Source: an optimization exercise on an open RTL-to-GDS flow (aim: small area and a short achievable clock period). Production flows keep margins and buffers that such runs may drop. Some runs may be left out. An edit can pass the tests and still lose a function that they never use. No run shown here included a check of the RTL's function; only the layout flow was run.

Run 1, wire density map:
The die is cut into 35 by 35 equal tiles; dark blue is low, red is high, scaled to the fullest tile. Values are wire area over tile area, all layers added.
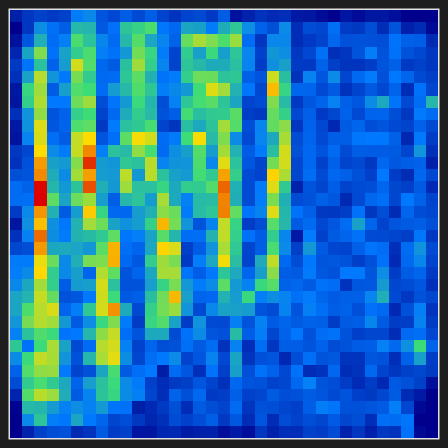
Run 1, the worst timing path:
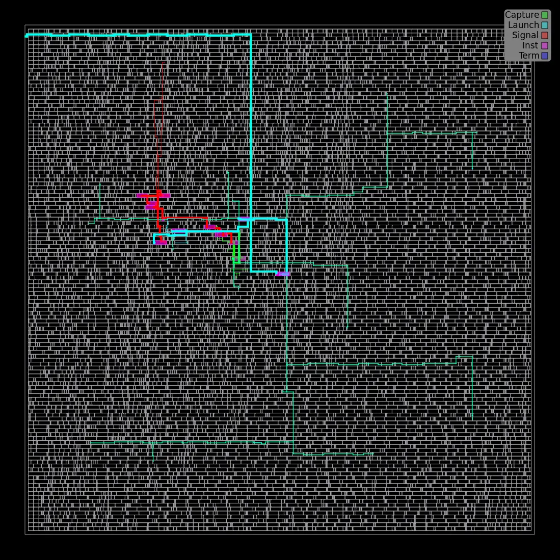
Run 1, ports around the boundary:
Pins as bars across the die edge, other pins in gray.
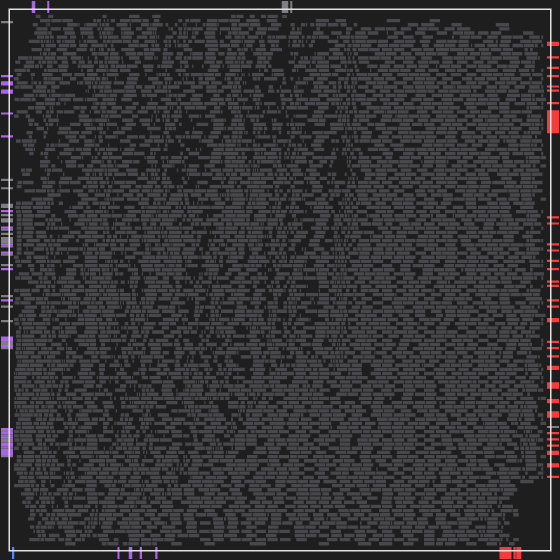
==> flow/design.v, too long to show whole: its modules and the start of the top module <==
// module pipelined_boothe_multiplier: 1856 lines
module pipelined_boothe_multiplier #(
    parameter WIDTH = 32
) (
    input clk,
    input reset,
    input en,
    input [WIDTH - 1: 0] md,
    input [WIDTH - 1: 0] mr,
    output [(2 * WIDTH) - 1: 0] s_result
);
  // ...
==> flow/run.sh <==
#!/bin/bash
# synth_recipe.tcl (not shown) runs the flow's synth.tcl, then flattens the netlist and writes it again
# the make line also repeats each setting of config.mk as NAME=value (left out here)
make -C /OpenROAD-flow-scripts/flow DESIGN_CONFIG=/design/flow/config.mk WORK_HOME=/design/flow/orfs CLKGATE_MAP_FILE= SYNTH_SCRIPT=/design/flow/synth_recipe.tcl finish
==> flow/config.mk <==
export PLATFORM = sky130hd
export DESIGN_NAME = pipelined_boothe_multiplier
export DESIGN_NICKNAME = pipelined_boothe_multiplier
export VERILOG_FILES = /design/flow/design.v
export SDC_FILE = /design/flow/constraint.sdc
export NUM_CORES = 4
export LEC_CHECK = 0
export CAP_MARGIN = 20
export CORE_MARGIN = 2
export CORE_UTILIZATION = 60
export PLACE_DENSITY = 0.7
export SETUP_SLACK_MARGIN = 2.9
export SLEW_MARGIN = 20
==> flow/constraint.sdc <==
create_clock -name core_clock -period 5.0 [get_ports {clk}]
set_input_delay 1.0000 -clock core_clock [delete_from_list [all_inputs] [get_ports {clk}]]
set_output_delay 1.0000 -clock core_clock [all_outputs]
set_load 0.01 [all_outputs]
==> run_results.csv, run 1 <==
group,metric,value,unit
synthesis,synthTopCellsByCount,"dfxtp_1 (2367), inv_1 (653), xnor2_1 (493), fa_1 (434), a22oi_1 (259)",
synthesis,yosys.area_share.simple,0.0182,
sta,skew,54.8,ps
worst_setup_path,reg2reg_depth,8,
die,fp.dieArea,0.125,mm2
worst_hold_path,hp-class,"register to register",
synthesis,synth_ff_type,"dfxtp_1",
synthesis,synth_edf_count,0,
global_route,met3_usage,0.0365,
clocking,clk_path_buf_depth,3,
finish,buf_share,0.0363,
die,initial_core_util,0.604,
place,pre_cts_slack,1850,ps
synthesis,ys_warn_count,1,
worst_setup_path,cp.arrival,3240,ps
clocking,cts_buffers,206,
worst_setup_path,worst-path-buf-inv,3,
clocking,cts_sinks,2367,
sta,slew_violations,0,
place,hpwl,74800,um
finish,clkbuf_count,294,
sta,grt_setup_unrepaired,"true",
die,fp-row-count,128,
routing,drt_iter0_drc,1624,
synthesis,synth_compound_area_frac,0.0625,
finish,final_cell_mix,"dfxtp_1 (2145), inv_1 (459), xnor2_1 (441)",
clocking,htreeDepth,4,
finish,nFillCells,7819,
global_route,overflow,0,
finish,regArea,0.0480,mm2
synthesis,synthMuxAreaShare,0.000273,
outcome,status,"timing/DRC/antenna clean",
synthesis,ys_ff_latch,2367,
clocking,insertion_delay,820,ps
finish,antenna-diode-count,0,
worst_hold_path,min_path_cells,0,
synthesis,syn_avg_cell_area,13.4,um2
finish,seq_area_frac,0.542,
routing,drt-met1-wl,50900,um
worst_setup_path,crit_chain,"buf_12 -> o22ai_4 -> xnor2_2 -> fa_1 -> inv_2 -> fa_1 -> inv_2 -> fa_2",
worst_setup_path,crit_family,"adder cells",
global_route,grt_pass1_vias,38999,
routing,top_layer_used,"met4",
synthesis,synth_top_cell_area_share,0.646,
die,num_io_pins,131,
worst_setup_path,worst-path-stages,8,
die,core_area,0.122,mm2
routing,drc,0,
global_route,use_met2,0.344,
sta,max_freq,396,MHz
routing,drtPass1Iterations,5,
job,cap_violations,0,
global_route,grt_max_degree,33,
worst_setup_path,startpoint_type,"register",
global_route,gr-usage-met1,0.235,
sta,hold_viol,0,
finish,nets,6418,
sta,period_share,0.505,
finish,largest_cell_class,"registers",
synthesis,synth_top_family_by_area,"adder cells",
global_route,antenna_found_initial,0,
finish,multi_input_gates,2175,
finish,final_cell_area,0.0884,mm2
synthesis,synth.distinct_cells,62,
sta,min_period,2530,ps
place,gp_congestion,0.838,
clocking,postCtsSetupRepairBufs,138,
finish,multi_input_area,0.0254,mm2
clocking,cts_resized,935,
routing,routed_via_density,4.86,
clocking,ctsHoldBuffers,0,
finish,multi_input_area_share,0.287,
synthesis,yosysMostFrequentCell,"dfxtp_1",
synthesis,ys_top_cells_by_area,"dfxtp_1 (65%), fa_1 (12%), xnor2_1 (5.9%)",
clocking,clockRootBuffer,"clkbuf_16",
synthesis,synthAdderAreaFrac,0.152,
worst_setup_path,end_kind,"register",
finish,buffers,318,
synthesis,yosys.area.top_type,"dfxtp_1",
worst_setup_path,max_stage_delay,530,ps
clocking,clkTransAtPathRegs,60,ps
sta,whs,277,ps
finish,area_delta_synth_final,20.5,%
sta,worstMarginPinSlew,715,ps
place,dp.cells,6947,
synthesis,ys_async_sr_fraction,0,
routing,drtAntennaViolNets,0,
finish,final_common_cell,"dfxtp_1",
finish,clk_share,0.0824,
routing,dr_wl_met2,62200,um
global_route,grt-busiest-layer,"met2",
synthesis,synth-xor-area-share,0.0721,
place,place_area,0.0766,mm2
global_route,grt_pass1_wl,198000,um
worst_setup_path,critical_path.slowest_cell,"fa_1",
worst_setup_path,critical_path_required,5710,ps
sta,max_slew_margin,0.522,
worst_setup_path,r2r_slack,2470,ps
finish,n_all_inverters,654,
synthesis,synth_area,0.0734,mm2
clocking,cts_tree,"done",
synthesis,ys_seq_area_frac,0.646,
routing,met3WireLength,5150,um
synthesis,syn_inst,5472,
finish,seq_cells,2367,
finish,layout-drive-gt1-share,0.263,
worst_setup_path,criticalPathCategory,"register to register",
die,nWellTaps,1625,
sta,finalSetupViolCount,0,
worst_setup_path,critPathMaxFanout,7,
## Picture notes: 'wire density map'
mean over tiles: 0.15
nearly empty tiles: 1.3%
tiles over half the peak: 14%
fullest tile: 0.54
via count: 36575
Post-Route WL: 122000 um
wire per inst: 16.2 um
GRT Util Overall: 0.195

## Picture notes: 'the worst timing path'
Post-Layout Cell Count: 7528
post-route setup TNS: 0 ps
final core occ: 0.727
post-route setup slack: 2470 ps

## Picture notes: 'ports around the boundary'
legend:
  s_result:
    color: red
    pins: 64
    direction: output
    edge: 52 right, 12 bottom
  md:
    color: purple
    pins: 32
    direction: input
    edge: 24 left, 5 bottom, 3 top
  en:
    color: blue
    pins: 1
    direction: input
    edge: bottom
all pins by edge: 53 right, 52 left, 18 bottom, 8 top
die width: 354 um
Die Y: 354 um
Buffers on Ports: 129

Run 1, metal layers overlaid:
The bar under the picture is 100 um long.
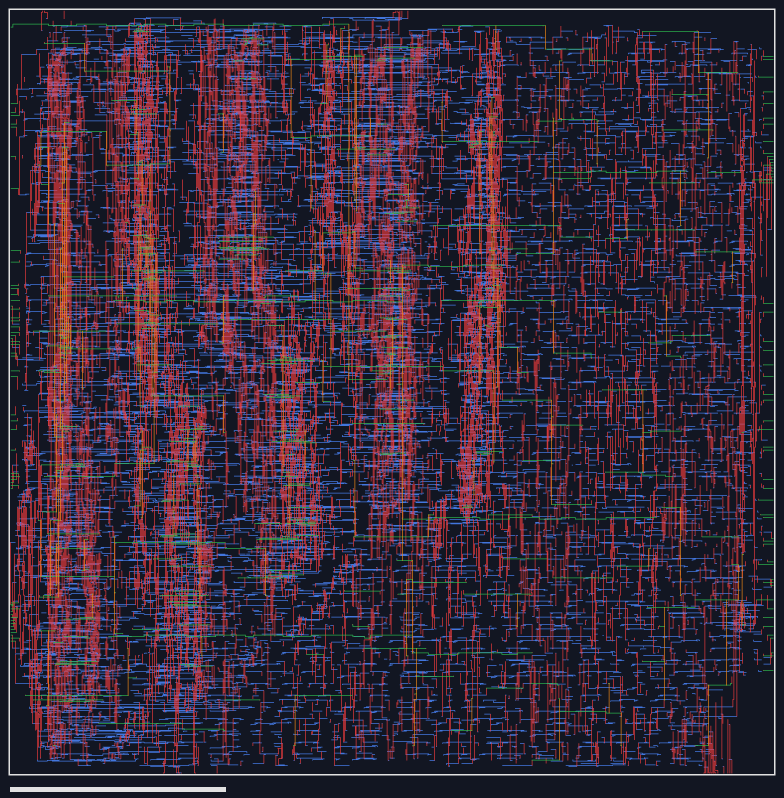

==> run 2: changes to the inputs <==
--- a/flow/config.mk
+++ b/flow/config.mk
@@ -9,4 +9,6 @@
 export CORE_MARGIN = 2
 export CORE_UTILIZATION = 60
+export CTS_BUF_LIST = sky130_fd_sc_hd__clkbuf_8
+export CTS_CLUSTER_SIZE = 24
 export PLACE_DENSITY = 0.7
 export SETUP_SLACK_MARGIN = 2.9
Run 2, metal layers overlaid:
The bar under the picture is 100 um long.
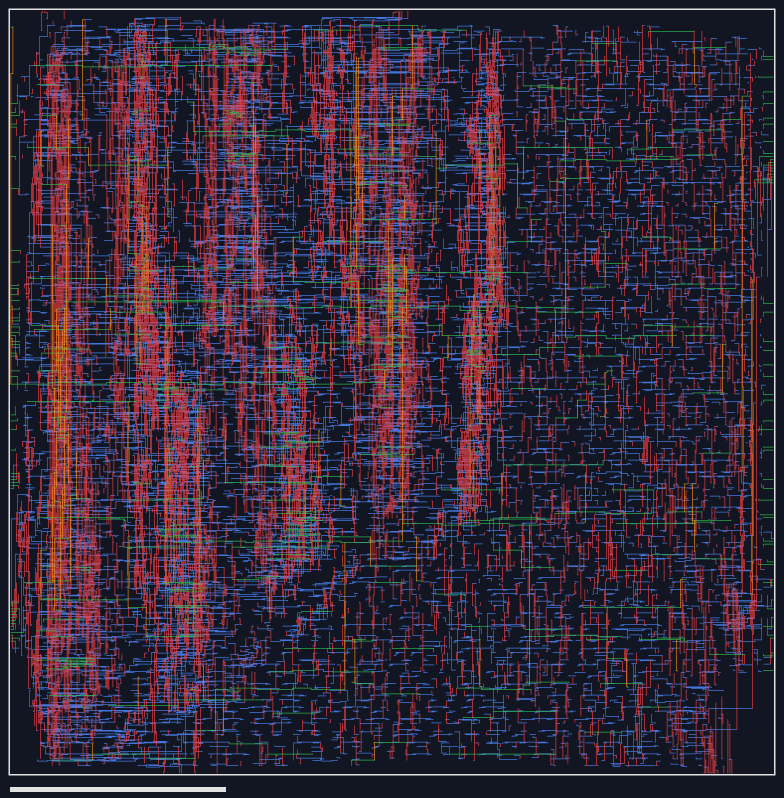
legend:
  metal 1:
    color: blue
    wire_length: 49.4 mm
  metal 3:
    color: green
    wire_length: 6340 um
  metal 4:
    color: orange
    wire_length: 4520 um
  metal 2:
    color: red
    wire_length: 60.5 mm
GRT Util Overall: 0.192
via count: 37666
Post-Route WL: 121000 um

Run 2, ports around the boundary:
Pins as bars across the die edge, other pins in gray.
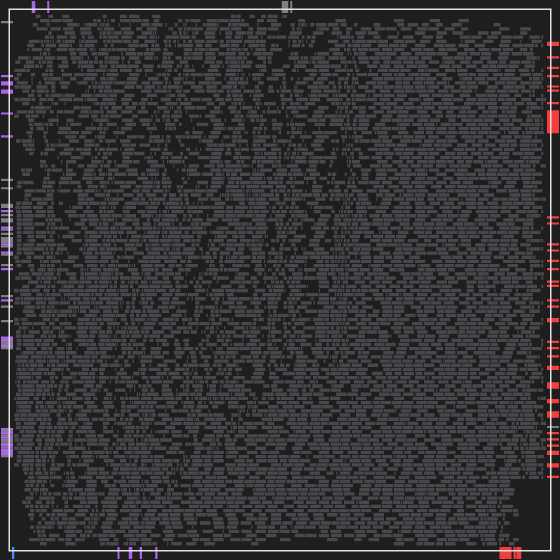
legend:
  s_result:
    color: red
    pins: 64
    direction: output
    edge: 52 right, 12 bottom
  en:
    color: blue
    pins: 1
    direction: input
    edge: bottom
  md:
    color: purple
    pins: 32
    direction: input
    edge: 24 left, 5 bottom, 3 top
all pins by edge: 53 right, 52 left, 18 bottom, 8 top

==> run 2 against run 1 <==
Still clean on timing, DRC and antenna. Clock-buffer cell count increased by 134. Synthesized cell count unchanged. Core utilization increased by 0.086 points. Design area increased by 0.12%. Highest routed layer unchanged.
==> run_results.csv, run 2 <==
group,metric,value,unit
outcome,status,"timing/DRC/antenna clean",
sta,setup_tns,0,ps
worst_setup_path,reg2reg_depth,8,
finish,final_cell_mix,"dfxtp_1 (2149), inv_1 (561), xnor2_1 (430)",
die,die_w,354,um
job,cap_violations,0,
global_route,gr-usage-met1,0.227,
synthesis,yosys.area.top_type,"dfxtp_1",
clocking,cts_sinks,2367,
global_route,overflow,0,
finish,buffers,370,
clocking,clk_path_buf_depth,4,
sta,period_share,0.516,
routing,drtPass1Iterations,7,
synthesis,synth_edf_count,0,
die,fp-row-count,128,
clocking,clkTransAtPathRegs,70,ps
synthesis,synth_compound_area_frac,0.0625,
finish,largest_cell_class,"registers",
finish,clkbuf_count,428,
place,dp.cells,6947,
global_route,grt-busiest-layer,"met2",
finish,nets,6612,
global_route,grt_pass1_vias,40037,
synthesis,synthTopCellsByCount,"dfxtp_1 (2367), inv_1 (653), xnor2_1 (493), fa_1 (434), a22oi_1 (259)",
place,gp_congestion,0.838,
worst_hold_path,hp-class,"register to register",
worst_hold_path,min_path_cells,0,
finish,area_delta_synth_final,20.6,%
worst_setup_path,criticalPathCategory,"register to register",
finish,buf_share,0.0419,
sta,worstMarginPinSlew,763,ps
synthesis,synth_ff_type,"dfxtp_1",
die,num_io_pins,131,
worst_setup_path,cp.arrival,3470,ps
worst_setup_path,critPathMaxFanout,9,
sta,max_freq,388,MHz
die,core_area,0.122,mm2
worst_setup_path,worst-path-buf-inv,3,
finish,multi_input_gates,2175,
sta,hold_viol,0,
worst_setup_path,crit_family,"adder cells",
sta,grt_setup_unrepaired,"true",
sta,layout_setup_ws,2420,ps
clocking,htreeDepth,5,
finish,regArea,0.0479,mm2
worst_setup_path,startpoint_type,"register",
place,pre_cts_slack,1850,ps
synthesis,synth_top_cell_area_share,0.646,
place,portBuffers,129,
sta,max_slew_margin,0.490,
sta,skew,51.8,ps
die,nWellTaps,1625,
sta,finalSetupViolCount,0,
global_route,met3_usage,0.0476,
finish,multi_input_area_share,0.289,
synthesis,ys_async_sr_fraction,0,
synthesis,ys_top_cells_by_area,"dfxtp_1 (65%), fa_1 (12%), xnor2_1 (5.9%)",
global_route,grt_max_degree,33,
finish,clk_share,0.0762,
routing,routed_via_density,4.84,
synthesis,synth_area,0.0734,mm2
routing,drtAntennaViolNets,0,
global_route,antenna_found_initial,1,
die,fp.dieArea,0.125,mm2
synthesis,ys_ff_latch,2367,
clocking,clockRootBuffer,"clkbuf_8",
worst_setup_path,crit_chain,"buf_4 -> o22ai_4 -> xnor2_2 -> fa_1 -> inv_2 -> fa_1 -> inv_2 -> fa_2",
worst_setup_path,end_kind,"register",
synthesis,synthAdderAreaFrac,0.152,
place,hpwl,74800,um
finish,multi_input_area,0.0255,mm2
worst_setup_path,critical_path_required,5890,ps
routing,drc,0,
finish,antenna-diode-count,2,
clocking,ctsHoldBuffers,0,
die,die_height,354,um
synthesis,ys_warn_count,1,
finish,final_common_cell,"dfxtp_1",
global_route,use_met2,0.329,
routing,drt-met1-wl,49400,um
routing,dr_wl_met2,60500,um
synthesis,syn_avg_cell_area,13.4,um2
finish,fin_util,0.728,
finish,seq_area_frac,0.541,
clocking,cts_tree,"done",
global_route,grt_pass1_wl,196000,um
worst_setup_path,r2r_slack,2420,ps
synthesis,synth-xor-area-share,0.0721,
clocking,insertion_delay,980,ps
synthesis,syn_inst,5472,
synthesis,yosysMostFrequentCell,"dfxtp_1",
synthesis,yosys.area_share.simple,0.0182,
synthesis,synthMuxAreaShare,0.000273,
finish,seq_cells,2367,
clocking,cts_resized,991,
finish,final_cell_area,0.0885,mm2
worst_setup_path,critical_path.slowest_cell,"fa_2",
routing,met3WireLength,6340,um
sta,slew_violations,0,
finish,n_all_inverters,654,
routing,drt_iter0_drc,1624,
worst_setup_path,max_stage_delay,570,ps
die,initial_core_util,0.604,
synthesis,ys_seq_area_frac,0.646,
finish,nFillCells,7947,
worst_setup_path,worst-path-stages,8,
sta,whs,284,ps
routing,top_layer_used,"met4",
finish,layout-drive-gt1-share,0.285,
Run 2, wire density map:
The die is cut into 35 by 35 equal tiles; dark blue is low, red is high, scaled to the fullest tile. Values are wire area over tile area, all layers added.
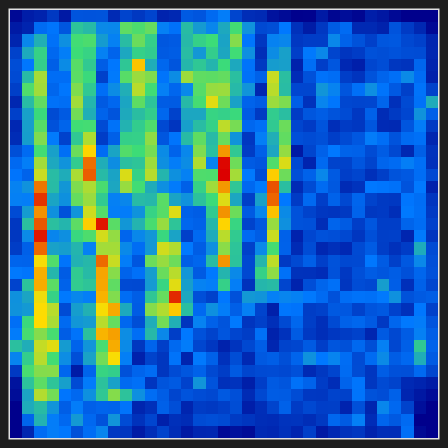
mean over tiles: 0.16
nearly empty tiles: 1.5%
fullest tile: 0.55
tiles over half the peak: 15%
densest ninth of the die: left middle
wire per inst: 15.5 um

Run 2, the worst timing path:
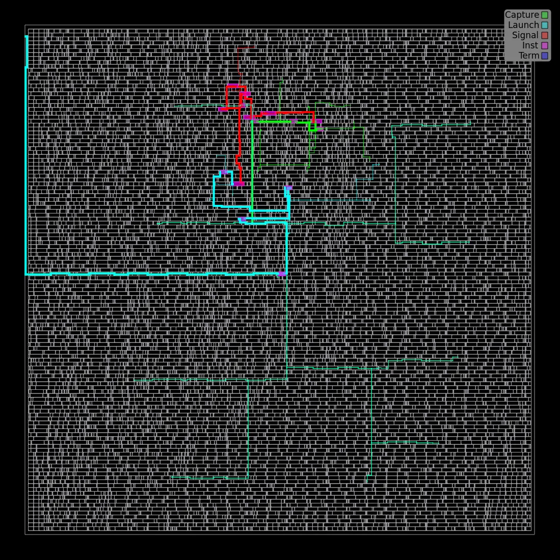
Post-Layout Cell Count: 7781
Final min period: 2580 ps

Run 2, placed cells, one color a class:
Fill, decap, tap and diode cells in gray.
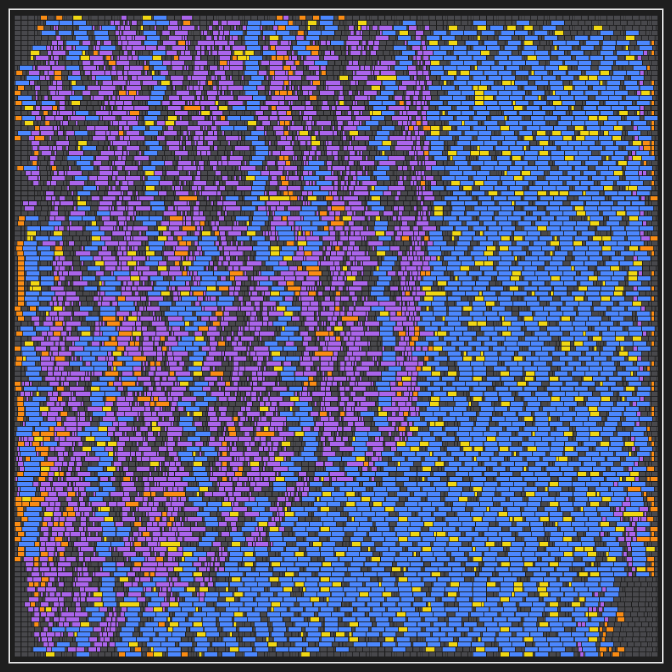

--- run 3: outline of the changes from run 2 ---
flow/design.v: 1856 -> 3302 lines; modules unchanged: 0
  bxor: new, 3 lines
  pipelined_boothe_multiplier: edited, 1856 -> 3299 lines
==> module bxor as of run 3 <==
module bxor (input a, input b, output y);
  assign y = a ^ b;
endmodule
--- a/flow/config.mk
+++ b/flow/config.mk
@@ -9,7 +9,7 @@
 export CORE_MARGIN = 2
 export CORE_UTILIZATION = 60
-export CTS_BUF_LIST = sky130_fd_sc_hd__clkbuf_8
-export CTS_CLUSTER_SIZE = 24
 export PLACE_DENSITY = 0.7
 export SETUP_SLACK_MARGIN = 2.9
 export SLEW_MARGIN = 20
+export SYNTH_HIERARCHICAL = 1
+export SYNTH_MINIMUM_KEEP_SIZE = 0
Run 3, placed cells, one color a class:
Fill, decap, tap and diode cells in gray.
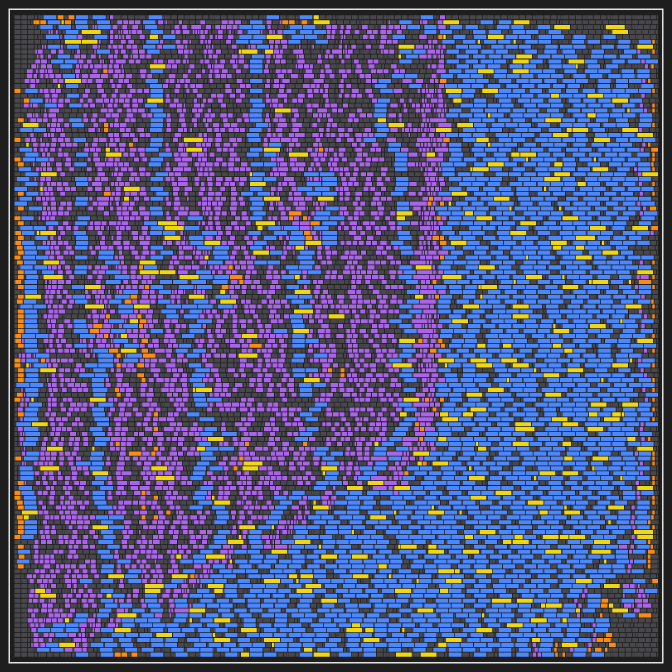
legend:
  flops:
    color: blue
    cells: 2367
    share_of_their_area: 56%
  combinational and other logic:
    color: purple
    cells: 3351
    share_of_their_area: 34%
  other buffers and delay cells:
    color: orange
    cells: 216
    share_of_their_area: 2.2%
  clock drivers and dummy loads:
    color: yellow
    cells: 373
    share_of_their_area: 8.3%
core area: 0.127 mm2
post-route cell area: 0.0877 mm2

Run 3, the worst timing path:
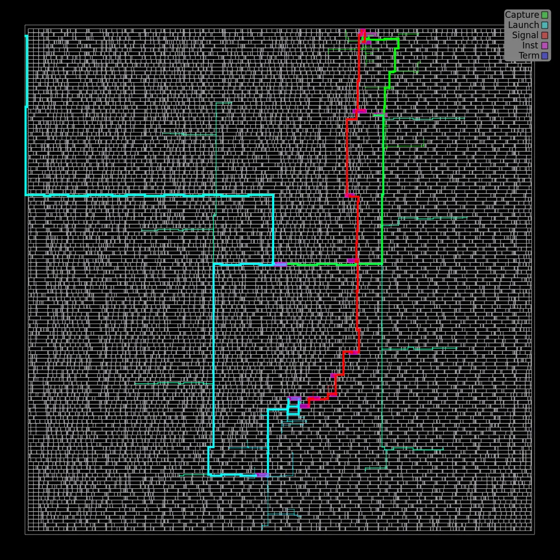
post-route setup slack: 2500 ps
Final min period: 2500 ps
final core occ: 0.689
Post-Layout Cell Count: 7970

Run 3, wire density map:
The die is cut into 36 by 36 equal tiles; dark blue is low, red is high, scaled to the fullest tile. Values are wire area over tile area, all layers added.
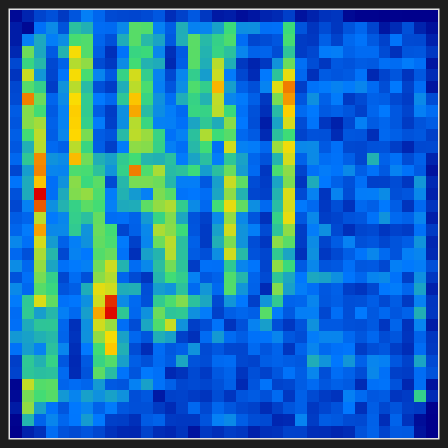
emptiest ninth of the die: top right
nearly empty tiles: 1.2%
tiles over half the peak: 14%
mean over tiles: 0.14
fullest tile: 0.51
Post-Route WL: 120000 um
via count: 39319
GRT Util Overall: 0.179
wire per inst: 15.0 um

Run 3, metal layers overlaid:
The bar under the picture is 100 um long.
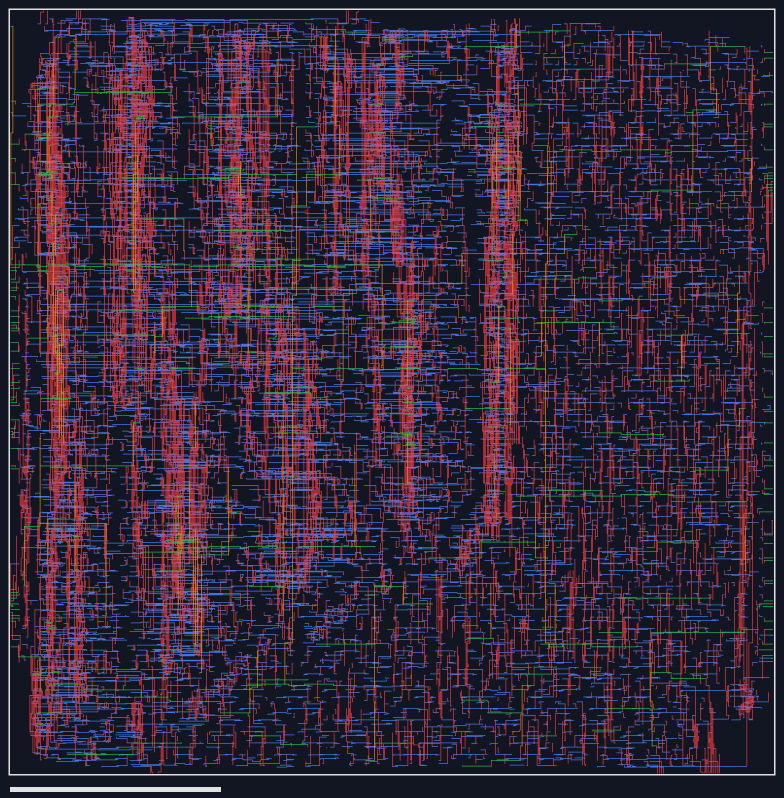
legend:
  metal 2:
    color: red
    wire_length: 59.1 mm
  metal 3:
    color: green
    wire_length: 4370 um
  metal 4:
    color: orange
    wire_length: 3400 um
  metal 1:
    color: blue
    wire_length: 52.7 mm

==> run 3 against run 2 <==
Largest cell class unchanged. Via count rose by 4.4%. Core utilization fell by 3.9 points. Register-to-register slack improved by 80 ps.
==> run_results.csv, run 3 <==
group,metric,value,unit
worst_setup_path,worst-path-stages,9,
outcome,status,"timing/DRC/antenna clean",
worst_hold_path,hp-class,"register to register",
finish,nFillCells,8974,
clocking,clk_path_buf_depth,3,
synthesis,synth.distinct_cells,71,
finish,seq_area_frac,0.545,
synthesis,ys_warn_count,7,
die,fp-row-count,131,
die,num_io_pins,131,
synthesis,yosysMostFrequentCell,"dfxtp_1",
sta,max_freq,401,MHz
clocking,clkTransAtPathRegs,60,ps
synthesis,synthTopCellsByCount,"dfxtp_1 (2367), xor2_1 (1040), xnor2_1 (566), maj3_2 (291), o22ai_1 (231)",
global_route,met3_usage,0.0328,
finish,regArea,0.0478,mm2
sta,period_share,0.499,
global_route,grt_pass1_vias,39324,
sta,worstMarginPinSlew,711,ps
sta,grt_setup_unrepaired,"true",
worst_setup_path,criticalPathCategory,"register to register",
global_route,overflow,0,
synthesis,ys_top_cells_by_area,"dfxtp_1 (62%), xor2_1 (12%), xnor2_1 (6.5%)",
worst_setup_path,worst-path-buf-inv,0,
finish,largest_cell_class,"registers",
routing,drt_iter0_drc,1654,
clocking,insertion_delay,830,ps
routing,met3WireLength,4370,um
clocking,postCtsSetupRepairBufs,17,
worst_hold_path,min_path_cells,0,
sta,max_slew_margin,0.525,
global_route,use_met2,0.305,
finish,multi_input_gates,3215,
synthesis,synth_compound_area_frac,0.0681,
worst_setup_path,reg2reg_depth,9,
worst_setup_path,startpoint_type,"register",
sta,slew_violations,0,
synthesis,synthMuxAreaShare,0.000652,
synthesis,yosys.area_share.simple,0.0283,
sta,setup_tns,0,ps
synthesis,ys_async_sr_fraction,0,
synthesis,ys_seq_area_frac,0.617,
routing,drtPass1Iterations,7,
worst_setup_path,end_kind,"register",
die,initial_core_util,0.603,
finish,clk_share,0.0811,
worst_setup_path,crit_family,"compound AO/OA/AOI/OAI gates",
job,cap_violations,0,
global_route,grt_pass1_wl,194000,um
finish,antenna-diode-count,1,
synthesis,synth_edf_count,0,
clocking,ctsHoldBuffers,0,
routing,drt-met1-wl,52700,um
finish,final_common_cell,"dfxtp_1",
worst_setup_path,critPathMaxFanout,3,
sta,whs,265,ps
synthesis,syn_avg_cell_area,12.8,um2
clocking,cts_resized,504,
die,die_w,362,um
worst_setup_path,r2r_slack,2500,ps
synthesis,syn_inst,5984,
global_route,grt_max_degree,33,
worst_setup_path,max_stage_delay,420,ps
routing,drc,0,
synthesis,synthAdderAreaFrac,0.0722,
clocking,htreeDepth,4,
synthesis,synth-xor-area-share,0.183,
finish,multi_input_area_share,0.323,
place,dp.cells,7509,
synthesis,yosys.area.top_type,"dfxtp_1",
clocking,clockRootBuffer,"clkbuf_16",
die,die_height,362,um
finish,multi_input_area,0.0283,mm2
synthesis,ys_ff_latch,2367,
place,pre_cts_slack,2230,ps
worst_setup_path,cp.arrival,3200,ps
routing,dr_wl_met2,59100,um
global_route,gr-usage-met1,0.223,
finish,buf_share,0.0213,
clocking,cts_sinks,2367,
sta,skew,73.8,ps
synthesis,synth_ff_type,"dfxtp_1",
die,nWellTaps,1662,
Run 3, ports around the boundary:
Pins as bars across the die edge, other pins in gray.
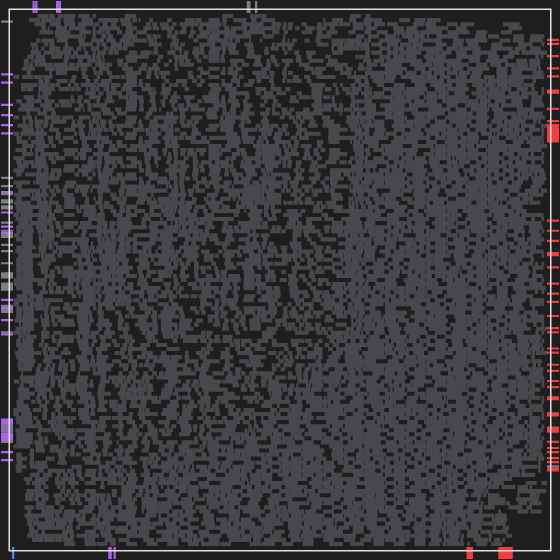

--- run 4: outline of the changes from run 3 ---
flow/design.v: 3302 -> 3716 lines; modules unchanged: 1
  bao: new, 3 lines
  band: new, 3 lines
  pipelined_boothe_multiplier: edited, 3299 -> 3707 lines
==> module band as of run 4 <==
module band (input a, input b, output y);
  assign y = a & b;
endmodule
==> module bao as of run 4 <==
module bao (input a, input b, input c, output y);
  assign y = a | (b & c);
endmodule
Run 4, ports around the boundary:
Pins as bars across the die edge, other pins in gray.
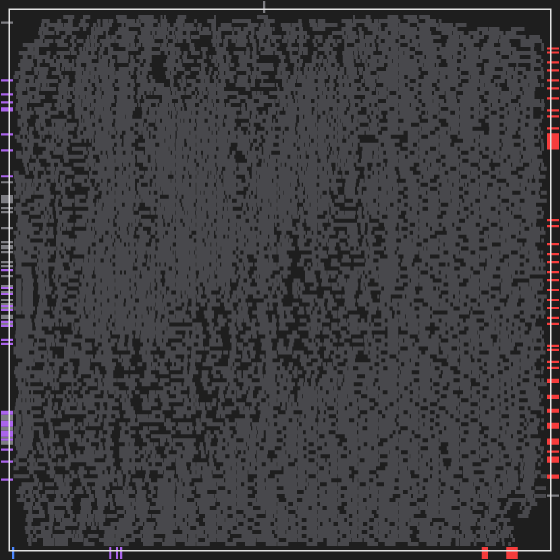
legend:
  en:
    color: blue
    pins: 1
    direction: input
    edge: bottom
  s_result:
    color: red
    pins: 64
    direction: output
    edge: 52 right, 12 bottom
  md:
    color: purple
    pins: 32
    direction: input
    edge: 29 left, 3 bottom
die width: 368 um
Die Y: 368 um

Run 4, metal layers overlaid:
The bar under the picture is 100 um long.
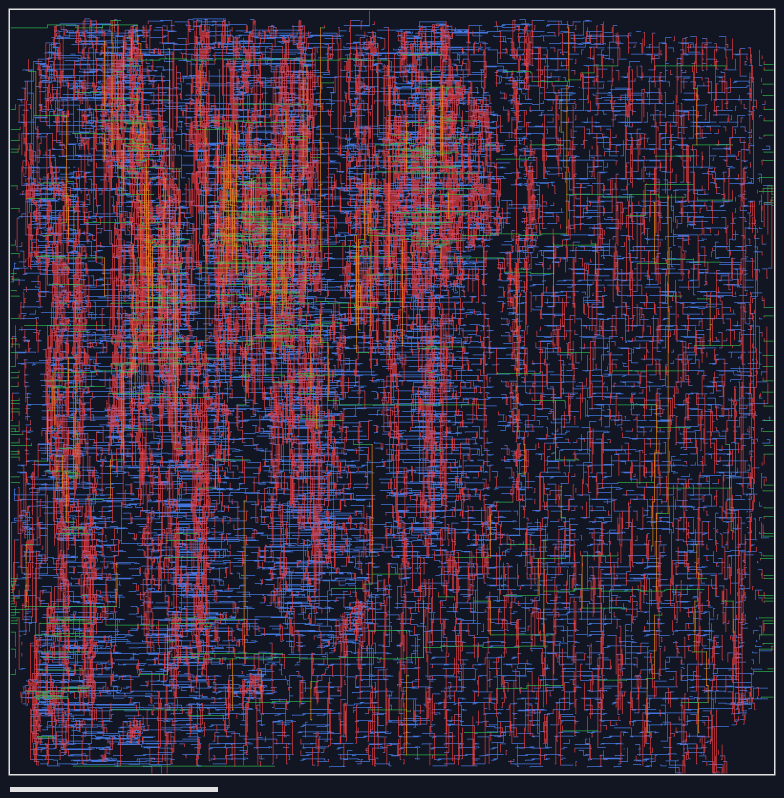
legend:
  metal 3:
    color: green
    wire_length: 6250 um
  metal 4:
    color: orange
    wire_length: 5400 um
  metal 2:
    color: red
    wire_length: 73.5 mm
  metal 1:
    color: blue
    wire_length: 61.2 mm
Post-Route WL: 146000 um
GRT Util Overall: 0.202
wire per inst: 15.9 um
via count: 46923

==> run 4 against run 3 <==
Area after synthesis grew 3.5%. Design area grew 12%. Cell count grew 15%. Non-clock buffer count grew 358. Largest cell class unchanged. Wire length grew 22%. Global-route usage grew 2.4 points. Sequential cell count is the same. Register-to-register slack gained 40 ps.
==> run_results.csv, run 4 <==
group,metric,value,unit
worst_setup_path,r2r_slack,2540,ps
worst_setup_path,startpoint_type,"register",
routing,top_layer_used,"met4",
sta,hold_viol,0,
finish,clk_share,0.0756,
routing,drc,0,
synthesis,ys_top_cells_by_area,"dfxtp_1 (60%), xor2_1 (13%), xnor2_1 (4.0%)",
synthesis,synth_area,0.0795,mm2
finish,seq_area_frac,0.489,
clocking,clockRootBuffer,"clkbuf_16",
finish,layout-drive-gt1-share,0.275,
place,gp_congestion,0.804,
sta,max_freq,407,MHz
clocking,cts_tree,"done",
global_route,gr-usage-met1,0.243,
synthesis,ys_warn_count,7,
routing,routed_via_density,5.11,
synthesis,synth-xor-area-share,0.166,
global_route,grt_pass1_vias,46307,
routing,dr_wl_met2,73500,um
worst_setup_path,worst-path-stages,11,
worst_setup_path,critical_path_required,5620,ps
die,initial_core_util,0.604,
synthesis,yosysMostFrequentCell,"dfxtp_1",
clocking,cts_sinks,2367,
synthesis,ys_async_sr_fraction,0,
worst_setup_path,worst-path-buf-inv,2,
finish,final_cell_mix,"dfxtp_1 (2175), xor2_1 (996), xnor2_1 (345)",
worst_setup_path,crit_family,"compound AO/OA/AOI/OAI gates",
finish,antenna-diode-count,0,
finish,buf_share,0.0544,
finish,nets,7350,
worst_setup_path,end_kind,"register",
worst_hold_path,min_path_cells,0,
sta,whs,266,ps
worst_setup_path,max_stage_delay,380,ps
synthesis,synthAdderAreaFrac,0.0449,
sta,finalSetupViolCount,0,
synthesis,synth_top_cell_area_share,0.596,
worst_setup_path,critical_path.slowest_cell,"dfxtp_4",
outcome,status,"timing/DRC/antenna clean",
place,place_area,0.0821,mm2
global_route,overflow,0,
finish,multi_input_area,0.0345,mm2
finish,buffers,574,
synthesis,synth_compound_area_frac,0.0866,
place,portBuffers,129,
sta,grt_setup_unrepaired,"true",
routing,drt-met1-wl,61200,um
synthesis,synth_top_family_by_area,"XOR/XNOR gates",
synthesis,yosys.area.top_type,"dfxtp_1",
global_route,use_met2,0.359,
job,cap_violations,0,
synthesis,synth_edf_count,0,
clocking,insertion_delay,830,ps
global_route,grt_max_degree,33,
die,num_io_pins,131,
synthesis,syn_inst,6697,
synthesis,ys_seq_area_frac,0.596,
finish,multi_input_gates,3934,
sta,skew,74.0,ps
place,hpwl,85700,um
synthesis,synthTopCellsByCount,"dfxtp_1 (2367), xor2_1 (1145), xnor2_1 (363), nor2b_1 (273), and2_1 (272)",
routing,drtPass1Iterations,6,
sta,worstMarginPinSlew,733,ps
synthesis,syn_avg_cell_area,11.9,um2
routing,met3WireLength,6250,um
worst_setup_path,reg2reg_depth,11,
clocking,clk_path_buf_depth,3,
clocking,ctsHoldBuffers,0,
routing,drt_iter0_drc,2318,
sta,slew_violations,0,
worst_setup_path,crit_chain,"buf_6 -> nor2b_4 -> or3_4 -> a22oi_2 -> a21oi_2 -> inv_2 -> xor2_2 -> xor2_2 -> o21a_1 -> a22oi_2 -> o211ai_1",
sta,setup_tns,0,ps
finish,multi_input_area_share,0.352,
clocking,postCtsSetupRepairBufs,288,
finish,seq_cells,2367,
die,fp-row-count,133,
clocking,clkTransAtPathRegs,60,ps
routing,drtAntennaViolNets,0,
place,pre_cts_slack,2100,ps
sta,max_slew_margin,0.510,
synthesis,ys_ff_latch,2367,
Run 4, placed cells, one color a class:
Fill, decap, tap and diode cells in gray.
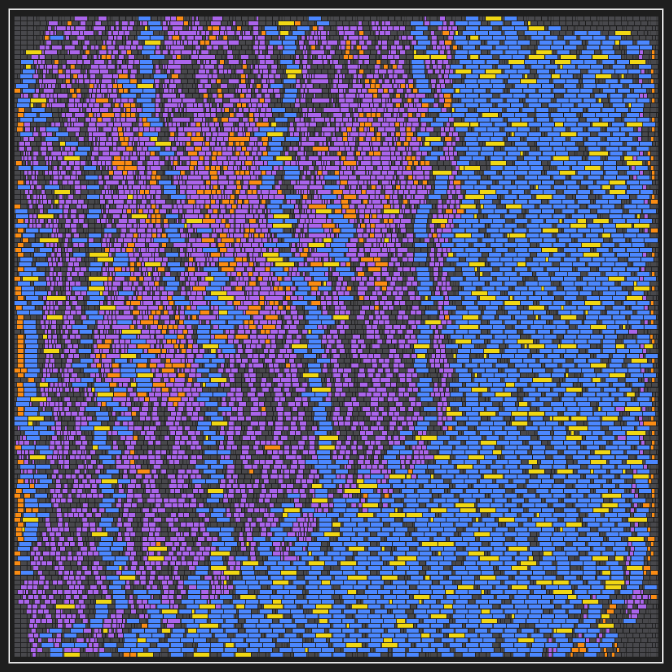
legend:
  flops:
    color: blue
    cells: 2367
    share_of_their_area: 50%
  combinational and other logic:
    color: purple
    cells: 4103
    share_of_their_area: 37%
  clock drivers and dummy loads:
    color: yellow
    cells: 385
    share_of_their_area: 7.7%
  other buffers and delay cells:
    color: orange
    cells: 574
    share_of_their_area: 5.6%
core area: 0.131 mm2
final core occ: 0.746
post-route cell area: 0.0980 mm2

Run 4, the worst timing path:
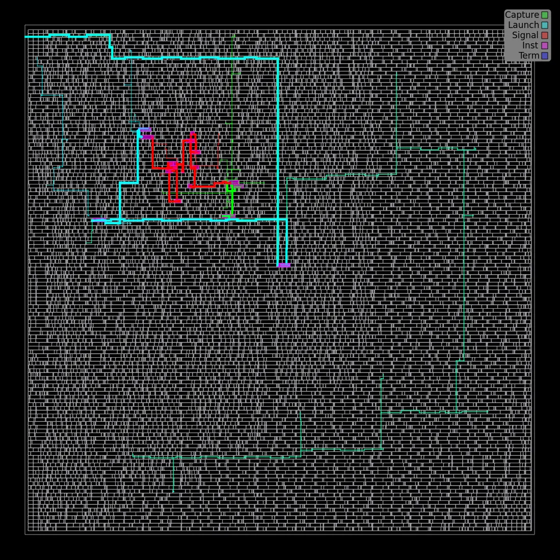
Final min period: 2460 ps
post-route setup slack: 2540 ps
Post-Layout Cell Count: 9184

Run 4, wire density map:
The die is cut into 37 by 37 equal tiles; dark blue is low, red is high, scaled to the fullest tile. Values are wire area over tile area, all layers added.
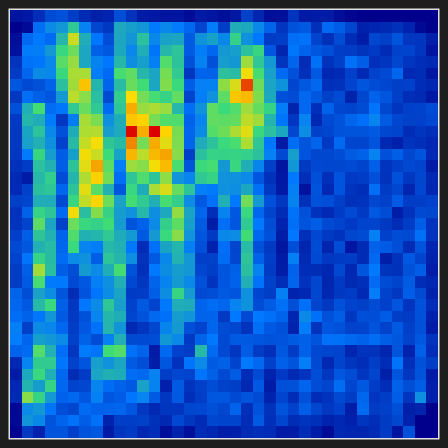

==> run 5: too many edits to list; what changed since run 4 <==
flow/design.v: 3716 -> 3832 lines; modules unchanged: 3
  pipelined_boothe_multiplier: edited, 3707 -> 3823 lines
Run 5, wire density map:
The die is cut into 37 by 37 equal tiles; dark blue is low, red is high, scaled to the fullest tile. Values are wire area over tile area, all layers added.
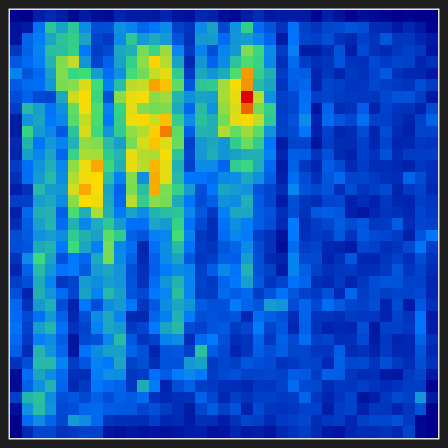
mean over tiles: 0.18
tiles over half the peak: 8.5%
nearly empty tiles: 1.5%
fullest tile: 0.78
via count: 47933
wire per inst: 16.3 um

Run 5, the worst timing path:
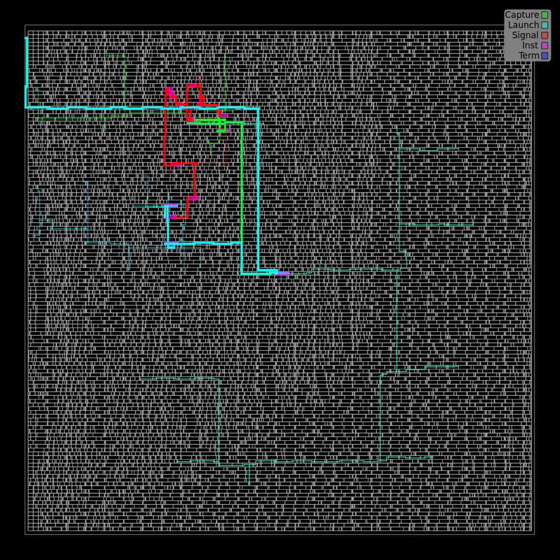
final core occ: 0.748
Post-Layout Cell Count: 9276
post-route setup slack: 2470 ps
Final min period: 2530 ps

==> run 5 against run 4 <==
Area after synthesis increased by 0.48%. Worst setup slack got worse by 75 ps. Still clean on timing, DRC and antenna. First-iteration DRC count down 8.2%. Synthesized cell count is 0.84% higher. Design area is 0.61% higher. Largest cell class unchanged. Critical path depth rose by 1.
==> run_results.csv, run 5 <==
group,metric,value,unit
sta,worstMarginPinSlew,722,ps
finish,nFillCells,8519,
routing,met3WireLength,6450,um
die,num_io_pins,131,
finish,buf_share,0.0565,
finish,largest_cell_class,"registers",
synthesis,yosysMostFrequentCell,"dfxtp_1",
clocking,cts_resized,1177,
synthesis,ys_async_sr_fraction,0,
job,cap_violations,0,
sta,max_freq,395,MHz
finish,final_common_cell,"dfxtp_1",
global_route,use_met2,0.356,
die,fp.dieArea,0.136,mm2
clocking,ctsHoldBuffers,0,
worst_setup_path,critical_path.slowest_cell,"dfxtp_4",
clocking,cts_buffers,206,
worst_setup_path,criticalPathCategory,"register to register",
routing,drc,0,
finish,multi_input_area_share,0.356,
sta,grt_setup_unrepaired,"true",
finish,seq_area_frac,0.486,
worst_setup_path,reg2reg_depth,12,
routing,top_layer_used,"met4",
finish,seq_cells,2367,
sta,hold_viol,0,
synthesis,syn_avg_cell_area,11.8,um2
worst_setup_path,r2r_slack,2470,ps
sta,max_slew_margin,0.517,
worst_setup_path,crit_family,"compound AO/OA/AOI/OAI gates",
finish,multi_input_area,0.0351,mm2
routing,wl,151000,um
synthesis,yosys.area.top_type,"dfxtp_1",
global_route,grt_pass1_vias,46711,
global_route,grt_max_degree,33,
routing,dr_wl_met2,75200,um
clocking,clk_path_buf_depth,3,
finish,nets,7440,
place,pre_cts_slack,2120,ps
routing,drtPass1Iterations,8,
routing,drtAntennaViolNets,0,
synthesis,synthAdderAreaFrac,0.0447,
outcome,status,"timing/DRC/antenna clean",
worst_setup_path,critPathMaxFanout,4,
synthesis,synth_area,0.0799,mm2
clocking,cts_sinks,2367,
clocking,postCtsSetupRepairBufs,313,
place,portBuffers,129,
worst_setup_path,worst-path-stages,12,
global_route,grt_pass1_wl,227000,um
finish,antenna-diode-count,1,
global_route,antenna_found_initial,1,
die,initial_core_util,0.606,
sta,whs,292,ps
worst_setup_path,worst-path-buf-inv,4,
worst_setup_path,end_kind,"register",
synthesis,yosys.area_share.simple,0.0814,
sta,slew_violations,0,
worst_setup_path,max_stage_delay,390,ps
synthesis,synth_compound_area_frac,0.0888,
worst_setup_path,crit_chain,"buf_12 -> buf_12 -> nor2b_4 -> or3_4 -> a22oi_2 -> a21oi_2 -> inv_2 -> xor2_1 -> xor2_1 -> buf_4 -> o21ai_0 -> o211ai_1",
synthesis,synth_edf_count,0,
synthesis,synth_top_family_by_area,"XOR/XNOR gates",
finish,buffers,610,
Run 5, ports around the boundary:
Pins as bars across the die edge, other pins in gray.
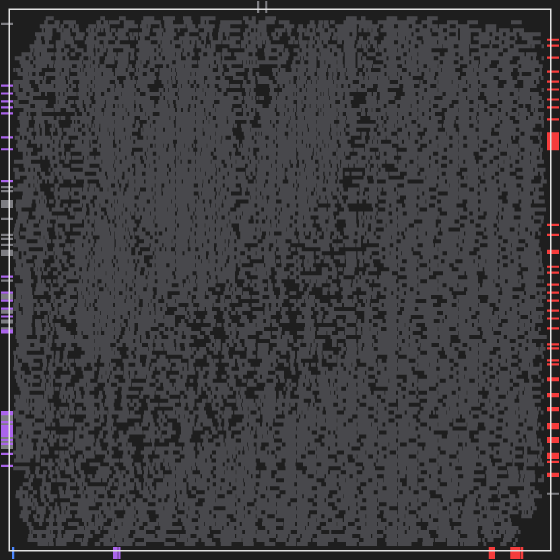
legend:
  md:
    color: purple
    pins: 32
    direction: input
    edge: 28 left, 4 bottom
  en:
    color: blue
    pins: 1
    direction: input
    edge: bottom
  s_result:
    color: red
    pins: 64
    direction: output
    edge: 52 right, 12 bottom
all pins by edge: 59 left, 53 right, 17 bottom, 2 top
Die Y: 369 um
die width: 369 um

Run 5, placed cells, one color a class:
Fill, decap, tap and diode cells in gray.
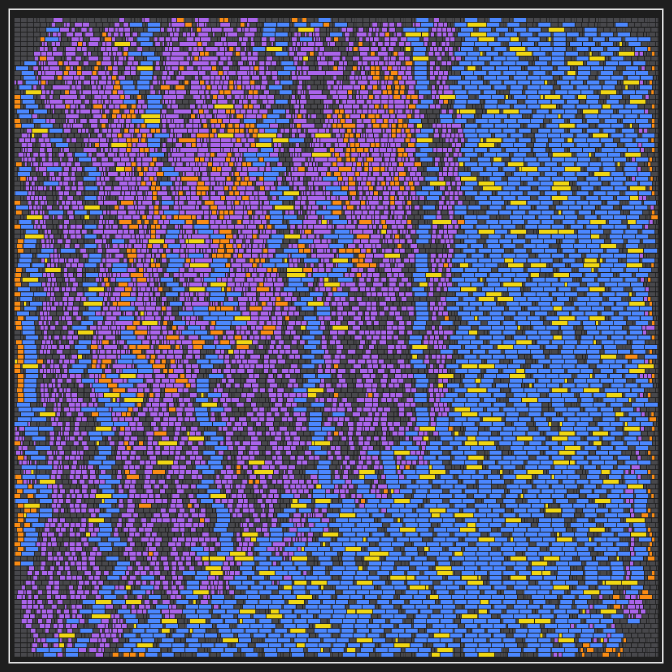
legend:
  combinational and other logic:
    color: purple
    cells: 4160
    share_of_their_area: 37%
  other buffers and delay cells:
    color: orange
    cells: 610
    share_of_their_area: 5.8%
  flops:
    color: blue
    cells: 2367
    share_of_their_area: 50%
  clock drivers and dummy loads:
    color: yellow
    cells: 383
    share_of_their_area: 7.4%
post-route cell area: 0.0986 mm2
core area: 0.132 mm2

Run 5, metal layers overlaid:
The bar under the picture is 100 um long.
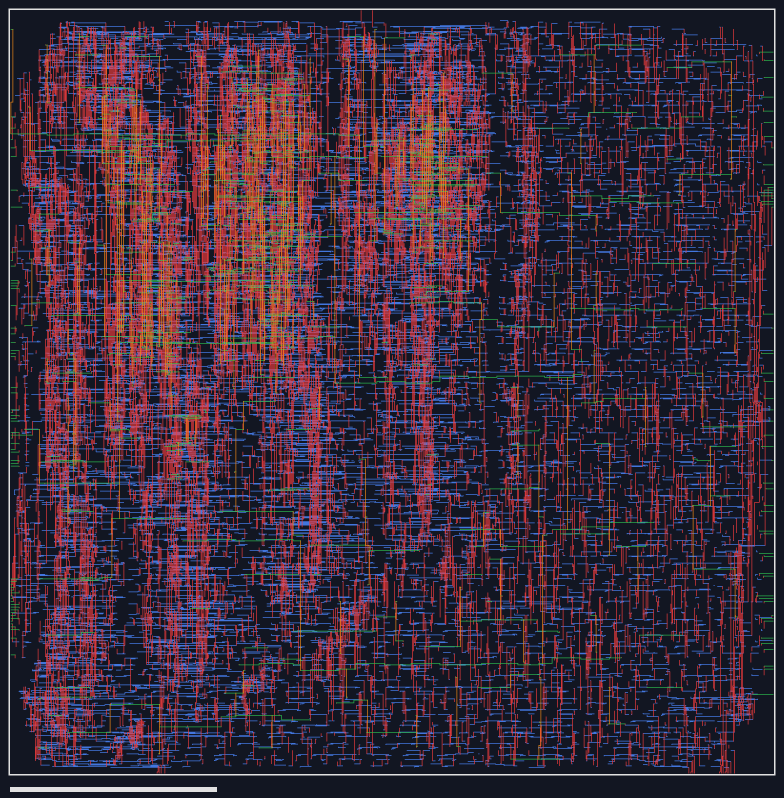

==> run 6: too many edits to list; what changed since run 5 <==
flow/design.v: 3832 -> 3208 lines; modules unchanged: 1
  pipelined_boothe_multiplier: edited, 3823 -> 3205 lines
  removed: bao, band
Run 6, metal layers overlaid:
The bar under the picture is 100 um long.
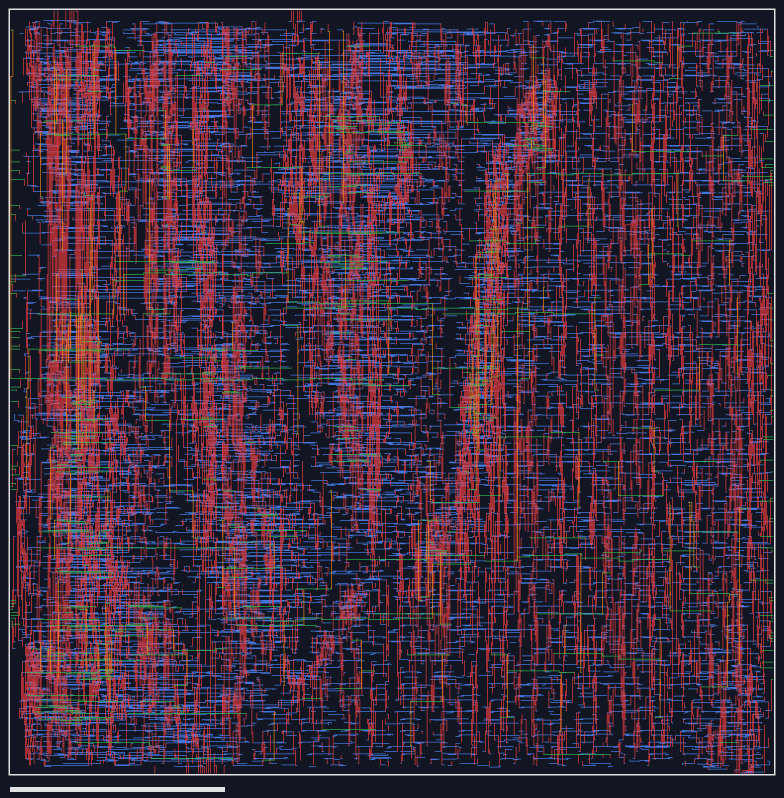
legend:
  metal 1:
    color: blue
    wire_length: 59.9 mm
  metal 3:
    color: green
    wire_length: 5670 um
  metal 2:
    color: red
    wire_length: 77.2 mm
  metal 4:
    color: orange
    wire_length: 4310 um
via count: 41222
GRT Util Overall: 0.229

Run 6, ports around the boundary:
Pins as bars across the die edge, other pins in gray.
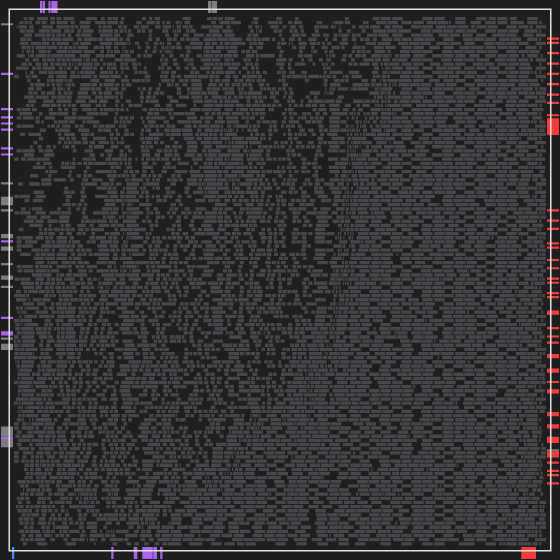
legend:
  md:
    color: purple
    pins: 32
    direction: input
    edge: 13 bottom, 12 left, 7 top
  en:
    color: blue
    pins: 1
    direction: input
    edge: bottom
  s_result:
    color: red
    pins: 64
    direction: output
    edge: 54 right, 10 bottom
all pins by edge: 55 right, 40 left, 24 bottom, 12 top
Die Y: 355 um
die width: 355 um

Run 6, wire density map:
The die is cut into 36 by 36 equal tiles; dark blue is low, red is high, scaled to the fullest tile. Values are wire area over tile area, all layers added.
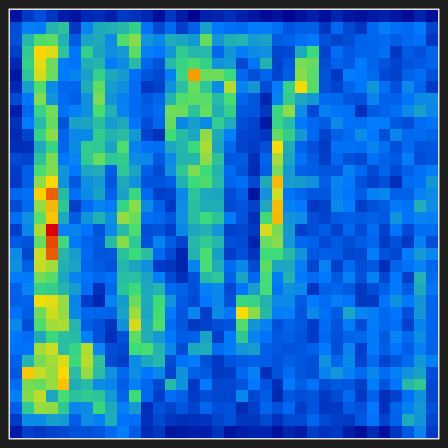
mean over tiles: 0.18
tiles over half the peak: 10%
fullest tile: 0.65
nearly empty tiles: 0.20%
wire per inst: 18.1 um
Post-Route WL: 147000 um

Run 6, placed cells, one color a class:
Fill, decap, tap and diode cells in gray.
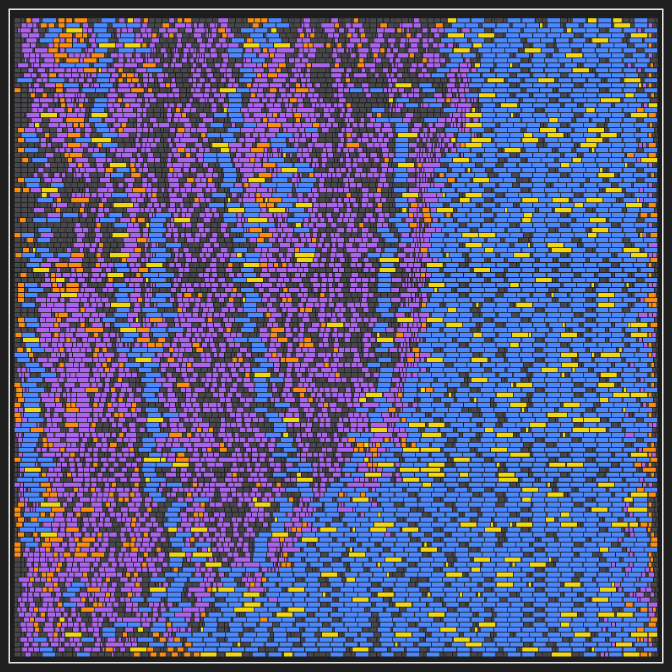
legend:
  flops:
    color: blue
    cells: 2304
    share_of_their_area: 52%
  other buffers and delay cells:
    color: orange
    cells: 554
    share_of_their_area: 6.0%
  clock drivers and dummy loads:
    color: yellow
    cells: 363
    share_of_their_area: 7.6%
  combinational and other logic:
    color: purple
    cells: 3301
    share_of_their_area: 35%
Seq area share: 0.507
core area: 0.122 mm2

==> run 6 against run 5 <==
Clock-buffer cell count increased by 2. Sequential share of layout area up 2.1 points. Global-route usage is 2.7 points higher. Synthesized cell count decreased by 13%. Non-clock buffer count down 56. Area after synthesis is 7.3% lower. Cell count fell by 12%. Die area down 7.3%. Register-to-register slack is essentially flat. Clock skew is 31 ps higher.
==> run_results.csv, run 6 <==
group,metric,value,unit
finish,final_cell_mix,"dfxtp_1 (2083), xor2_1 (897), xnor2_1 (429)",
global_route,gr-usage-met1,0.271,
worst_setup_path,crit_chain,"ha_4 -> buf_4 -> buf_6 -> buf_6 -> buf_6 -> a21oi_4 -> o22ai_4 -> o21ai_4 -> buf_6 -> o21ai_4 -> a21oi_4 -> buf_6 -> o22ai_4 -> a31oi_2 -> xnor2_1",
finish,clk_share,0.0744,
worst_setup_path,critical_path_required,5730,ps
die,initial_core_util,0.606,
synthesis,ys_ff_latch,2304,
synthesis,synthAdderAreaFrac,0.0729,
synthesis,synth_compound_area_frac,0.0636,
clocking,insertion_delay,820,ps
finish,buf_share,0.0584,
synthesis,synth_top_cell_area_share,0.623,
global_route,grt_pass1_vias,42786,
sta,grt_setup_unrepaired,"true",
finish,nFillCells,7355,
sta,worstMarginPinSlew,805,ps
place,hpwl,82800,um
global_route,overflow,0,
finish,n_all_inverters,129,
synthesis,synth.distinct_cells,63,
global_route,grt_pass1_wl,230000,um
worst_hold_path,min_path_cells,0,
die,fp-row-count,128,
place,gp_congestion,0.812,
synthesis,yosys.area.top_type,"dfxtp_1",
finish,buffers,554,
finish,nets,6495,
place,place_area,0.0769,mm2
clocking,cts_tree,"done",
synthesis,yosys.area_share.simple,0.0282,
finish,multi_input_area,0.0305,mm2
clocking,cts_sinks,2304,
finish,multi_input_gates,3172,
finish,fin_util,0.756,
clocking,clkTransAtPathRegs,70,ps
worst_setup_path,criticalPathCategory,"register to register",
finish,seq_cells,2304,
synthesis,syn_inst,5854,
synthesis,synth-xor-area-share,0.187,
synthesis,synth_ff_type,"dfxtp_1",
routing,routed_via_density,5.06,
sta,min_period,2540,ps
worst_setup_path,max_stage_delay,330,ps
worst_setup_path,crit_family,"compound AO/OA/AOI/OAI gates",
finish,final_common_cell,"dfxtp_1",
synthesis,ys_top_cells_by_area,"dfxtp_1 (62%), xor2_1 (12%), xnor2_1 (6.6%)",
finish,stdcell_count,8148,
sta,skew,74.1,ps
worst_hold_path,hp-class,"register to register",
routing,drt_iter0_drc,2097,
synthesis,ys_async_sr_fraction,0,
sta,hold_viol,0,
global_route,met3_usage,0.0336,
sta,max_slew_margin,0.461,
clocking,clockRootBuffer,"clkbuf_16",
die,nWellTaps,1625,
worst_setup_path,r2r_slack,2460,ps
finish,layout-drive-gt1-share,0.303,
clocking,htreeDepth,4,
routing,top_layer_used,"met4",
job,cap_violations,0,
place,dp.cells,7360,
clocking,ctsHoldBuffers,0,
worst_setup_path,critPathMaxFanout,3,
synthesis,synthMuxAreaShare,0.000406,
sta,slew_violations,0,
sta,period_share,0.508,
outcome,status,"timing/DRC/antenna clean",
worst_setup_path,worst-path-buf-inv,6,
synthesis,synth_area,0.0740,mm2
worst_setup_path,critical_path.slowest_cell,"dfxtp_2",
finish,multi_input_area_share,0.331,
Run 6, the worst timing path:
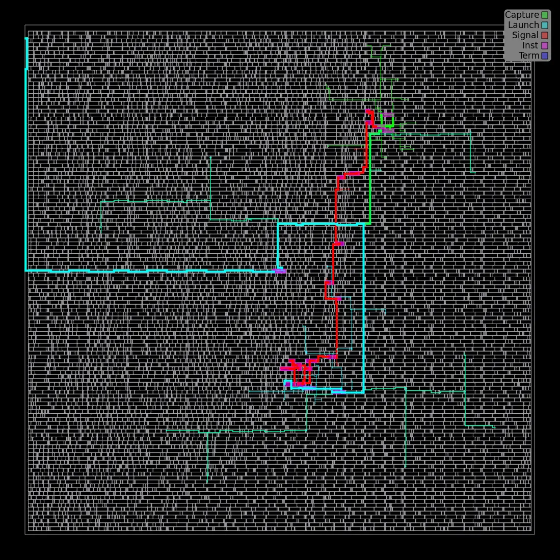

==> run 7: too many edits to list; what changed since run 6 <==
flow/design.v: 3208 -> 5901 lines; modules unchanged: 1
  bmaj: new, 3 lines
  bpp: new, 3 lines
  bsel: new, 3 lines
  bseln: new, 3 lines
  bppn: new, 3 lines
  baoi: new, 3 lines
  boai: new, 3 lines
  bnand: new, 3 lines
  bnor: new, 3 lines
  bxnor: new, 3 lines
  pipelined_boothe_multiplier: edited, 3205 -> 5868 lines
==> module bnand as of run 7 <==
module bnand (input a, input b, output y);
  assign y = ~(a & b);
endmodule
==> module bsel as of run 7 <==
module bsel (input o, input t, input x, input z, output y);
  assign y = (o & x) | (t & z);
endmodule
==> module boai as of run 7 <==
module boai (input a, input b, input c, output y);
  assign y = ~(a & (b | c));
endmodule
==> module bpp as of run 7 <==
module bpp (input o, input t, input n, input x, input z, output y);
  assign y = ((o & x) | (t & z)) ^ n;
endmodule
==> module bnor as of run 7 <==
module bnor (input a, input b, output y);
  assign y = ~(a | b);
endmodule
==> module bmaj as of run 7 <==
module bmaj (input a, input b, input c, output y);
  assign y = (a & b) | (c & (a | b));
endmodule
==> module bseln as of run 7 <==
module bseln (input o, input t, input x, input z, output y);
  assign y = ~((o | x) & (t | z));
endmodule
==> module bppn as of run 7 <==
module bppn (input o, input t, input n, input x, input z, output y);
  assign y = ~((o | x) & (t | z)) ^ ~n;
endmodule
==> module bxnor as of run 7 <==
module bxnor (input a, input b, output y);
  assign y = ~(a ^ b);
endmodule
==> module baoi as of run 7 <==
module baoi (input a, input b, input c, output y);
  assign y = ~(a | (b & c));
endmodule
--- a/flow/config.mk
+++ b/flow/config.mk
@@ -9,7 +9,10 @@
 export CORE_MARGIN = 2
 export CORE_UTILIZATION = 60
+export CTS_CLUSTER_DIAMETER = 100
+export CTS_CLUSTER_SIZE = 30
 export PLACE_DENSITY = 0.7
-export SETUP_SLACK_MARGIN = 2.9
+export SETUP_SLACK_MARGIN = 2.85
 export SLEW_MARGIN = 20
 export SYNTH_HIERARCHICAL = 1
 export SYNTH_MINIMUM_KEEP_SIZE = 0
+export TNS_END_PERCENT = 60
Run 7, the worst timing path:
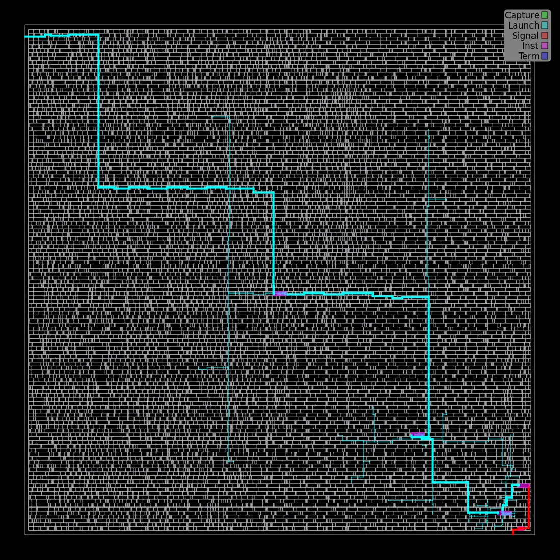
final core occ: 0.666
Post-Layout Cell Count: 7510
post-route setup slack: 2720 ps
Final min period: 2280 ps

Run 7, metal layers overlaid:
The bar under the picture is 100 um long.
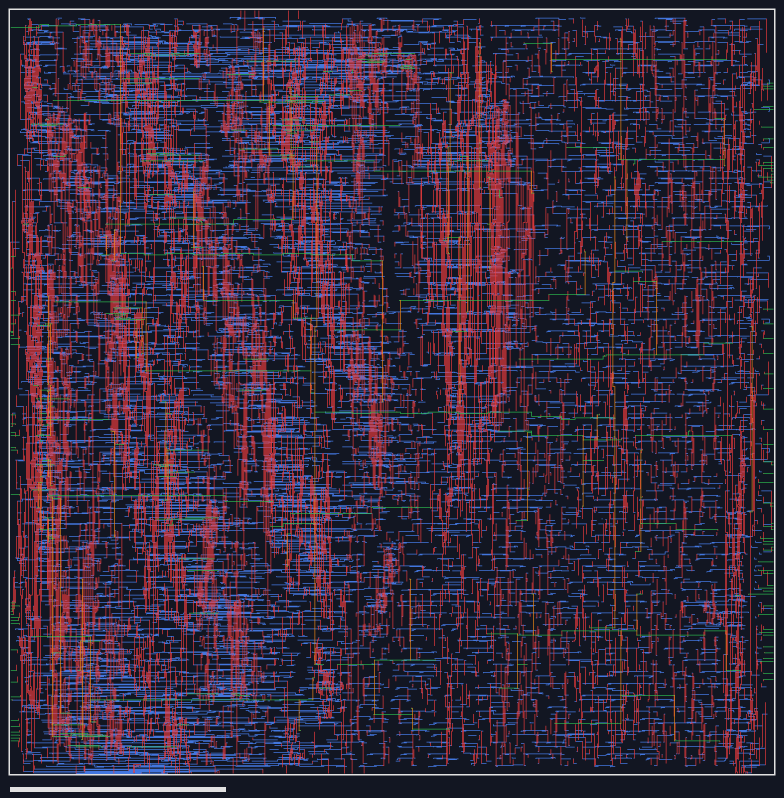
legend:
  metal 2:
    color: red
    wire_length: 60.2 mm
  metal 1:
    color: blue
    wire_length: 55.4 mm
  metal 4:
    color: orange
    wire_length: 2580 um
  metal 3:
    color: green
    wire_length: 3550 um
wire per inst: 16.2 um
GRT Util Overall: 0.191
via count: 37477
Post-Route WL: 122000 um

Run 7, wire density map:
The die is cut into 35 by 35 equal tiles; dark blue is low, red is high, scaled to the fullest tile. Values are wire area over tile area, all layers added.
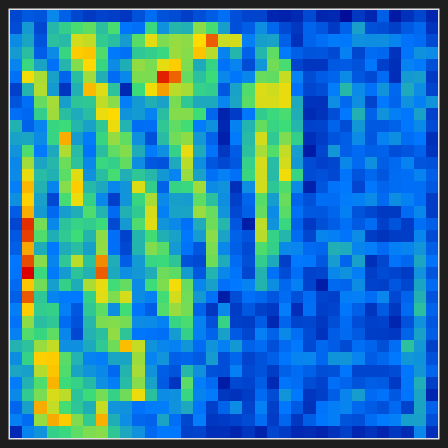
mean over tiles: 0.15
fullest tile: 0.46
tiles over half the peak: 18%

Run 7, ports around the boundary:
Pins as bars across the die edge, other pins in gray.
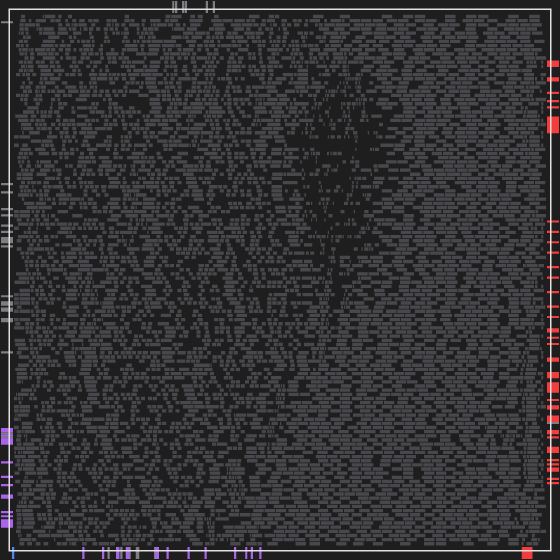
legend:
  md:
    color: purple
    pins: 32
    direction: input
    edge: 17 left, 15 bottom
  en:
    color: blue
    pins: 1
    direction: input
    edge: bottom
  s_result:
    color: red
    pins: 64
    direction: output
    edge: 57 right, 7 bottom
all pins by edge: 58 right, 38 left, 29 bottom, 6 top
Die Y: 354 um
die width: 354 um

==> run 7 against run 6 <==
Non-clock buffer count is 348 lower. Worst setup slack improved by 260 ps. Sequential cell count rose by 36. Global-route usage down 3.8 points. Synthesized cell count decreased by 4.7%.
==> run_results.csv, run 7 <==
group,metric,value,unit
outcome,status,"timing/DRC/antenna clean",
worst_setup_path,crit_family,"flip-flops",
die,initial_core_util,0.604,
clocking,cts_sinks,2340,
sta,skew,36.3,ps
synthesis,ys_seq_area_frac,0.638,
routing,drc,0,
worst_setup_path,criticalPathCategory,"register to output port",
finish,antenna-diode-count,0,
synthesis,syn_inst,5580,
finish,buffers,206,
synthesis,synth_compound_area_frac,0.0739,
synthesis,synth_ff_type,"dfxtp_1",
sta,setup_tns,0,ps
clocking,cts_buffers,90,
routing,dr_wl_met2,60200,um
sta,max_slew_margin,0.512,
clocking,postCtsSetupRepairBufs,2,
sta,period_share,0.456,
finish,seq_area_frac,0.584,
finish,regArea,0.0473,mm2
global_route,grt-busiest-layer,"met2",
synthesis,synth.distinct_cells,43,
synthesis,synth-xor-area-share,0.184,
place,gp_congestion,0.806,
finish,final_cell_mix,"dfxtp_1 (2137), xor2_1 (1177), maj3_2 (423)",
finish,seq_cells,2340,
synthesis,synth_area,0.0734,mm2
finish,clk_share,0.0315,
synthesis,ys_top_cells_by_area,"dfxtp_1 (64%), xor2_1 (15%), maj3_2 (6.5%)",
finish,multi_input_gates,3123,
worst_setup_path,startpoint_type,"register",
worst_setup_path,worst-path-stages,1,
finish,layout-drive-gt1-share,0.187,
synthesis,synth_top_cell_area_share,0.638,
global_route,met3_usage,0.0232,
sta,hold_viol,0,
clocking,clk_path_buf_depth,3,
routing,drt_iter0_drc,1772,
routing,top_layer_used,"met4",
die,nWellTaps,1625,
sta,slew_violations,0,
worst_setup_path,r2r_slack,2850,ps
worst_setup_path,worst-path-buf-inv,1,
sta,whs,321,ps
synthesis,ys_ff_latch,2340,
routing,drtPass1Iterations,5,
job,cap_violations,0,
worst_setup_path,crit_chain,"clkdlybuf4s15_2",
place,place_area,0.0767,mm2
sta,grt_setup_unrepaired,"true",
synthesis,yosys.area_share.simple,0.0275,
global_route,grt_max_degree,33,
worst_setup_path,max_stage_delay,340,ps
worst_setup_path,cp.arrival,1280,ps
place,hpwl,86000,um
finish,nFillCells,9006,
global_route,grt_pass1_wl,194000,um
clocking,insertion_delay,730,ps
routing,routed_via_density,4.99,
worst_hold_path,hp-class,"register to register",
synthesis,synthTopCellsByCount,"dfxtp_1 (2340), xor2_1 (1240), maj3_2 (423), xnor2_1 (305)",
finish,clkbuf_count,94,
sta,max_freq,439,MHz
finish,nets,5962,
synthesis,synthAdderAreaFrac,0.0695,
finish,largest_cell_class,"registers",
place,portBuffers,129,
clocking,cts_tree,"done",
global_route,overflow,0,
finish,final_cell_area,0.0810,mm2
routing,met3WireLength,3550,um
synthesis,synth_edf_count,0,
clocking,htreeDepth,3,
clocking,clkTransAtPathRegs,100,ps
finish,area_delta_synth_final,10.3,%
synthesis,synthMuxAreaShare,0.000273,
synthesis,ys_warn_count,7,
finish,n_all_inverters,108,
clocking,clockRootBuffer,"clkbuf_16",
global_route,grt_pass1_vias,36812,
worst_setup_path,critical_path_required,4000,ps
routing,drt-met1-wl,55400,um
synthesis,yosysMostFrequentCell,"dfxtp_1",
routing,drtAntennaViolNets,0,
sta,worstMarginPinSlew,726,ps
Run 7, placed cells, one color a class:
Fill, decap, tap and diode cells in gray.
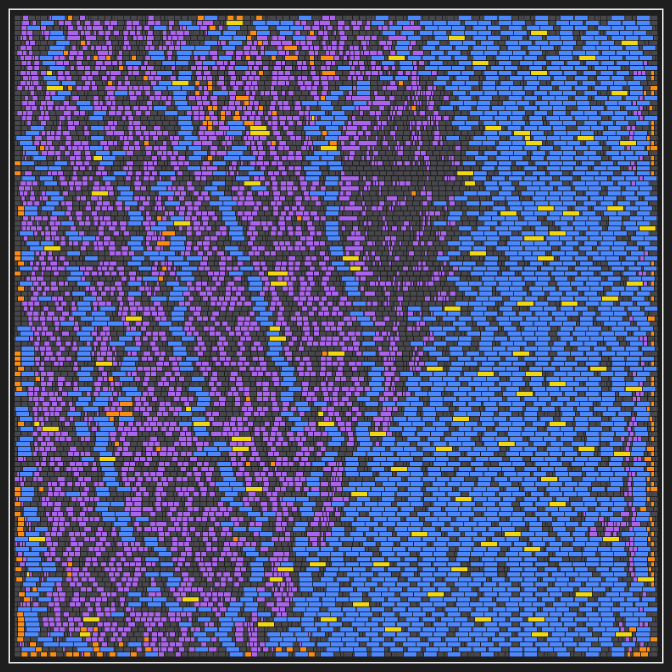

==> run 8: changes to the inputs <==
--- a/flow/config.mk
+++ b/flow/config.mk
@@ -16,3 +16,2 @@
 export SYNTH_HIERARCHICAL = 1
 export SYNTH_MINIMUM_KEEP_SIZE = 0
-export TNS_END_PERCENT = 60
Run 8, placed cells, one color a class:
Fill, decap, tap and diode cells in gray.
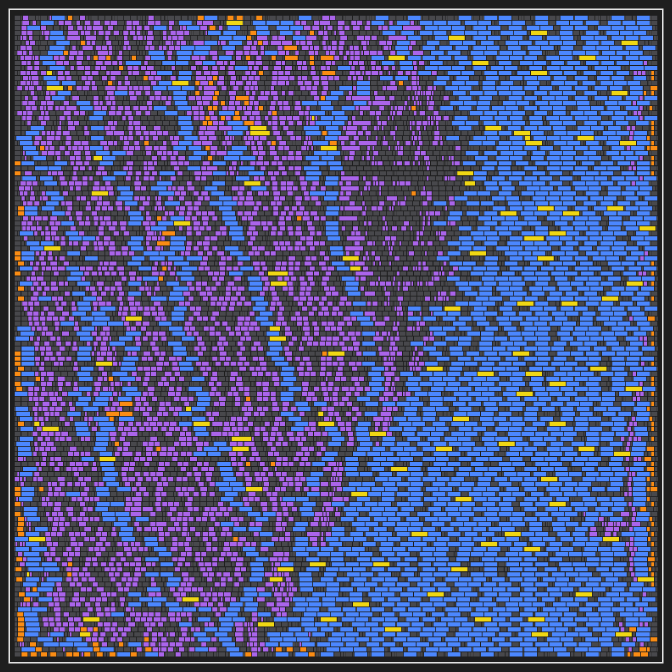
legend:
  flops:
    color: blue
    cells: 2340
    share_of_their_area: 60%
  combinational and other logic:
    color: purple
    cells: 3231
    share_of_their_area: 35%
  other buffers and delay cells:
    color: orange
    cells: 208
    share_of_their_area: 2.3%
  clock drivers and dummy loads:
    color: yellow
    cells: 108
    share_of_their_area: 3.2%
Site Rows: 128
post-route cell area: 0.0811 mm2

Run 8, metal layers overlaid:
The bar under the picture is 100 um long.
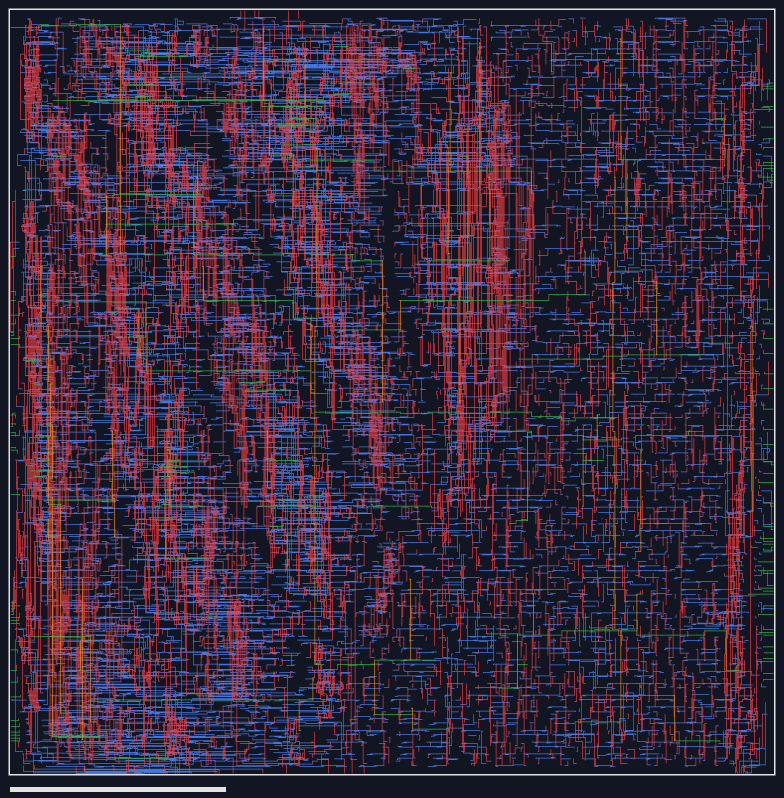
legend:
  metal 4:
    color: orange
    wire_length: 2630 um
  metal 2:
    color: red
    wire_length: 60.2 mm
  metal 3:
    color: green
    wire_length: 3670 um
  metal 1:
    color: blue
    wire_length: 55.2 mm
wire per inst: 16.2 um
via count: 37531
Post-Route WL: 122000 um

==> run 8 against run 7 <==
Hold slack better by 0.93 ps. Still clean on timing, DRC and antenna. Via count is 0.14% higher. Clock-buffer cell count did not move. Critical path depth did not move. Critical path type unchanged. Sequential share of layout area is 0.062 points lower. Global-route usage is the same. Die area is the same. Worst setup slack about the same.
==> run_results.csv, run 8 <==
group,metric,value,unit
outcome,status,"timing/DRC/antenna clean",
finish,clkbuf_count,94,
worst_setup_path,critical_path.slowest_cell,"dfxtp_2",
global_route,use_met2,0.333,
clocking,insertion_delay,740,ps
sta,grt_setup_unrepaired,"true",
finish,regArea,0.0473,mm2
worst_hold_path,hp-class,"register to register",
die,die_height,354,um
synthesis,synth-xor-area-share,0.184,
finish,stdcell_count,7512,
finish,area_delta_synth_final,10.5,%
global_route,met3_usage,0.0232,
finish,multi_input_gates,3123,
synthesis,ys_async_sr_fraction,0,
sta,worstMarginPinSlew,716,ps
sta,whs,322,ps
synthesis,synth_area,0.0734,mm2
clocking,htreeDepth,3,
finish,multi_input_area,0.0270,mm2
routing,dr_wl_met2,60200,um
place,place_area,0.0767,mm2
die,nWellTaps,1625,
clocking,cts_tree,"done",
synthesis,ys_warn_count,7,
clocking,clockRootBuffer,"clkbuf_16",
die,fp.dieArea,0.125,mm2
place,gp_congestion,0.806,
synthesis,synth.distinct_cells,43,
finish,clk_share,0.0314,
routing,drc,0,
clocking,cts_buffers,90,
place,portBuffers,129,
global_route,grt_pass1_vias,36812,
job,cap_violations,0,
worst_setup_path,reg2reg_depth,8,
sta,setup_tns,0,ps
finish,final_cell_mix,"dfxtp_1 (2132), xor2_1 (1175), maj3_2 (423)",
synthesis,ys_ff_latch,2340,
clocking,clkTransAtPathRegs,100,ps
worst_setup_path,startpoint_type,"register",
sta,finalSetupViolCount,0,
finish,layout-drive-gt1-share,0.190,
worst_setup_path,criticalPathCategory,"register to output port",
finish,multi_input_area_share,0.333,
synthesis,yosys.area.top_type,"dfxtp_1",
finish,seq_area_frac,0.583,
finish,buf_share,0.0220,
finish,fin_util,0.667,
clocking,clk_path_buf_depth,3,
worst_setup_path,max_stage_delay,340,ps
sta,max_slew_margin,0.518,
synthesis,synth_compound_area_frac,0.0739,
die,num_io_pins,131,
synthesis,synthAdderAreaFrac,0.0695,
worst_hold_path,min_path_cells,0,
clocking,cts_sinks,2340,
routing,drt_iter0_drc,1743,
sta,min_period,2280,ps
global_route,track_usage,0.191,
global_route,grt-busiest-layer,"met2",
sta,max_freq,439,MHz
synthesis,syn_avg_cell_area,13.2,um2
finish,largest_cell_class,"registers",
synthesis,synth_top_family_by_area,"XOR/XNOR gates",
worst_setup_path,worst-path-stages,1,
routing,drt-met1-wl,55200,um
clocking,cts_resized,428,
synthesis,yosysMostFrequentCell,"dfxtp_1",
routing,drtPass1Iterations,5,
sta,hold_viol,0,
global_route,grt_pass1_wl,194000,um
sta,period_share,0.456,
synthesis,synth_ff_type,"dfxtp_1",
worst_setup_path,crit_chain,"clkdlybuf4s15_2",
finish,seq_cells,2340,
worst_setup_path,end_kind,"output port",
global_route,gr-usage-met1,0.247,
place,pre_cts_slack,2140,ps
finish,nets,5964,
synthesis,ys_top_cells_by_area,"dfxtp_1 (64%), xor2_1 (15%), maj3_2 (6.5%)",
finish,final_common_cell,"dfxtp_1",
synthesis,yosys.area_share.simple,0.0275,
global_route,antenna_found_initial,2,
die,core_area,0.122,mm2
place,hpwl,86000,um
place,dp.cells,7327,
finish,nFillCells,8990,
sta,skew,38.6,ps
synthesis,ys_seq_area_frac,0.638,
finish,n_all_inverters,108,
routing,routed_via_density,5.00,
global_route,overflow,0,
die,initial_core_util,0.604,
finish,antenna-diode-count,0,
routing,met3WireLength,3670,um
global_route,grt_max_degree,33,
clocking,postCtsSetupRepairBufs,2,
routing,top_layer_used,"met4",
worst_setup_path,r2r_slack,2840,ps
sta,layout_setup_ws,2720,ps
finish,buffers,208,
worst_setup_path,cp.arrival,1280,ps
synthesis,synth_top_cell_area_share,0.638,
worst_setup_path,crit_family,"flip-flops",
clocking,ctsHoldBuffers,0,
synthesis,syn_inst,5580,
routing,drtAntennaViolNets,0,
worst_setup_path,critPathMaxFanout,1,
synthesis,synthMuxAreaShare,0.000273,
worst_setup_path,critical_path_required,4000,ps
worst_setup_path,worst-path-buf-inv,1,
synthesis,synth_edf_count,0,
die,die_w,354,um
synthesis,synthTopCellsByCount,"dfxtp_1 (2340), xor2_1 (1240), maj3_2 (423), xnor2_1 (305)",
sta,slew_violations,0,
Run 8, ports around the boundary:
Pins as bars across the die edge, other pins in gray.
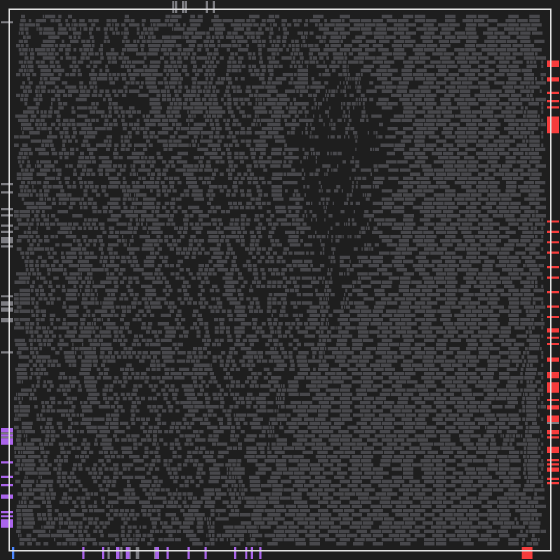
legend:
  md:
    color: purple
    pins: 32
    direction: input
    edge: 17 left, 15 bottom
  en:
    color: blue
    pins: 1
    direction: input
    edge: bottom
  s_result:
    color: red
    pins: 64
    direction: output
    edge: 57 right, 7 bottom
all pins by edge: 58 right, 38 left, 29 bottom, 6 top

Run 8, wire density map:
The die is cut into 35 by 35 equal tiles; dark blue is low, red is high, scaled to the fullest tile. Values are wire area over tile area, all layers added.
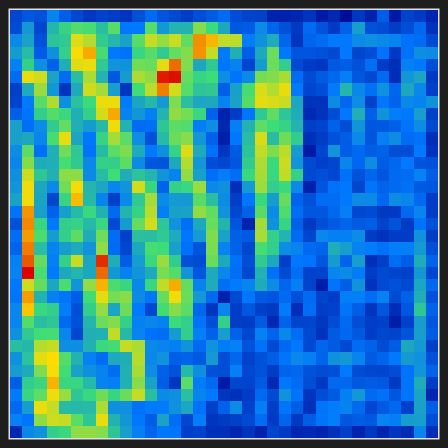
fullest tile: 0.46
mean over tiles: 0.15
tiles over half the peak: 18%

Run 8, the worst timing path:
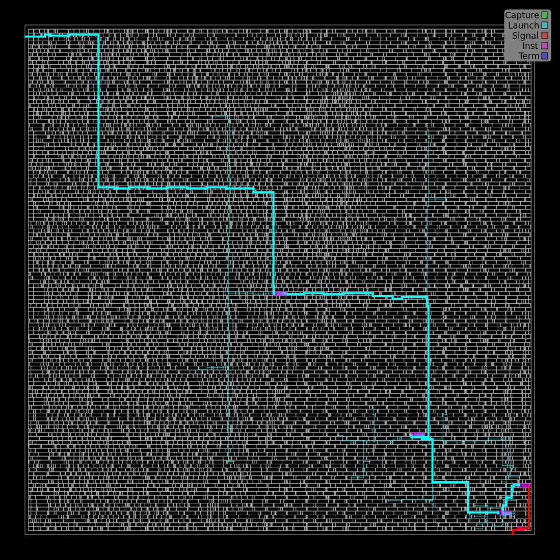

==> run 9: changes to the inputs <==
--- a/flow/config.mk
+++ b/flow/config.mk
@@ -16,2 +16,3 @@
 export SYNTH_HIERARCHICAL = 1
 export SYNTH_MINIMUM_KEEP_SIZE = 0
+export TNS_END_PERCENT = 80
Run 9, the worst timing path:
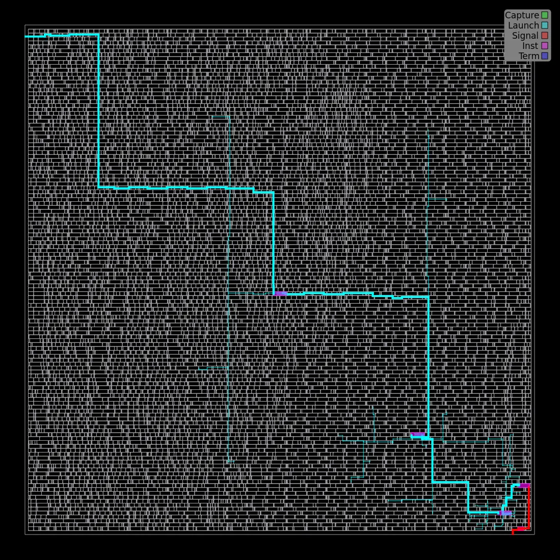
Post-Layout Cell Count: 7511
post-route setup slack: 2720 ps
Final min period: 2280 ps
final core occ: 0.667

Run 9, metal layers overlaid:
The bar under the picture is 100 um long.
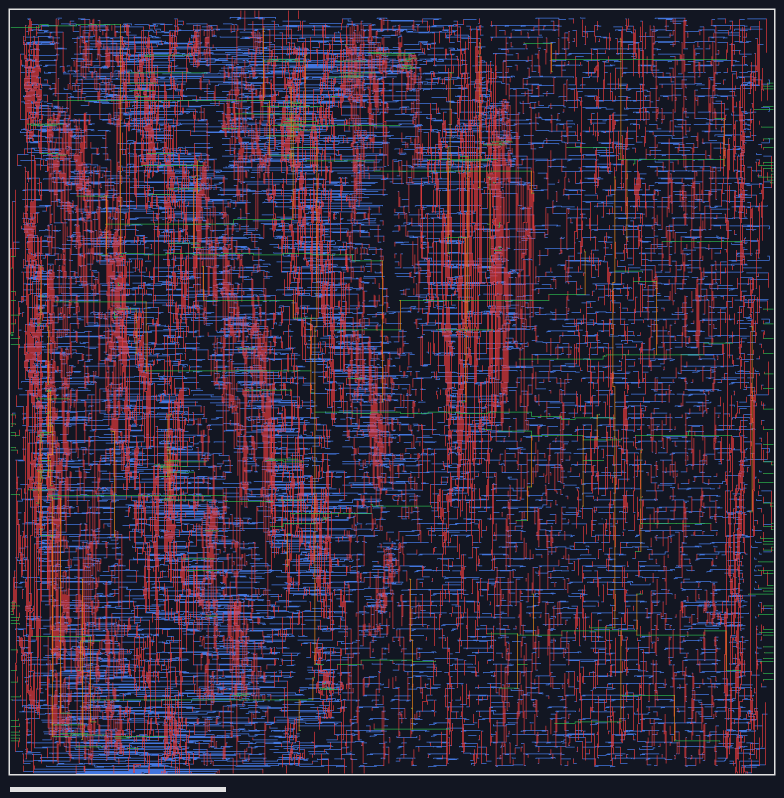
legend:
  metal 4:
    color: orange
    wire_length: 2620 um
  metal 3:
    color: green
    wire_length: 3610 um
  metal 2:
    color: red
    wire_length: 60.2 mm
  metal 1:
    color: blue
    wire_length: 55.2 mm
via count: 37556
Post-Route WL: 122000 um

==> run 9 against run 8 <==
First-iteration DRC count rose by 2.0%. Clock skew shrank 1.5 ps. Synthesized cell count stayed put.
==> run_results.csv, run 9 <==
group,metric,value,unit
routing,drtPass1Iterations,5,
outcome,status,"timing/DRC/antenna clean",
worst_setup_path,critical_path_required,4000,ps
global_route,use_met2,0.333,
finish,antenna-diode-count,0,
worst_hold_path,min_path_cells,0,
die,die_w,354,um
finish,buf_share,0.0219,
finish,layout-drive-gt1-share,0.189,
worst_setup_path,criticalPathCategory,"register to output port",
global_route,grt-busiest-layer,"met2",
synthesis,synth_top_family_by_area,"XOR/XNOR gates",
sta,max_slew_margin,0.510,
synthesis,synth_area,0.0734,mm2
finish,nets,5963,
worst_setup_path,startpoint_type,"register",
routing,drc,0,
synthesis,synth_ff_type,"dfxtp_1",
sta,slew_violations,0,
worst_setup_path,r2r_slack,2830,ps
finish,final_cell_area,0.0811,mm2
sta,finalSetupViolCount,0,
global_route,grt_pass1_wl,194000,um
die,num_io_pins,131,
sta,period_share,0.456,
synthesis,syn_inst,5580,
die,die_height,354,um
place,gp_congestion,0.806,
finish,buffers,207,
global_route,gr-usage-met1,0.247,
routing,drt-met1-wl,55200,um
synthesis,synth_edf_count,0,
clocking,clockRootBuffer,"clkbuf_16",
finish,nFillCells,9002,
clocking,postCtsSetupRepairBufs,2,
sta,whs,323,ps
sta,skew,37.1,ps
finish,seq_area_frac,0.584,
worst_hold_path,hp-class,"register to register",
synthesis,synth.distinct_cells,43,
synthesis,synthMuxAreaShare,0.000273,
clocking,clkTransAtPathRegs,100,ps
finish,seq_cells,2340,
finish,clk_share,0.0314,
routing,drt_iter0_drc,1777,
finish,area_delta_synth_final,10.4,%
finish,final_common_cell,"dfxtp_1",
synthesis,yosysMostFrequentCell,"dfxtp_1",
clocking,clk_path_buf_depth,3,
worst_setup_path,critical_path.slowest_cell,"dfxtp_2",
worst_setup_path,crit_chain,"clkdlybuf4s15_2",
finish,clkbuf_count,94,
clocking,htreeDepth,3,
global_route,overflow,0,
sta,max_freq,439,MHz
global_route,grt_pass1_vias,36812,
worst_setup_path,reg2reg_depth,8,
synthesis,synth-xor-area-share,0.184,
place,place_area,0.0767,mm2
clocking,cts_sinks,2340,
global_route,grt_max_degree,33,
routing,routed_via_density,5.00,
routing,drtAntennaViolNets,0,
job,cap_violations,0,
synthesis,ys_top_cells_by_area,"dfxtp_1 (64%), xor2_1 (15%), maj3_2 (6.5%)",
clocking,insertion_delay,740,ps
finish,regArea,0.0473,mm2
synthesis,ys_ff_latch,2340,
place,dp.cells,7327,
sta,grt_setup_unrepaired,"true",
die,nWellTaps,1625,
finish,multi_input_area,0.0270,mm2
global_route,track_usage,0.191,
worst_setup_path,end_kind,"output port",
synthesis,synth_compound_area_frac,0.0739,
place,hpwl,86000,um
synthesis,yosys.area_share.simple,0.0275,
finish,largest_cell_class,"registers",
place,pre_cts_slack,2140,ps
routing,top_layer_used,"met4",
die,initial_core_util,0.604,
synthesis,yosys.area.top_type,"dfxtp_1",
synthesis,synthTopCellsByCount,"dfxtp_1 (2340), xor2_1 (1240), maj3_2 (423), xnor2_1 (305)",
routing,met3WireLength,3610,um
clocking,ctsHoldBuffers,0,
worst_setup_path,cp.arrival,1280,ps
clocking,cts_resized,428,
finish,multi_input_area_share,0.333,
die,core_area,0.122,mm2
synthesis,ys_warn_count,7,
worst_setup_path,crit_family,"flip-flops",
sta,hold_viol,0,
sta,setup_tns,0,ps
worst_setup_path,max_stage_delay,340,ps
clocking,cts_buffers,90,
finish,n_all_inverters,108,
sta,worstMarginPinSlew,728,ps
synthesis,synthAdderAreaFrac,0.0695,
global_route,met3_usage,0.0232,
clocking,cts_tree,"done",
worst_setup_path,worst-path-stages,1,
synthesis,syn_avg_cell_area,13.2,um2
global_route,antenna_found_initial,2,
synthesis,ys_async_sr_fraction,0,
synthesis,ys_seq_area_frac,0.638,
place,portBuffers,129,
worst_setup_path,critPathMaxFanout,1,
worst_setup_path,worst-path-buf-inv,1,
finish,multi_input_gates,3123,
synthesis,synth_top_cell_area_share,0.638,
finish,final_cell_mix,"dfxtp_1 (2134), xor2_1 (1176), maj3_2 (423)",
die,fp-row-count,128,
die,fp.dieArea,0.125,mm2
routing,dr_wl_met2,60200,um
Run 9, ports around the boundary:
Pins as bars across the die edge, other pins in gray.
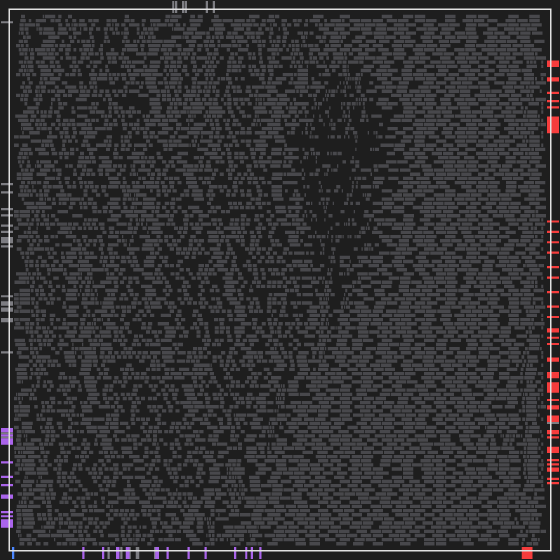
legend:
  s_result:
    color: red
    pins: 64
    direction: output
    edge: 57 right, 7 bottom
  en:
    color: blue
    pins: 1
    direction: input
    edge: bottom
  md:
    color: purple
    pins: 32
    direction: input
    edge: 17 left, 15 bottom
all pins by edge: 58 right, 38 left, 29 bottom, 6 top

Run 9, wire density map:
The die is cut into 35 by 35 equal tiles; dark blue is low, red is high, scaled to the fullest tile. Values are wire area over tile area, all layers added.
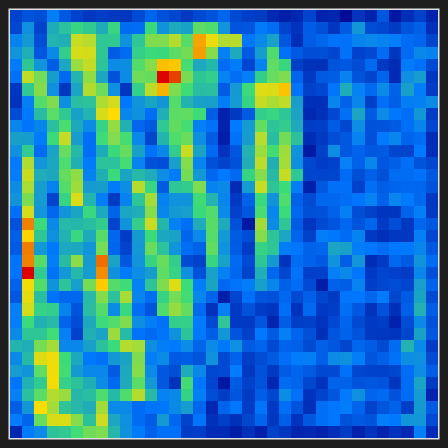
fullest tile: 0.49
tiles over half the peak: 15%
mean over tiles: 0.15
wire per inst: 16.2 um

Run 9, placed cells, one color a class:
Fill, decap, tap and diode cells in gray.
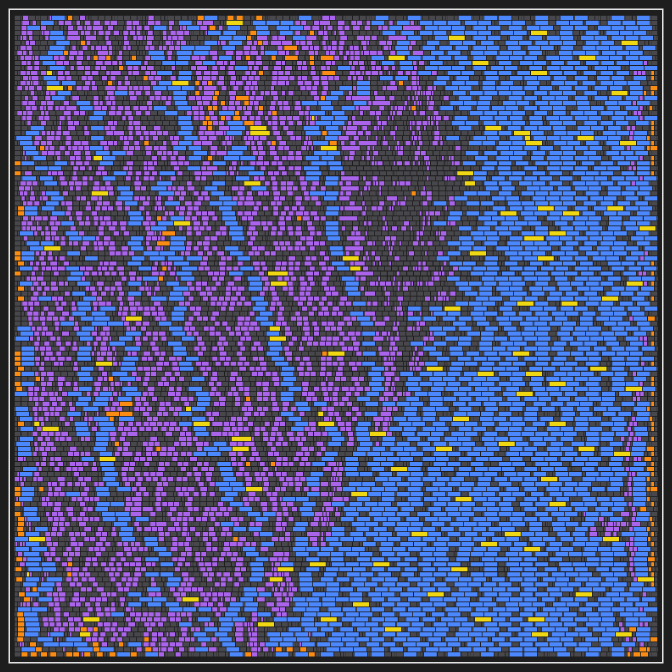

==> run 10: changes to the inputs <==
--- a/flow/config.mk
+++ b/flow/config.mk
@@ -11,8 +11,7 @@
 export CTS_CLUSTER_DIAMETER = 100
 export CTS_CLUSTER_SIZE = 30
-export PLACE_DENSITY = 0.7
+export PLACE_DENSITY = 0.65
 export SETUP_SLACK_MARGIN = 2.85
 export SLEW_MARGIN = 20
 export SYNTH_HIERARCHICAL = 1
 export SYNTH_MINIMUM_KEEP_SIZE = 0
-export TNS_END_PERCENT = 80
Run 10, placed cells, one color a class:
Fill, decap, tap and diode cells in gray.
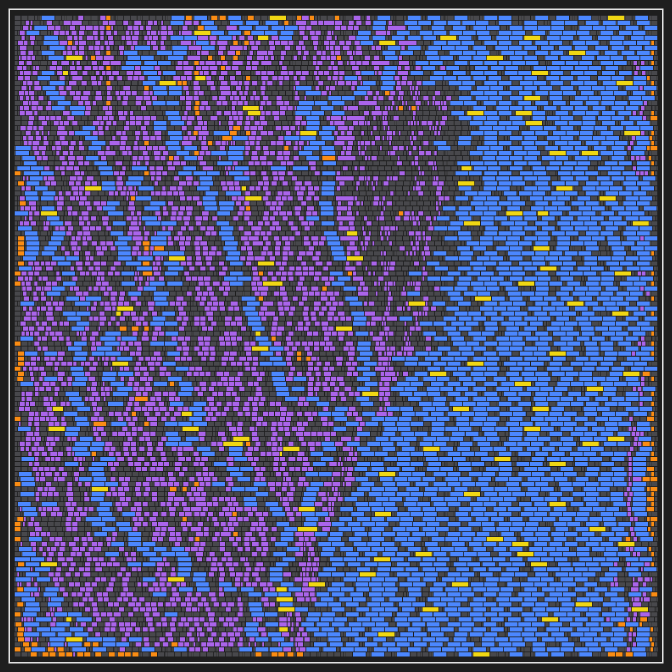
legend:
  combinational and other logic:
    color: purple
    cells: 3232
    share_of_their_area: 35%
  flops:
    color: blue
    cells: 2340
    share_of_their_area: 60%
  clock drivers and dummy loads:
    color: yellow
    cells: 111
    share_of_their_area: 3.3%
  other buffers and delay cells:
    color: orange
    cells: 207
    share_of_their_area: 2.2%
Seq area share: 0.583
post-route cell area: 0.0812 mm2
core area: 0.122 mm2
final core occ: 0.668

Run 10, ports around the boundary:
Pins as bars across the die edge, other pins in gray.
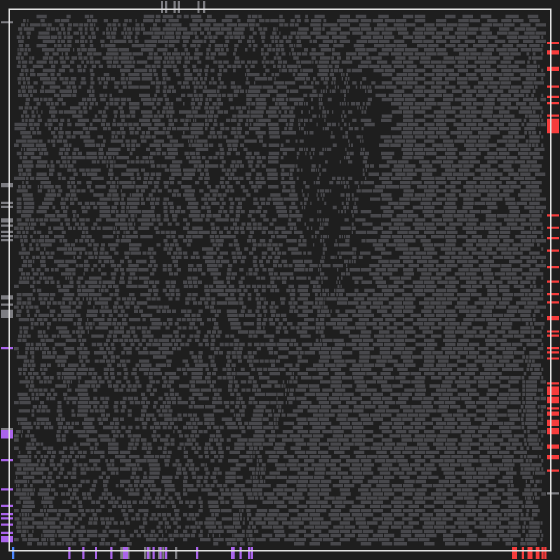
legend:
  md:
    color: purple
    pins: 32
    direction: input
    edge: 17 bottom, 15 left
  en:
    color: blue
    pins: 1
    direction: input
    edge: bottom
  s_result:
    color: red
    pins: 64
    direction: output
    edge: 53 right, 11 bottom
all pins by edge: 54 right, 37 bottom, 34 left, 6 top

Run 10, wire density map:
The die is cut into 35 by 35 equal tiles; dark blue is low, red is high, scaled to the fullest tile. Values are wire area over tile area, all layers added.
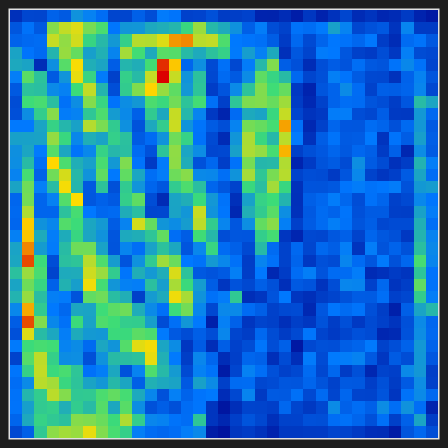
fullest tile: 0.51
mean over tiles: 0.15
tiles over half the peak: 15%
via count: 37822
GRT Util Overall: 0.190
wire per inst: 16.2 um
Post-Route WL: 121000 um

Run 10, the worst timing path:
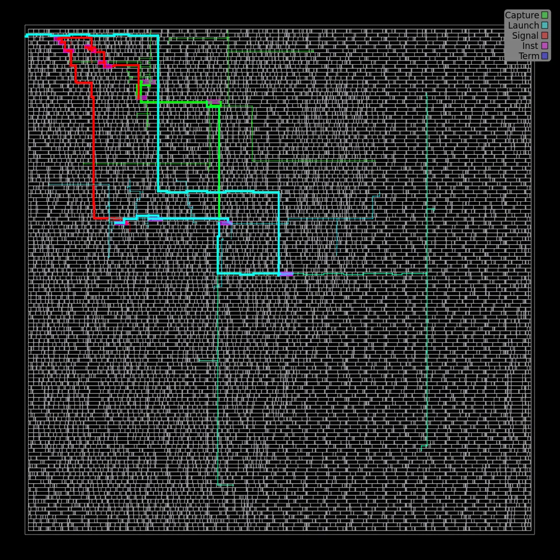
Post-Layout Cell Count: 7515
Final min period: 2170 ps
post-route setup slack: 2830 ps

==> run 10 against run 9 <==
Sequential cell count stayed put. Via count is 0.71% higher. Die area stayed put. Synthesized cell count stayed put. Worst setup slack better by 110 ps. Global-route usage is 0.084 points lower. Fmax is 4.9% higher. Cell count hardly changed. Design area is 0.12% higher.
==> run_results.csv, run 10 <==
group,metric,value,unit
global_route,antenna_found_initial,0,
clocking,ctsHoldBuffers,0,
die,nWellTaps,1625,
synthesis,synth.distinct_cells,43,
clocking,clk_path_buf_depth,3,
finish,multi_input_area,0.0270,mm2
finish,nFillCells,8928,
synthesis,synthAdderAreaFrac,0.0695,
routing,dr_wl_met2,59500,um
worst_setup_path,critical_path.slowest_cell,"dfxtp_4",
job,cap_violations,0,
finish,antenna-diode-count,0,
finish,final_common_cell,"dfxtp_1",
clocking,htreeDepth,3,
finish,seq_cells,2340,
worst_setup_path,worst-path-buf-inv,1,
clocking,cts_resized,457,
worst_setup_path,crit_chain,"buf_4 -> o22ai_2 -> xnor2_1 -> maj3_2 -> xor2_1 -> maj3_2 -> xor2_2 -> xor2_2",
finish,layout-drive-gt1-share,0.191,
sta,grt_setup_unrepaired,"true",
worst_setup_path,crit_family,"adder cells",
clocking,cts_buffers,91,
synthesis,synth_area,0.0734,mm2
die,die_height,354,um
sta,slew_violations,0,
synthesis,ys_ff_latch,2340,
finish,multi_input_area_share,0.333,
worst_setup_path,max_stage_delay,410,ps
global_route,grt_max_degree,31,
worst_hold_path,hp-class,"register to register",
finish,clkbuf_count,94,
worst_setup_path,end_kind,"register",
place,dp.cells,7325,
synthesis,yosys.area.top_type,"dfxtp_1",
finish,buf_share,0.0216,
synthesis,synth_compound_area_frac,0.0739,
synthesis,ys_top_cells_by_area,"dfxtp_1 (64%), xor2_1 (15%), maj3_2 (6.5%)",
worst_setup_path,critPathMaxFanout,7,
sta,finalSetupViolCount,0,
finish,regArea,0.0473,mm2
routing,drt-met1-wl,54400,um
synthesis,synth_edf_count,0,
global_route,met3_usage,0.0230,
worst_setup_path,critical_path_required,5640,ps
die,fp-row-count,128,
place,portBuffers,129,
routing,drtPass1Iterations,5,
worst_setup_path,r2r_slack,2830,ps
synthesis,synthMuxAreaShare,0.000273,
synthesis,syn_avg_cell_area,13.2,um2
finish,largest_cell_class,"registers",
finish,buffers,207,
sta,max_freq,460,MHz
finish,multi_input_gates,3124,
sta,period_share,0.434,
routing,drtAntennaViolNets,0,
finish,n_all_inverters,108,
routing,drc,0,
routing,routed_via_density,5.03,
synthesis,yosysMostFrequentCell,"dfxtp_1",
global_route,use_met2,0.333,
die,die_w,354,um
global_route,grt_pass1_wl,194000,um
global_route,grt_pass1_vias,37114,
clocking,clkTransAtPathRegs,100,ps
clocking,insertion_delay,760,ps
place,gp_congestion,0.820,
finish,final_cell_mix,"dfxtp_1 (2128), xor2_1 (1171), maj3_2 (423)",
clocking,cts_sinks,2340,
sta,setup_tns,0,ps
synthesis,ys_seq_area_frac,0.638,
synthesis,ys_async_sr_fraction,0,
clocking,cts_tree,"done",
sta,worstMarginPinSlew,775,ps
worst_setup_path,cp.arrival,2810,ps
synthesis,ys_warn_count,7,
sta,hold_viol,0,
place,hpwl,85700,um
synthesis,synth-xor-area-share,0.184,
die,initial_core_util,0.604,
clocking,clockRootBuffer,"clkbuf_16",
finish,nets,5965,
worst_setup_path,criticalPathCategory,"register to register",
synthesis,synth_top_cell_area_share,0.638,
worst_setup_path,reg2reg_depth,8,
place,pre_cts_slack,2200,ps
sta,skew,57.3,ps
outcome,status,"timing/DRC/antenna clean",
Run 10, metal layers overlaid:
The bar under the picture is 100 um long.
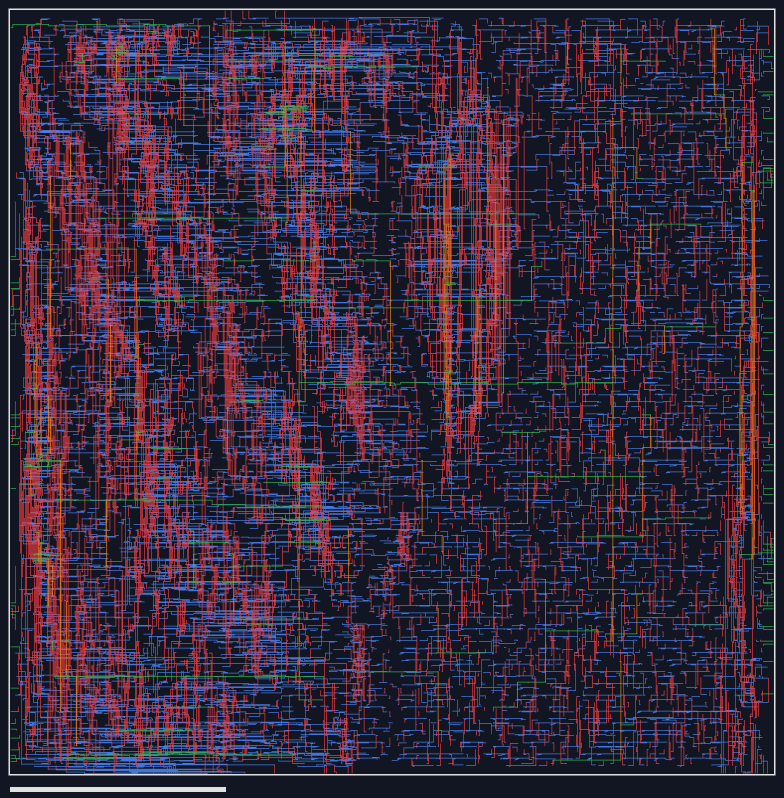

==> run 11: changes to the inputs <==
--- a/flow/config.mk
+++ b/flow/config.mk
@@ -8,8 +8,8 @@
 export CAP_MARGIN = 20
 export CORE_MARGIN = 2
-export CORE_UTILIZATION = 60
+export CORE_UTILIZATION = 58
 export CTS_CLUSTER_DIAMETER = 100
 export CTS_CLUSTER_SIZE = 30
-export PLACE_DENSITY = 0.65
+export PLACE_DENSITY = 0.7
 export SETUP_SLACK_MARGIN = 2.85
 export SLEW_MARGIN = 20
Run 11, metal layers overlaid:
The bar under the picture is 100 um long.
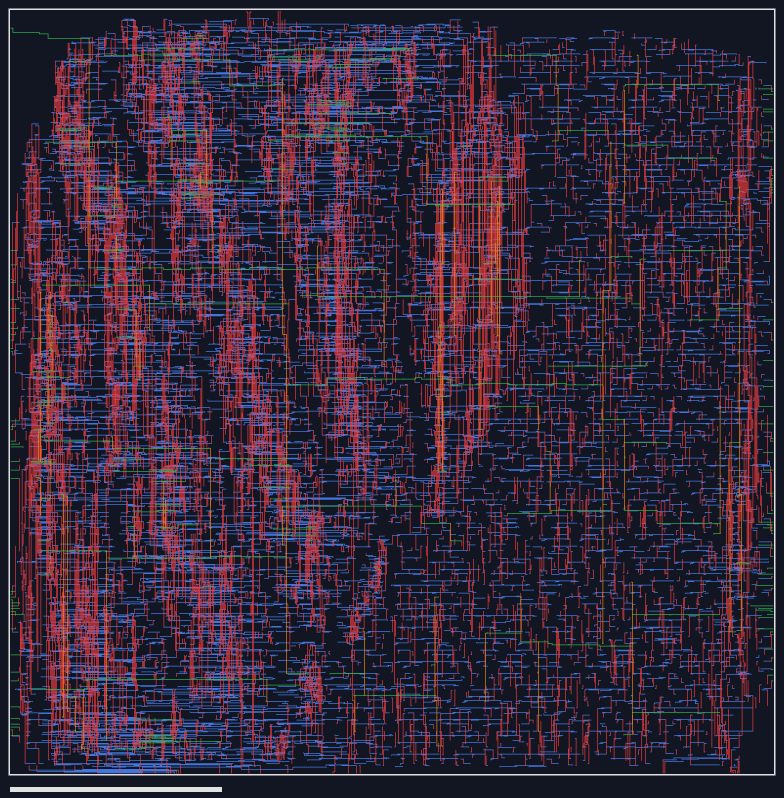
legend:
  metal 4:
    color: orange
    wire_length: 3260 um
  metal 2:
    color: red
    wire_length: 58.6 mm
  metal 3:
    color: green
    wire_length: 3670 um
  metal 1:
    color: blue
    wire_length: 53.2 mm
wire per inst: 15.8 um
Post-Route WL: 119000 um
via count: 37403
GRT Util Overall: 0.179

Run 11, placed cells, one color a class:
Fill, decap, tap and diode cells in gray.
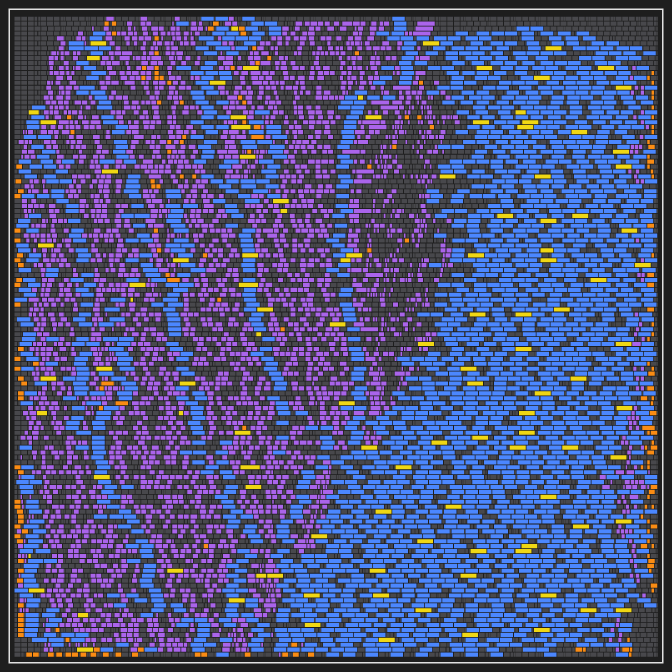
legend:
  other buffers and delay cells:
    color: orange
    cells: 189
    share_of_their_area: 2.1%
  flops:
    color: blue
    cells: 2340
    share_of_their_area: 60%
  clock drivers and dummy loads:
    color: yellow
    cells: 110
    share_of_their_area: 3.3%
  combinational and other logic:
    color: purple
    cells: 3232
    share_of_their_area: 35%
Site Rows: 130
post-route cell area: 0.0810 mm2
core area: 0.126 mm2

==> run 11 against run 10 <==
Still clean on timing, DRC and antenna. Sequential share of layout area grew 0.12 points. Sequential cell count is the same. Cell count is essentially flat. Critical path type is now register to output port.
==> run_results.csv, run 11 <==
group,metric,value,unit
synthesis,syn_inst,5580,
finish,nets,5947,
place,gp_congestion,0.858,
clocking,clkTransAtPathRegs,110,ps
synthesis,ys_top_cells_by_area,"dfxtp_1 (64%), xor2_1 (15%), maj3_2 (6.5%)",
worst_setup_path,crit_family,"flip-flops",
worst_setup_path,end_kind,"output port",
synthesis,synth_top_family_by_area,"XOR/XNOR gates",
synthesis,yosys.area_share.simple,0.0275,
worst_hold_path,min_path_cells,0,
synthesis,ys_warn_count,7,
global_route,overflow,0,
sta,whs,323,ps
worst_setup_path,criticalPathCategory,"register to output port",
die,initial_core_util,0.585,
finish,largest_cell_class,"registers",
synthesis,synthTopCellsByCount,"dfxtp_1 (2340), xor2_1 (1240), maj3_2 (423), xnor2_1 (305)",
synthesis,ys_async_sr_fraction,0,
finish,multi_input_gates,3124,
die,nWellTaps,1650,
sta,slew_violations,0,
synthesis,yosys.area.top_type,"dfxtp_1",
clocking,ctsHoldBuffers,0,
synthesis,synth-xor-area-share,0.184,
synthesis,synth_ff_type,"dfxtp_1",
synthesis,syn_avg_cell_area,13.2,um2
worst_setup_path,reg2reg_depth,7,
finish,area_delta_synth_final,10.3,%
finish,regArea,0.0473,mm2
routing,drtAntennaViolNets,0,
finish,final_cell_mix,"dfxtp_1 (2128), xor2_1 (1182), maj3_2 (423)",
place,dp.cells,7351,
clocking,cts_tree,"done",
worst_setup_path,critPathMaxFanout,1,
worst_setup_path,max_stage_delay,350,ps
sta,layout_setup_ws,2810,ps
clocking,cts_resized,452,
finish,fin_util,0.645,
sta,hold_viol,0,
worst_setup_path,r2r_slack,2840,ps
global_route,met3_usage,0.0221,
synthesis,synth_compound_area_frac,0.0739,
global_route,grt_pass1_wl,189000,um
sta,skew,39.3,ps
worst_setup_path,startpoint_type,"register",
sta,worstMarginPinSlew,661,ps
global_route,antenna_found_initial,3,
routing,drt-met1-wl,53200,um
die,fp.dieArea,0.129,mm2
finish,n_all_inverters,108,
synthesis,synthAdderAreaFrac,0.0695,
finish,multi_input_area_share,0.333,
die,num_io_pins,131,
synthesis,ys_seq_area_frac,0.638,
worst_hold_path,hp-class,"register to register",
finish,buffers,189,
finish,buf_share,0.0200,
sta,setup_tns,0,ps
synthesis,synth_edf_count,0,
synthesis,yosysMostFrequentCell,"dfxtp_1",
routing,drtPass1Iterations,7,
sta,grt_setup_unrepaired,"true",
clocking,htreeDepth,3,
clocking,cts_buffers,91,
synthesis,synth.distinct_cells,43,
finish,final_common_cell,"dfxtp_1",
worst_setup_path,critical_path.slowest_cell,"dfxtp_2",
job,cap_violations,0,
synthesis,synth_top_cell_area_share,0.638,
routing,drc,0,
finish,seq_cells,2340,
place,hpwl,85200,um
worst_setup_path,worst-path-stages,1,
outcome,status,"timing/DRC/antenna clean",
synthesis,synth_area,0.0734,mm2
Run 11, wire density map:
The die is cut into 36 by 36 equal tiles; dark blue is low, red is high, scaled to the fullest tile. Values are wire area over tile area, all layers added.
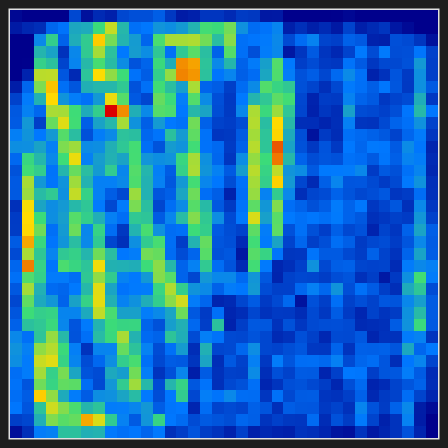
nearly empty tiles: 2.2%
fullest tile: 0.52
tiles over half the peak: 12%

Run 11, ports around the boundary:
Pins as bars across the die edge, other pins in gray.
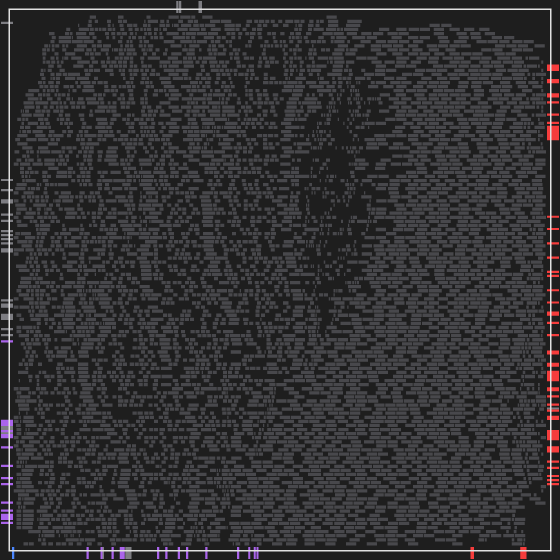
legend:
  en:
    color: blue
    pins: 1
    direction: input
    edge: bottom
  md:
    color: purple
    pins: 32
    direction: input
    edge: 17 left, 15 bottom
  s_result:
    color: red
    pins: 64
    direction: output
    edge: 58 right, 6 bottom
all pins by edge: 59 right, 41 left, 27 bottom, 4 top
Die Y: 360 um
die width: 360 um

[afterwards: timing with drivers on the ports]
Ports are ideal in the flow. The routed layouts listed here were re-timed in OpenROAD. Step 1 sets driving cells, clkbuf_16 on the clock port and buf_2 on the other inputs (assumed; they add their load-dependent delay and slew). Step 2 also shifts input and output timing later by t, the mid clock arrival at the registers, as if the neighbouring blocks saw the same clock. Slacks: ideal / step 1 / step 2; pairs: ideal / step 1.
run	t (ns)	slack for setup (ns)	worst setup path at the end
run 1	0.871	2.473 / 2.473 / 2.354	input to register
run 2	1.022	2.421 / 2.421 / 2.421	register to register
run 3	0.865	2.503 / 2.503 / 2.335	input to register
run 4	0.894	2.542 / 2.542 / 2.415	input to register
run 5	0.888	2.467 / 2.467 / 2.395	input to register
run 6	0.861	2.458 / 2.458 / 2.263	input to register
run 7	0.795	2.722 / 2.641 / 2.357	input to register
run 8	0.798	2.722 / 2.640 / 2.356	input to register
run 9	0.796	2.722 / 2.641 / 2.360	input to register
run 10	0.799	2.828 / 2.758 / 2.151	input to register
run 11	0.792	2.814 / 2.735 / 2.456	input to register
After both steps every run listed still meets setup and hold. The setup slack of run 10, which loses most, moves by -0.070 ns with the drivers and by -0.677 ns with both steps.
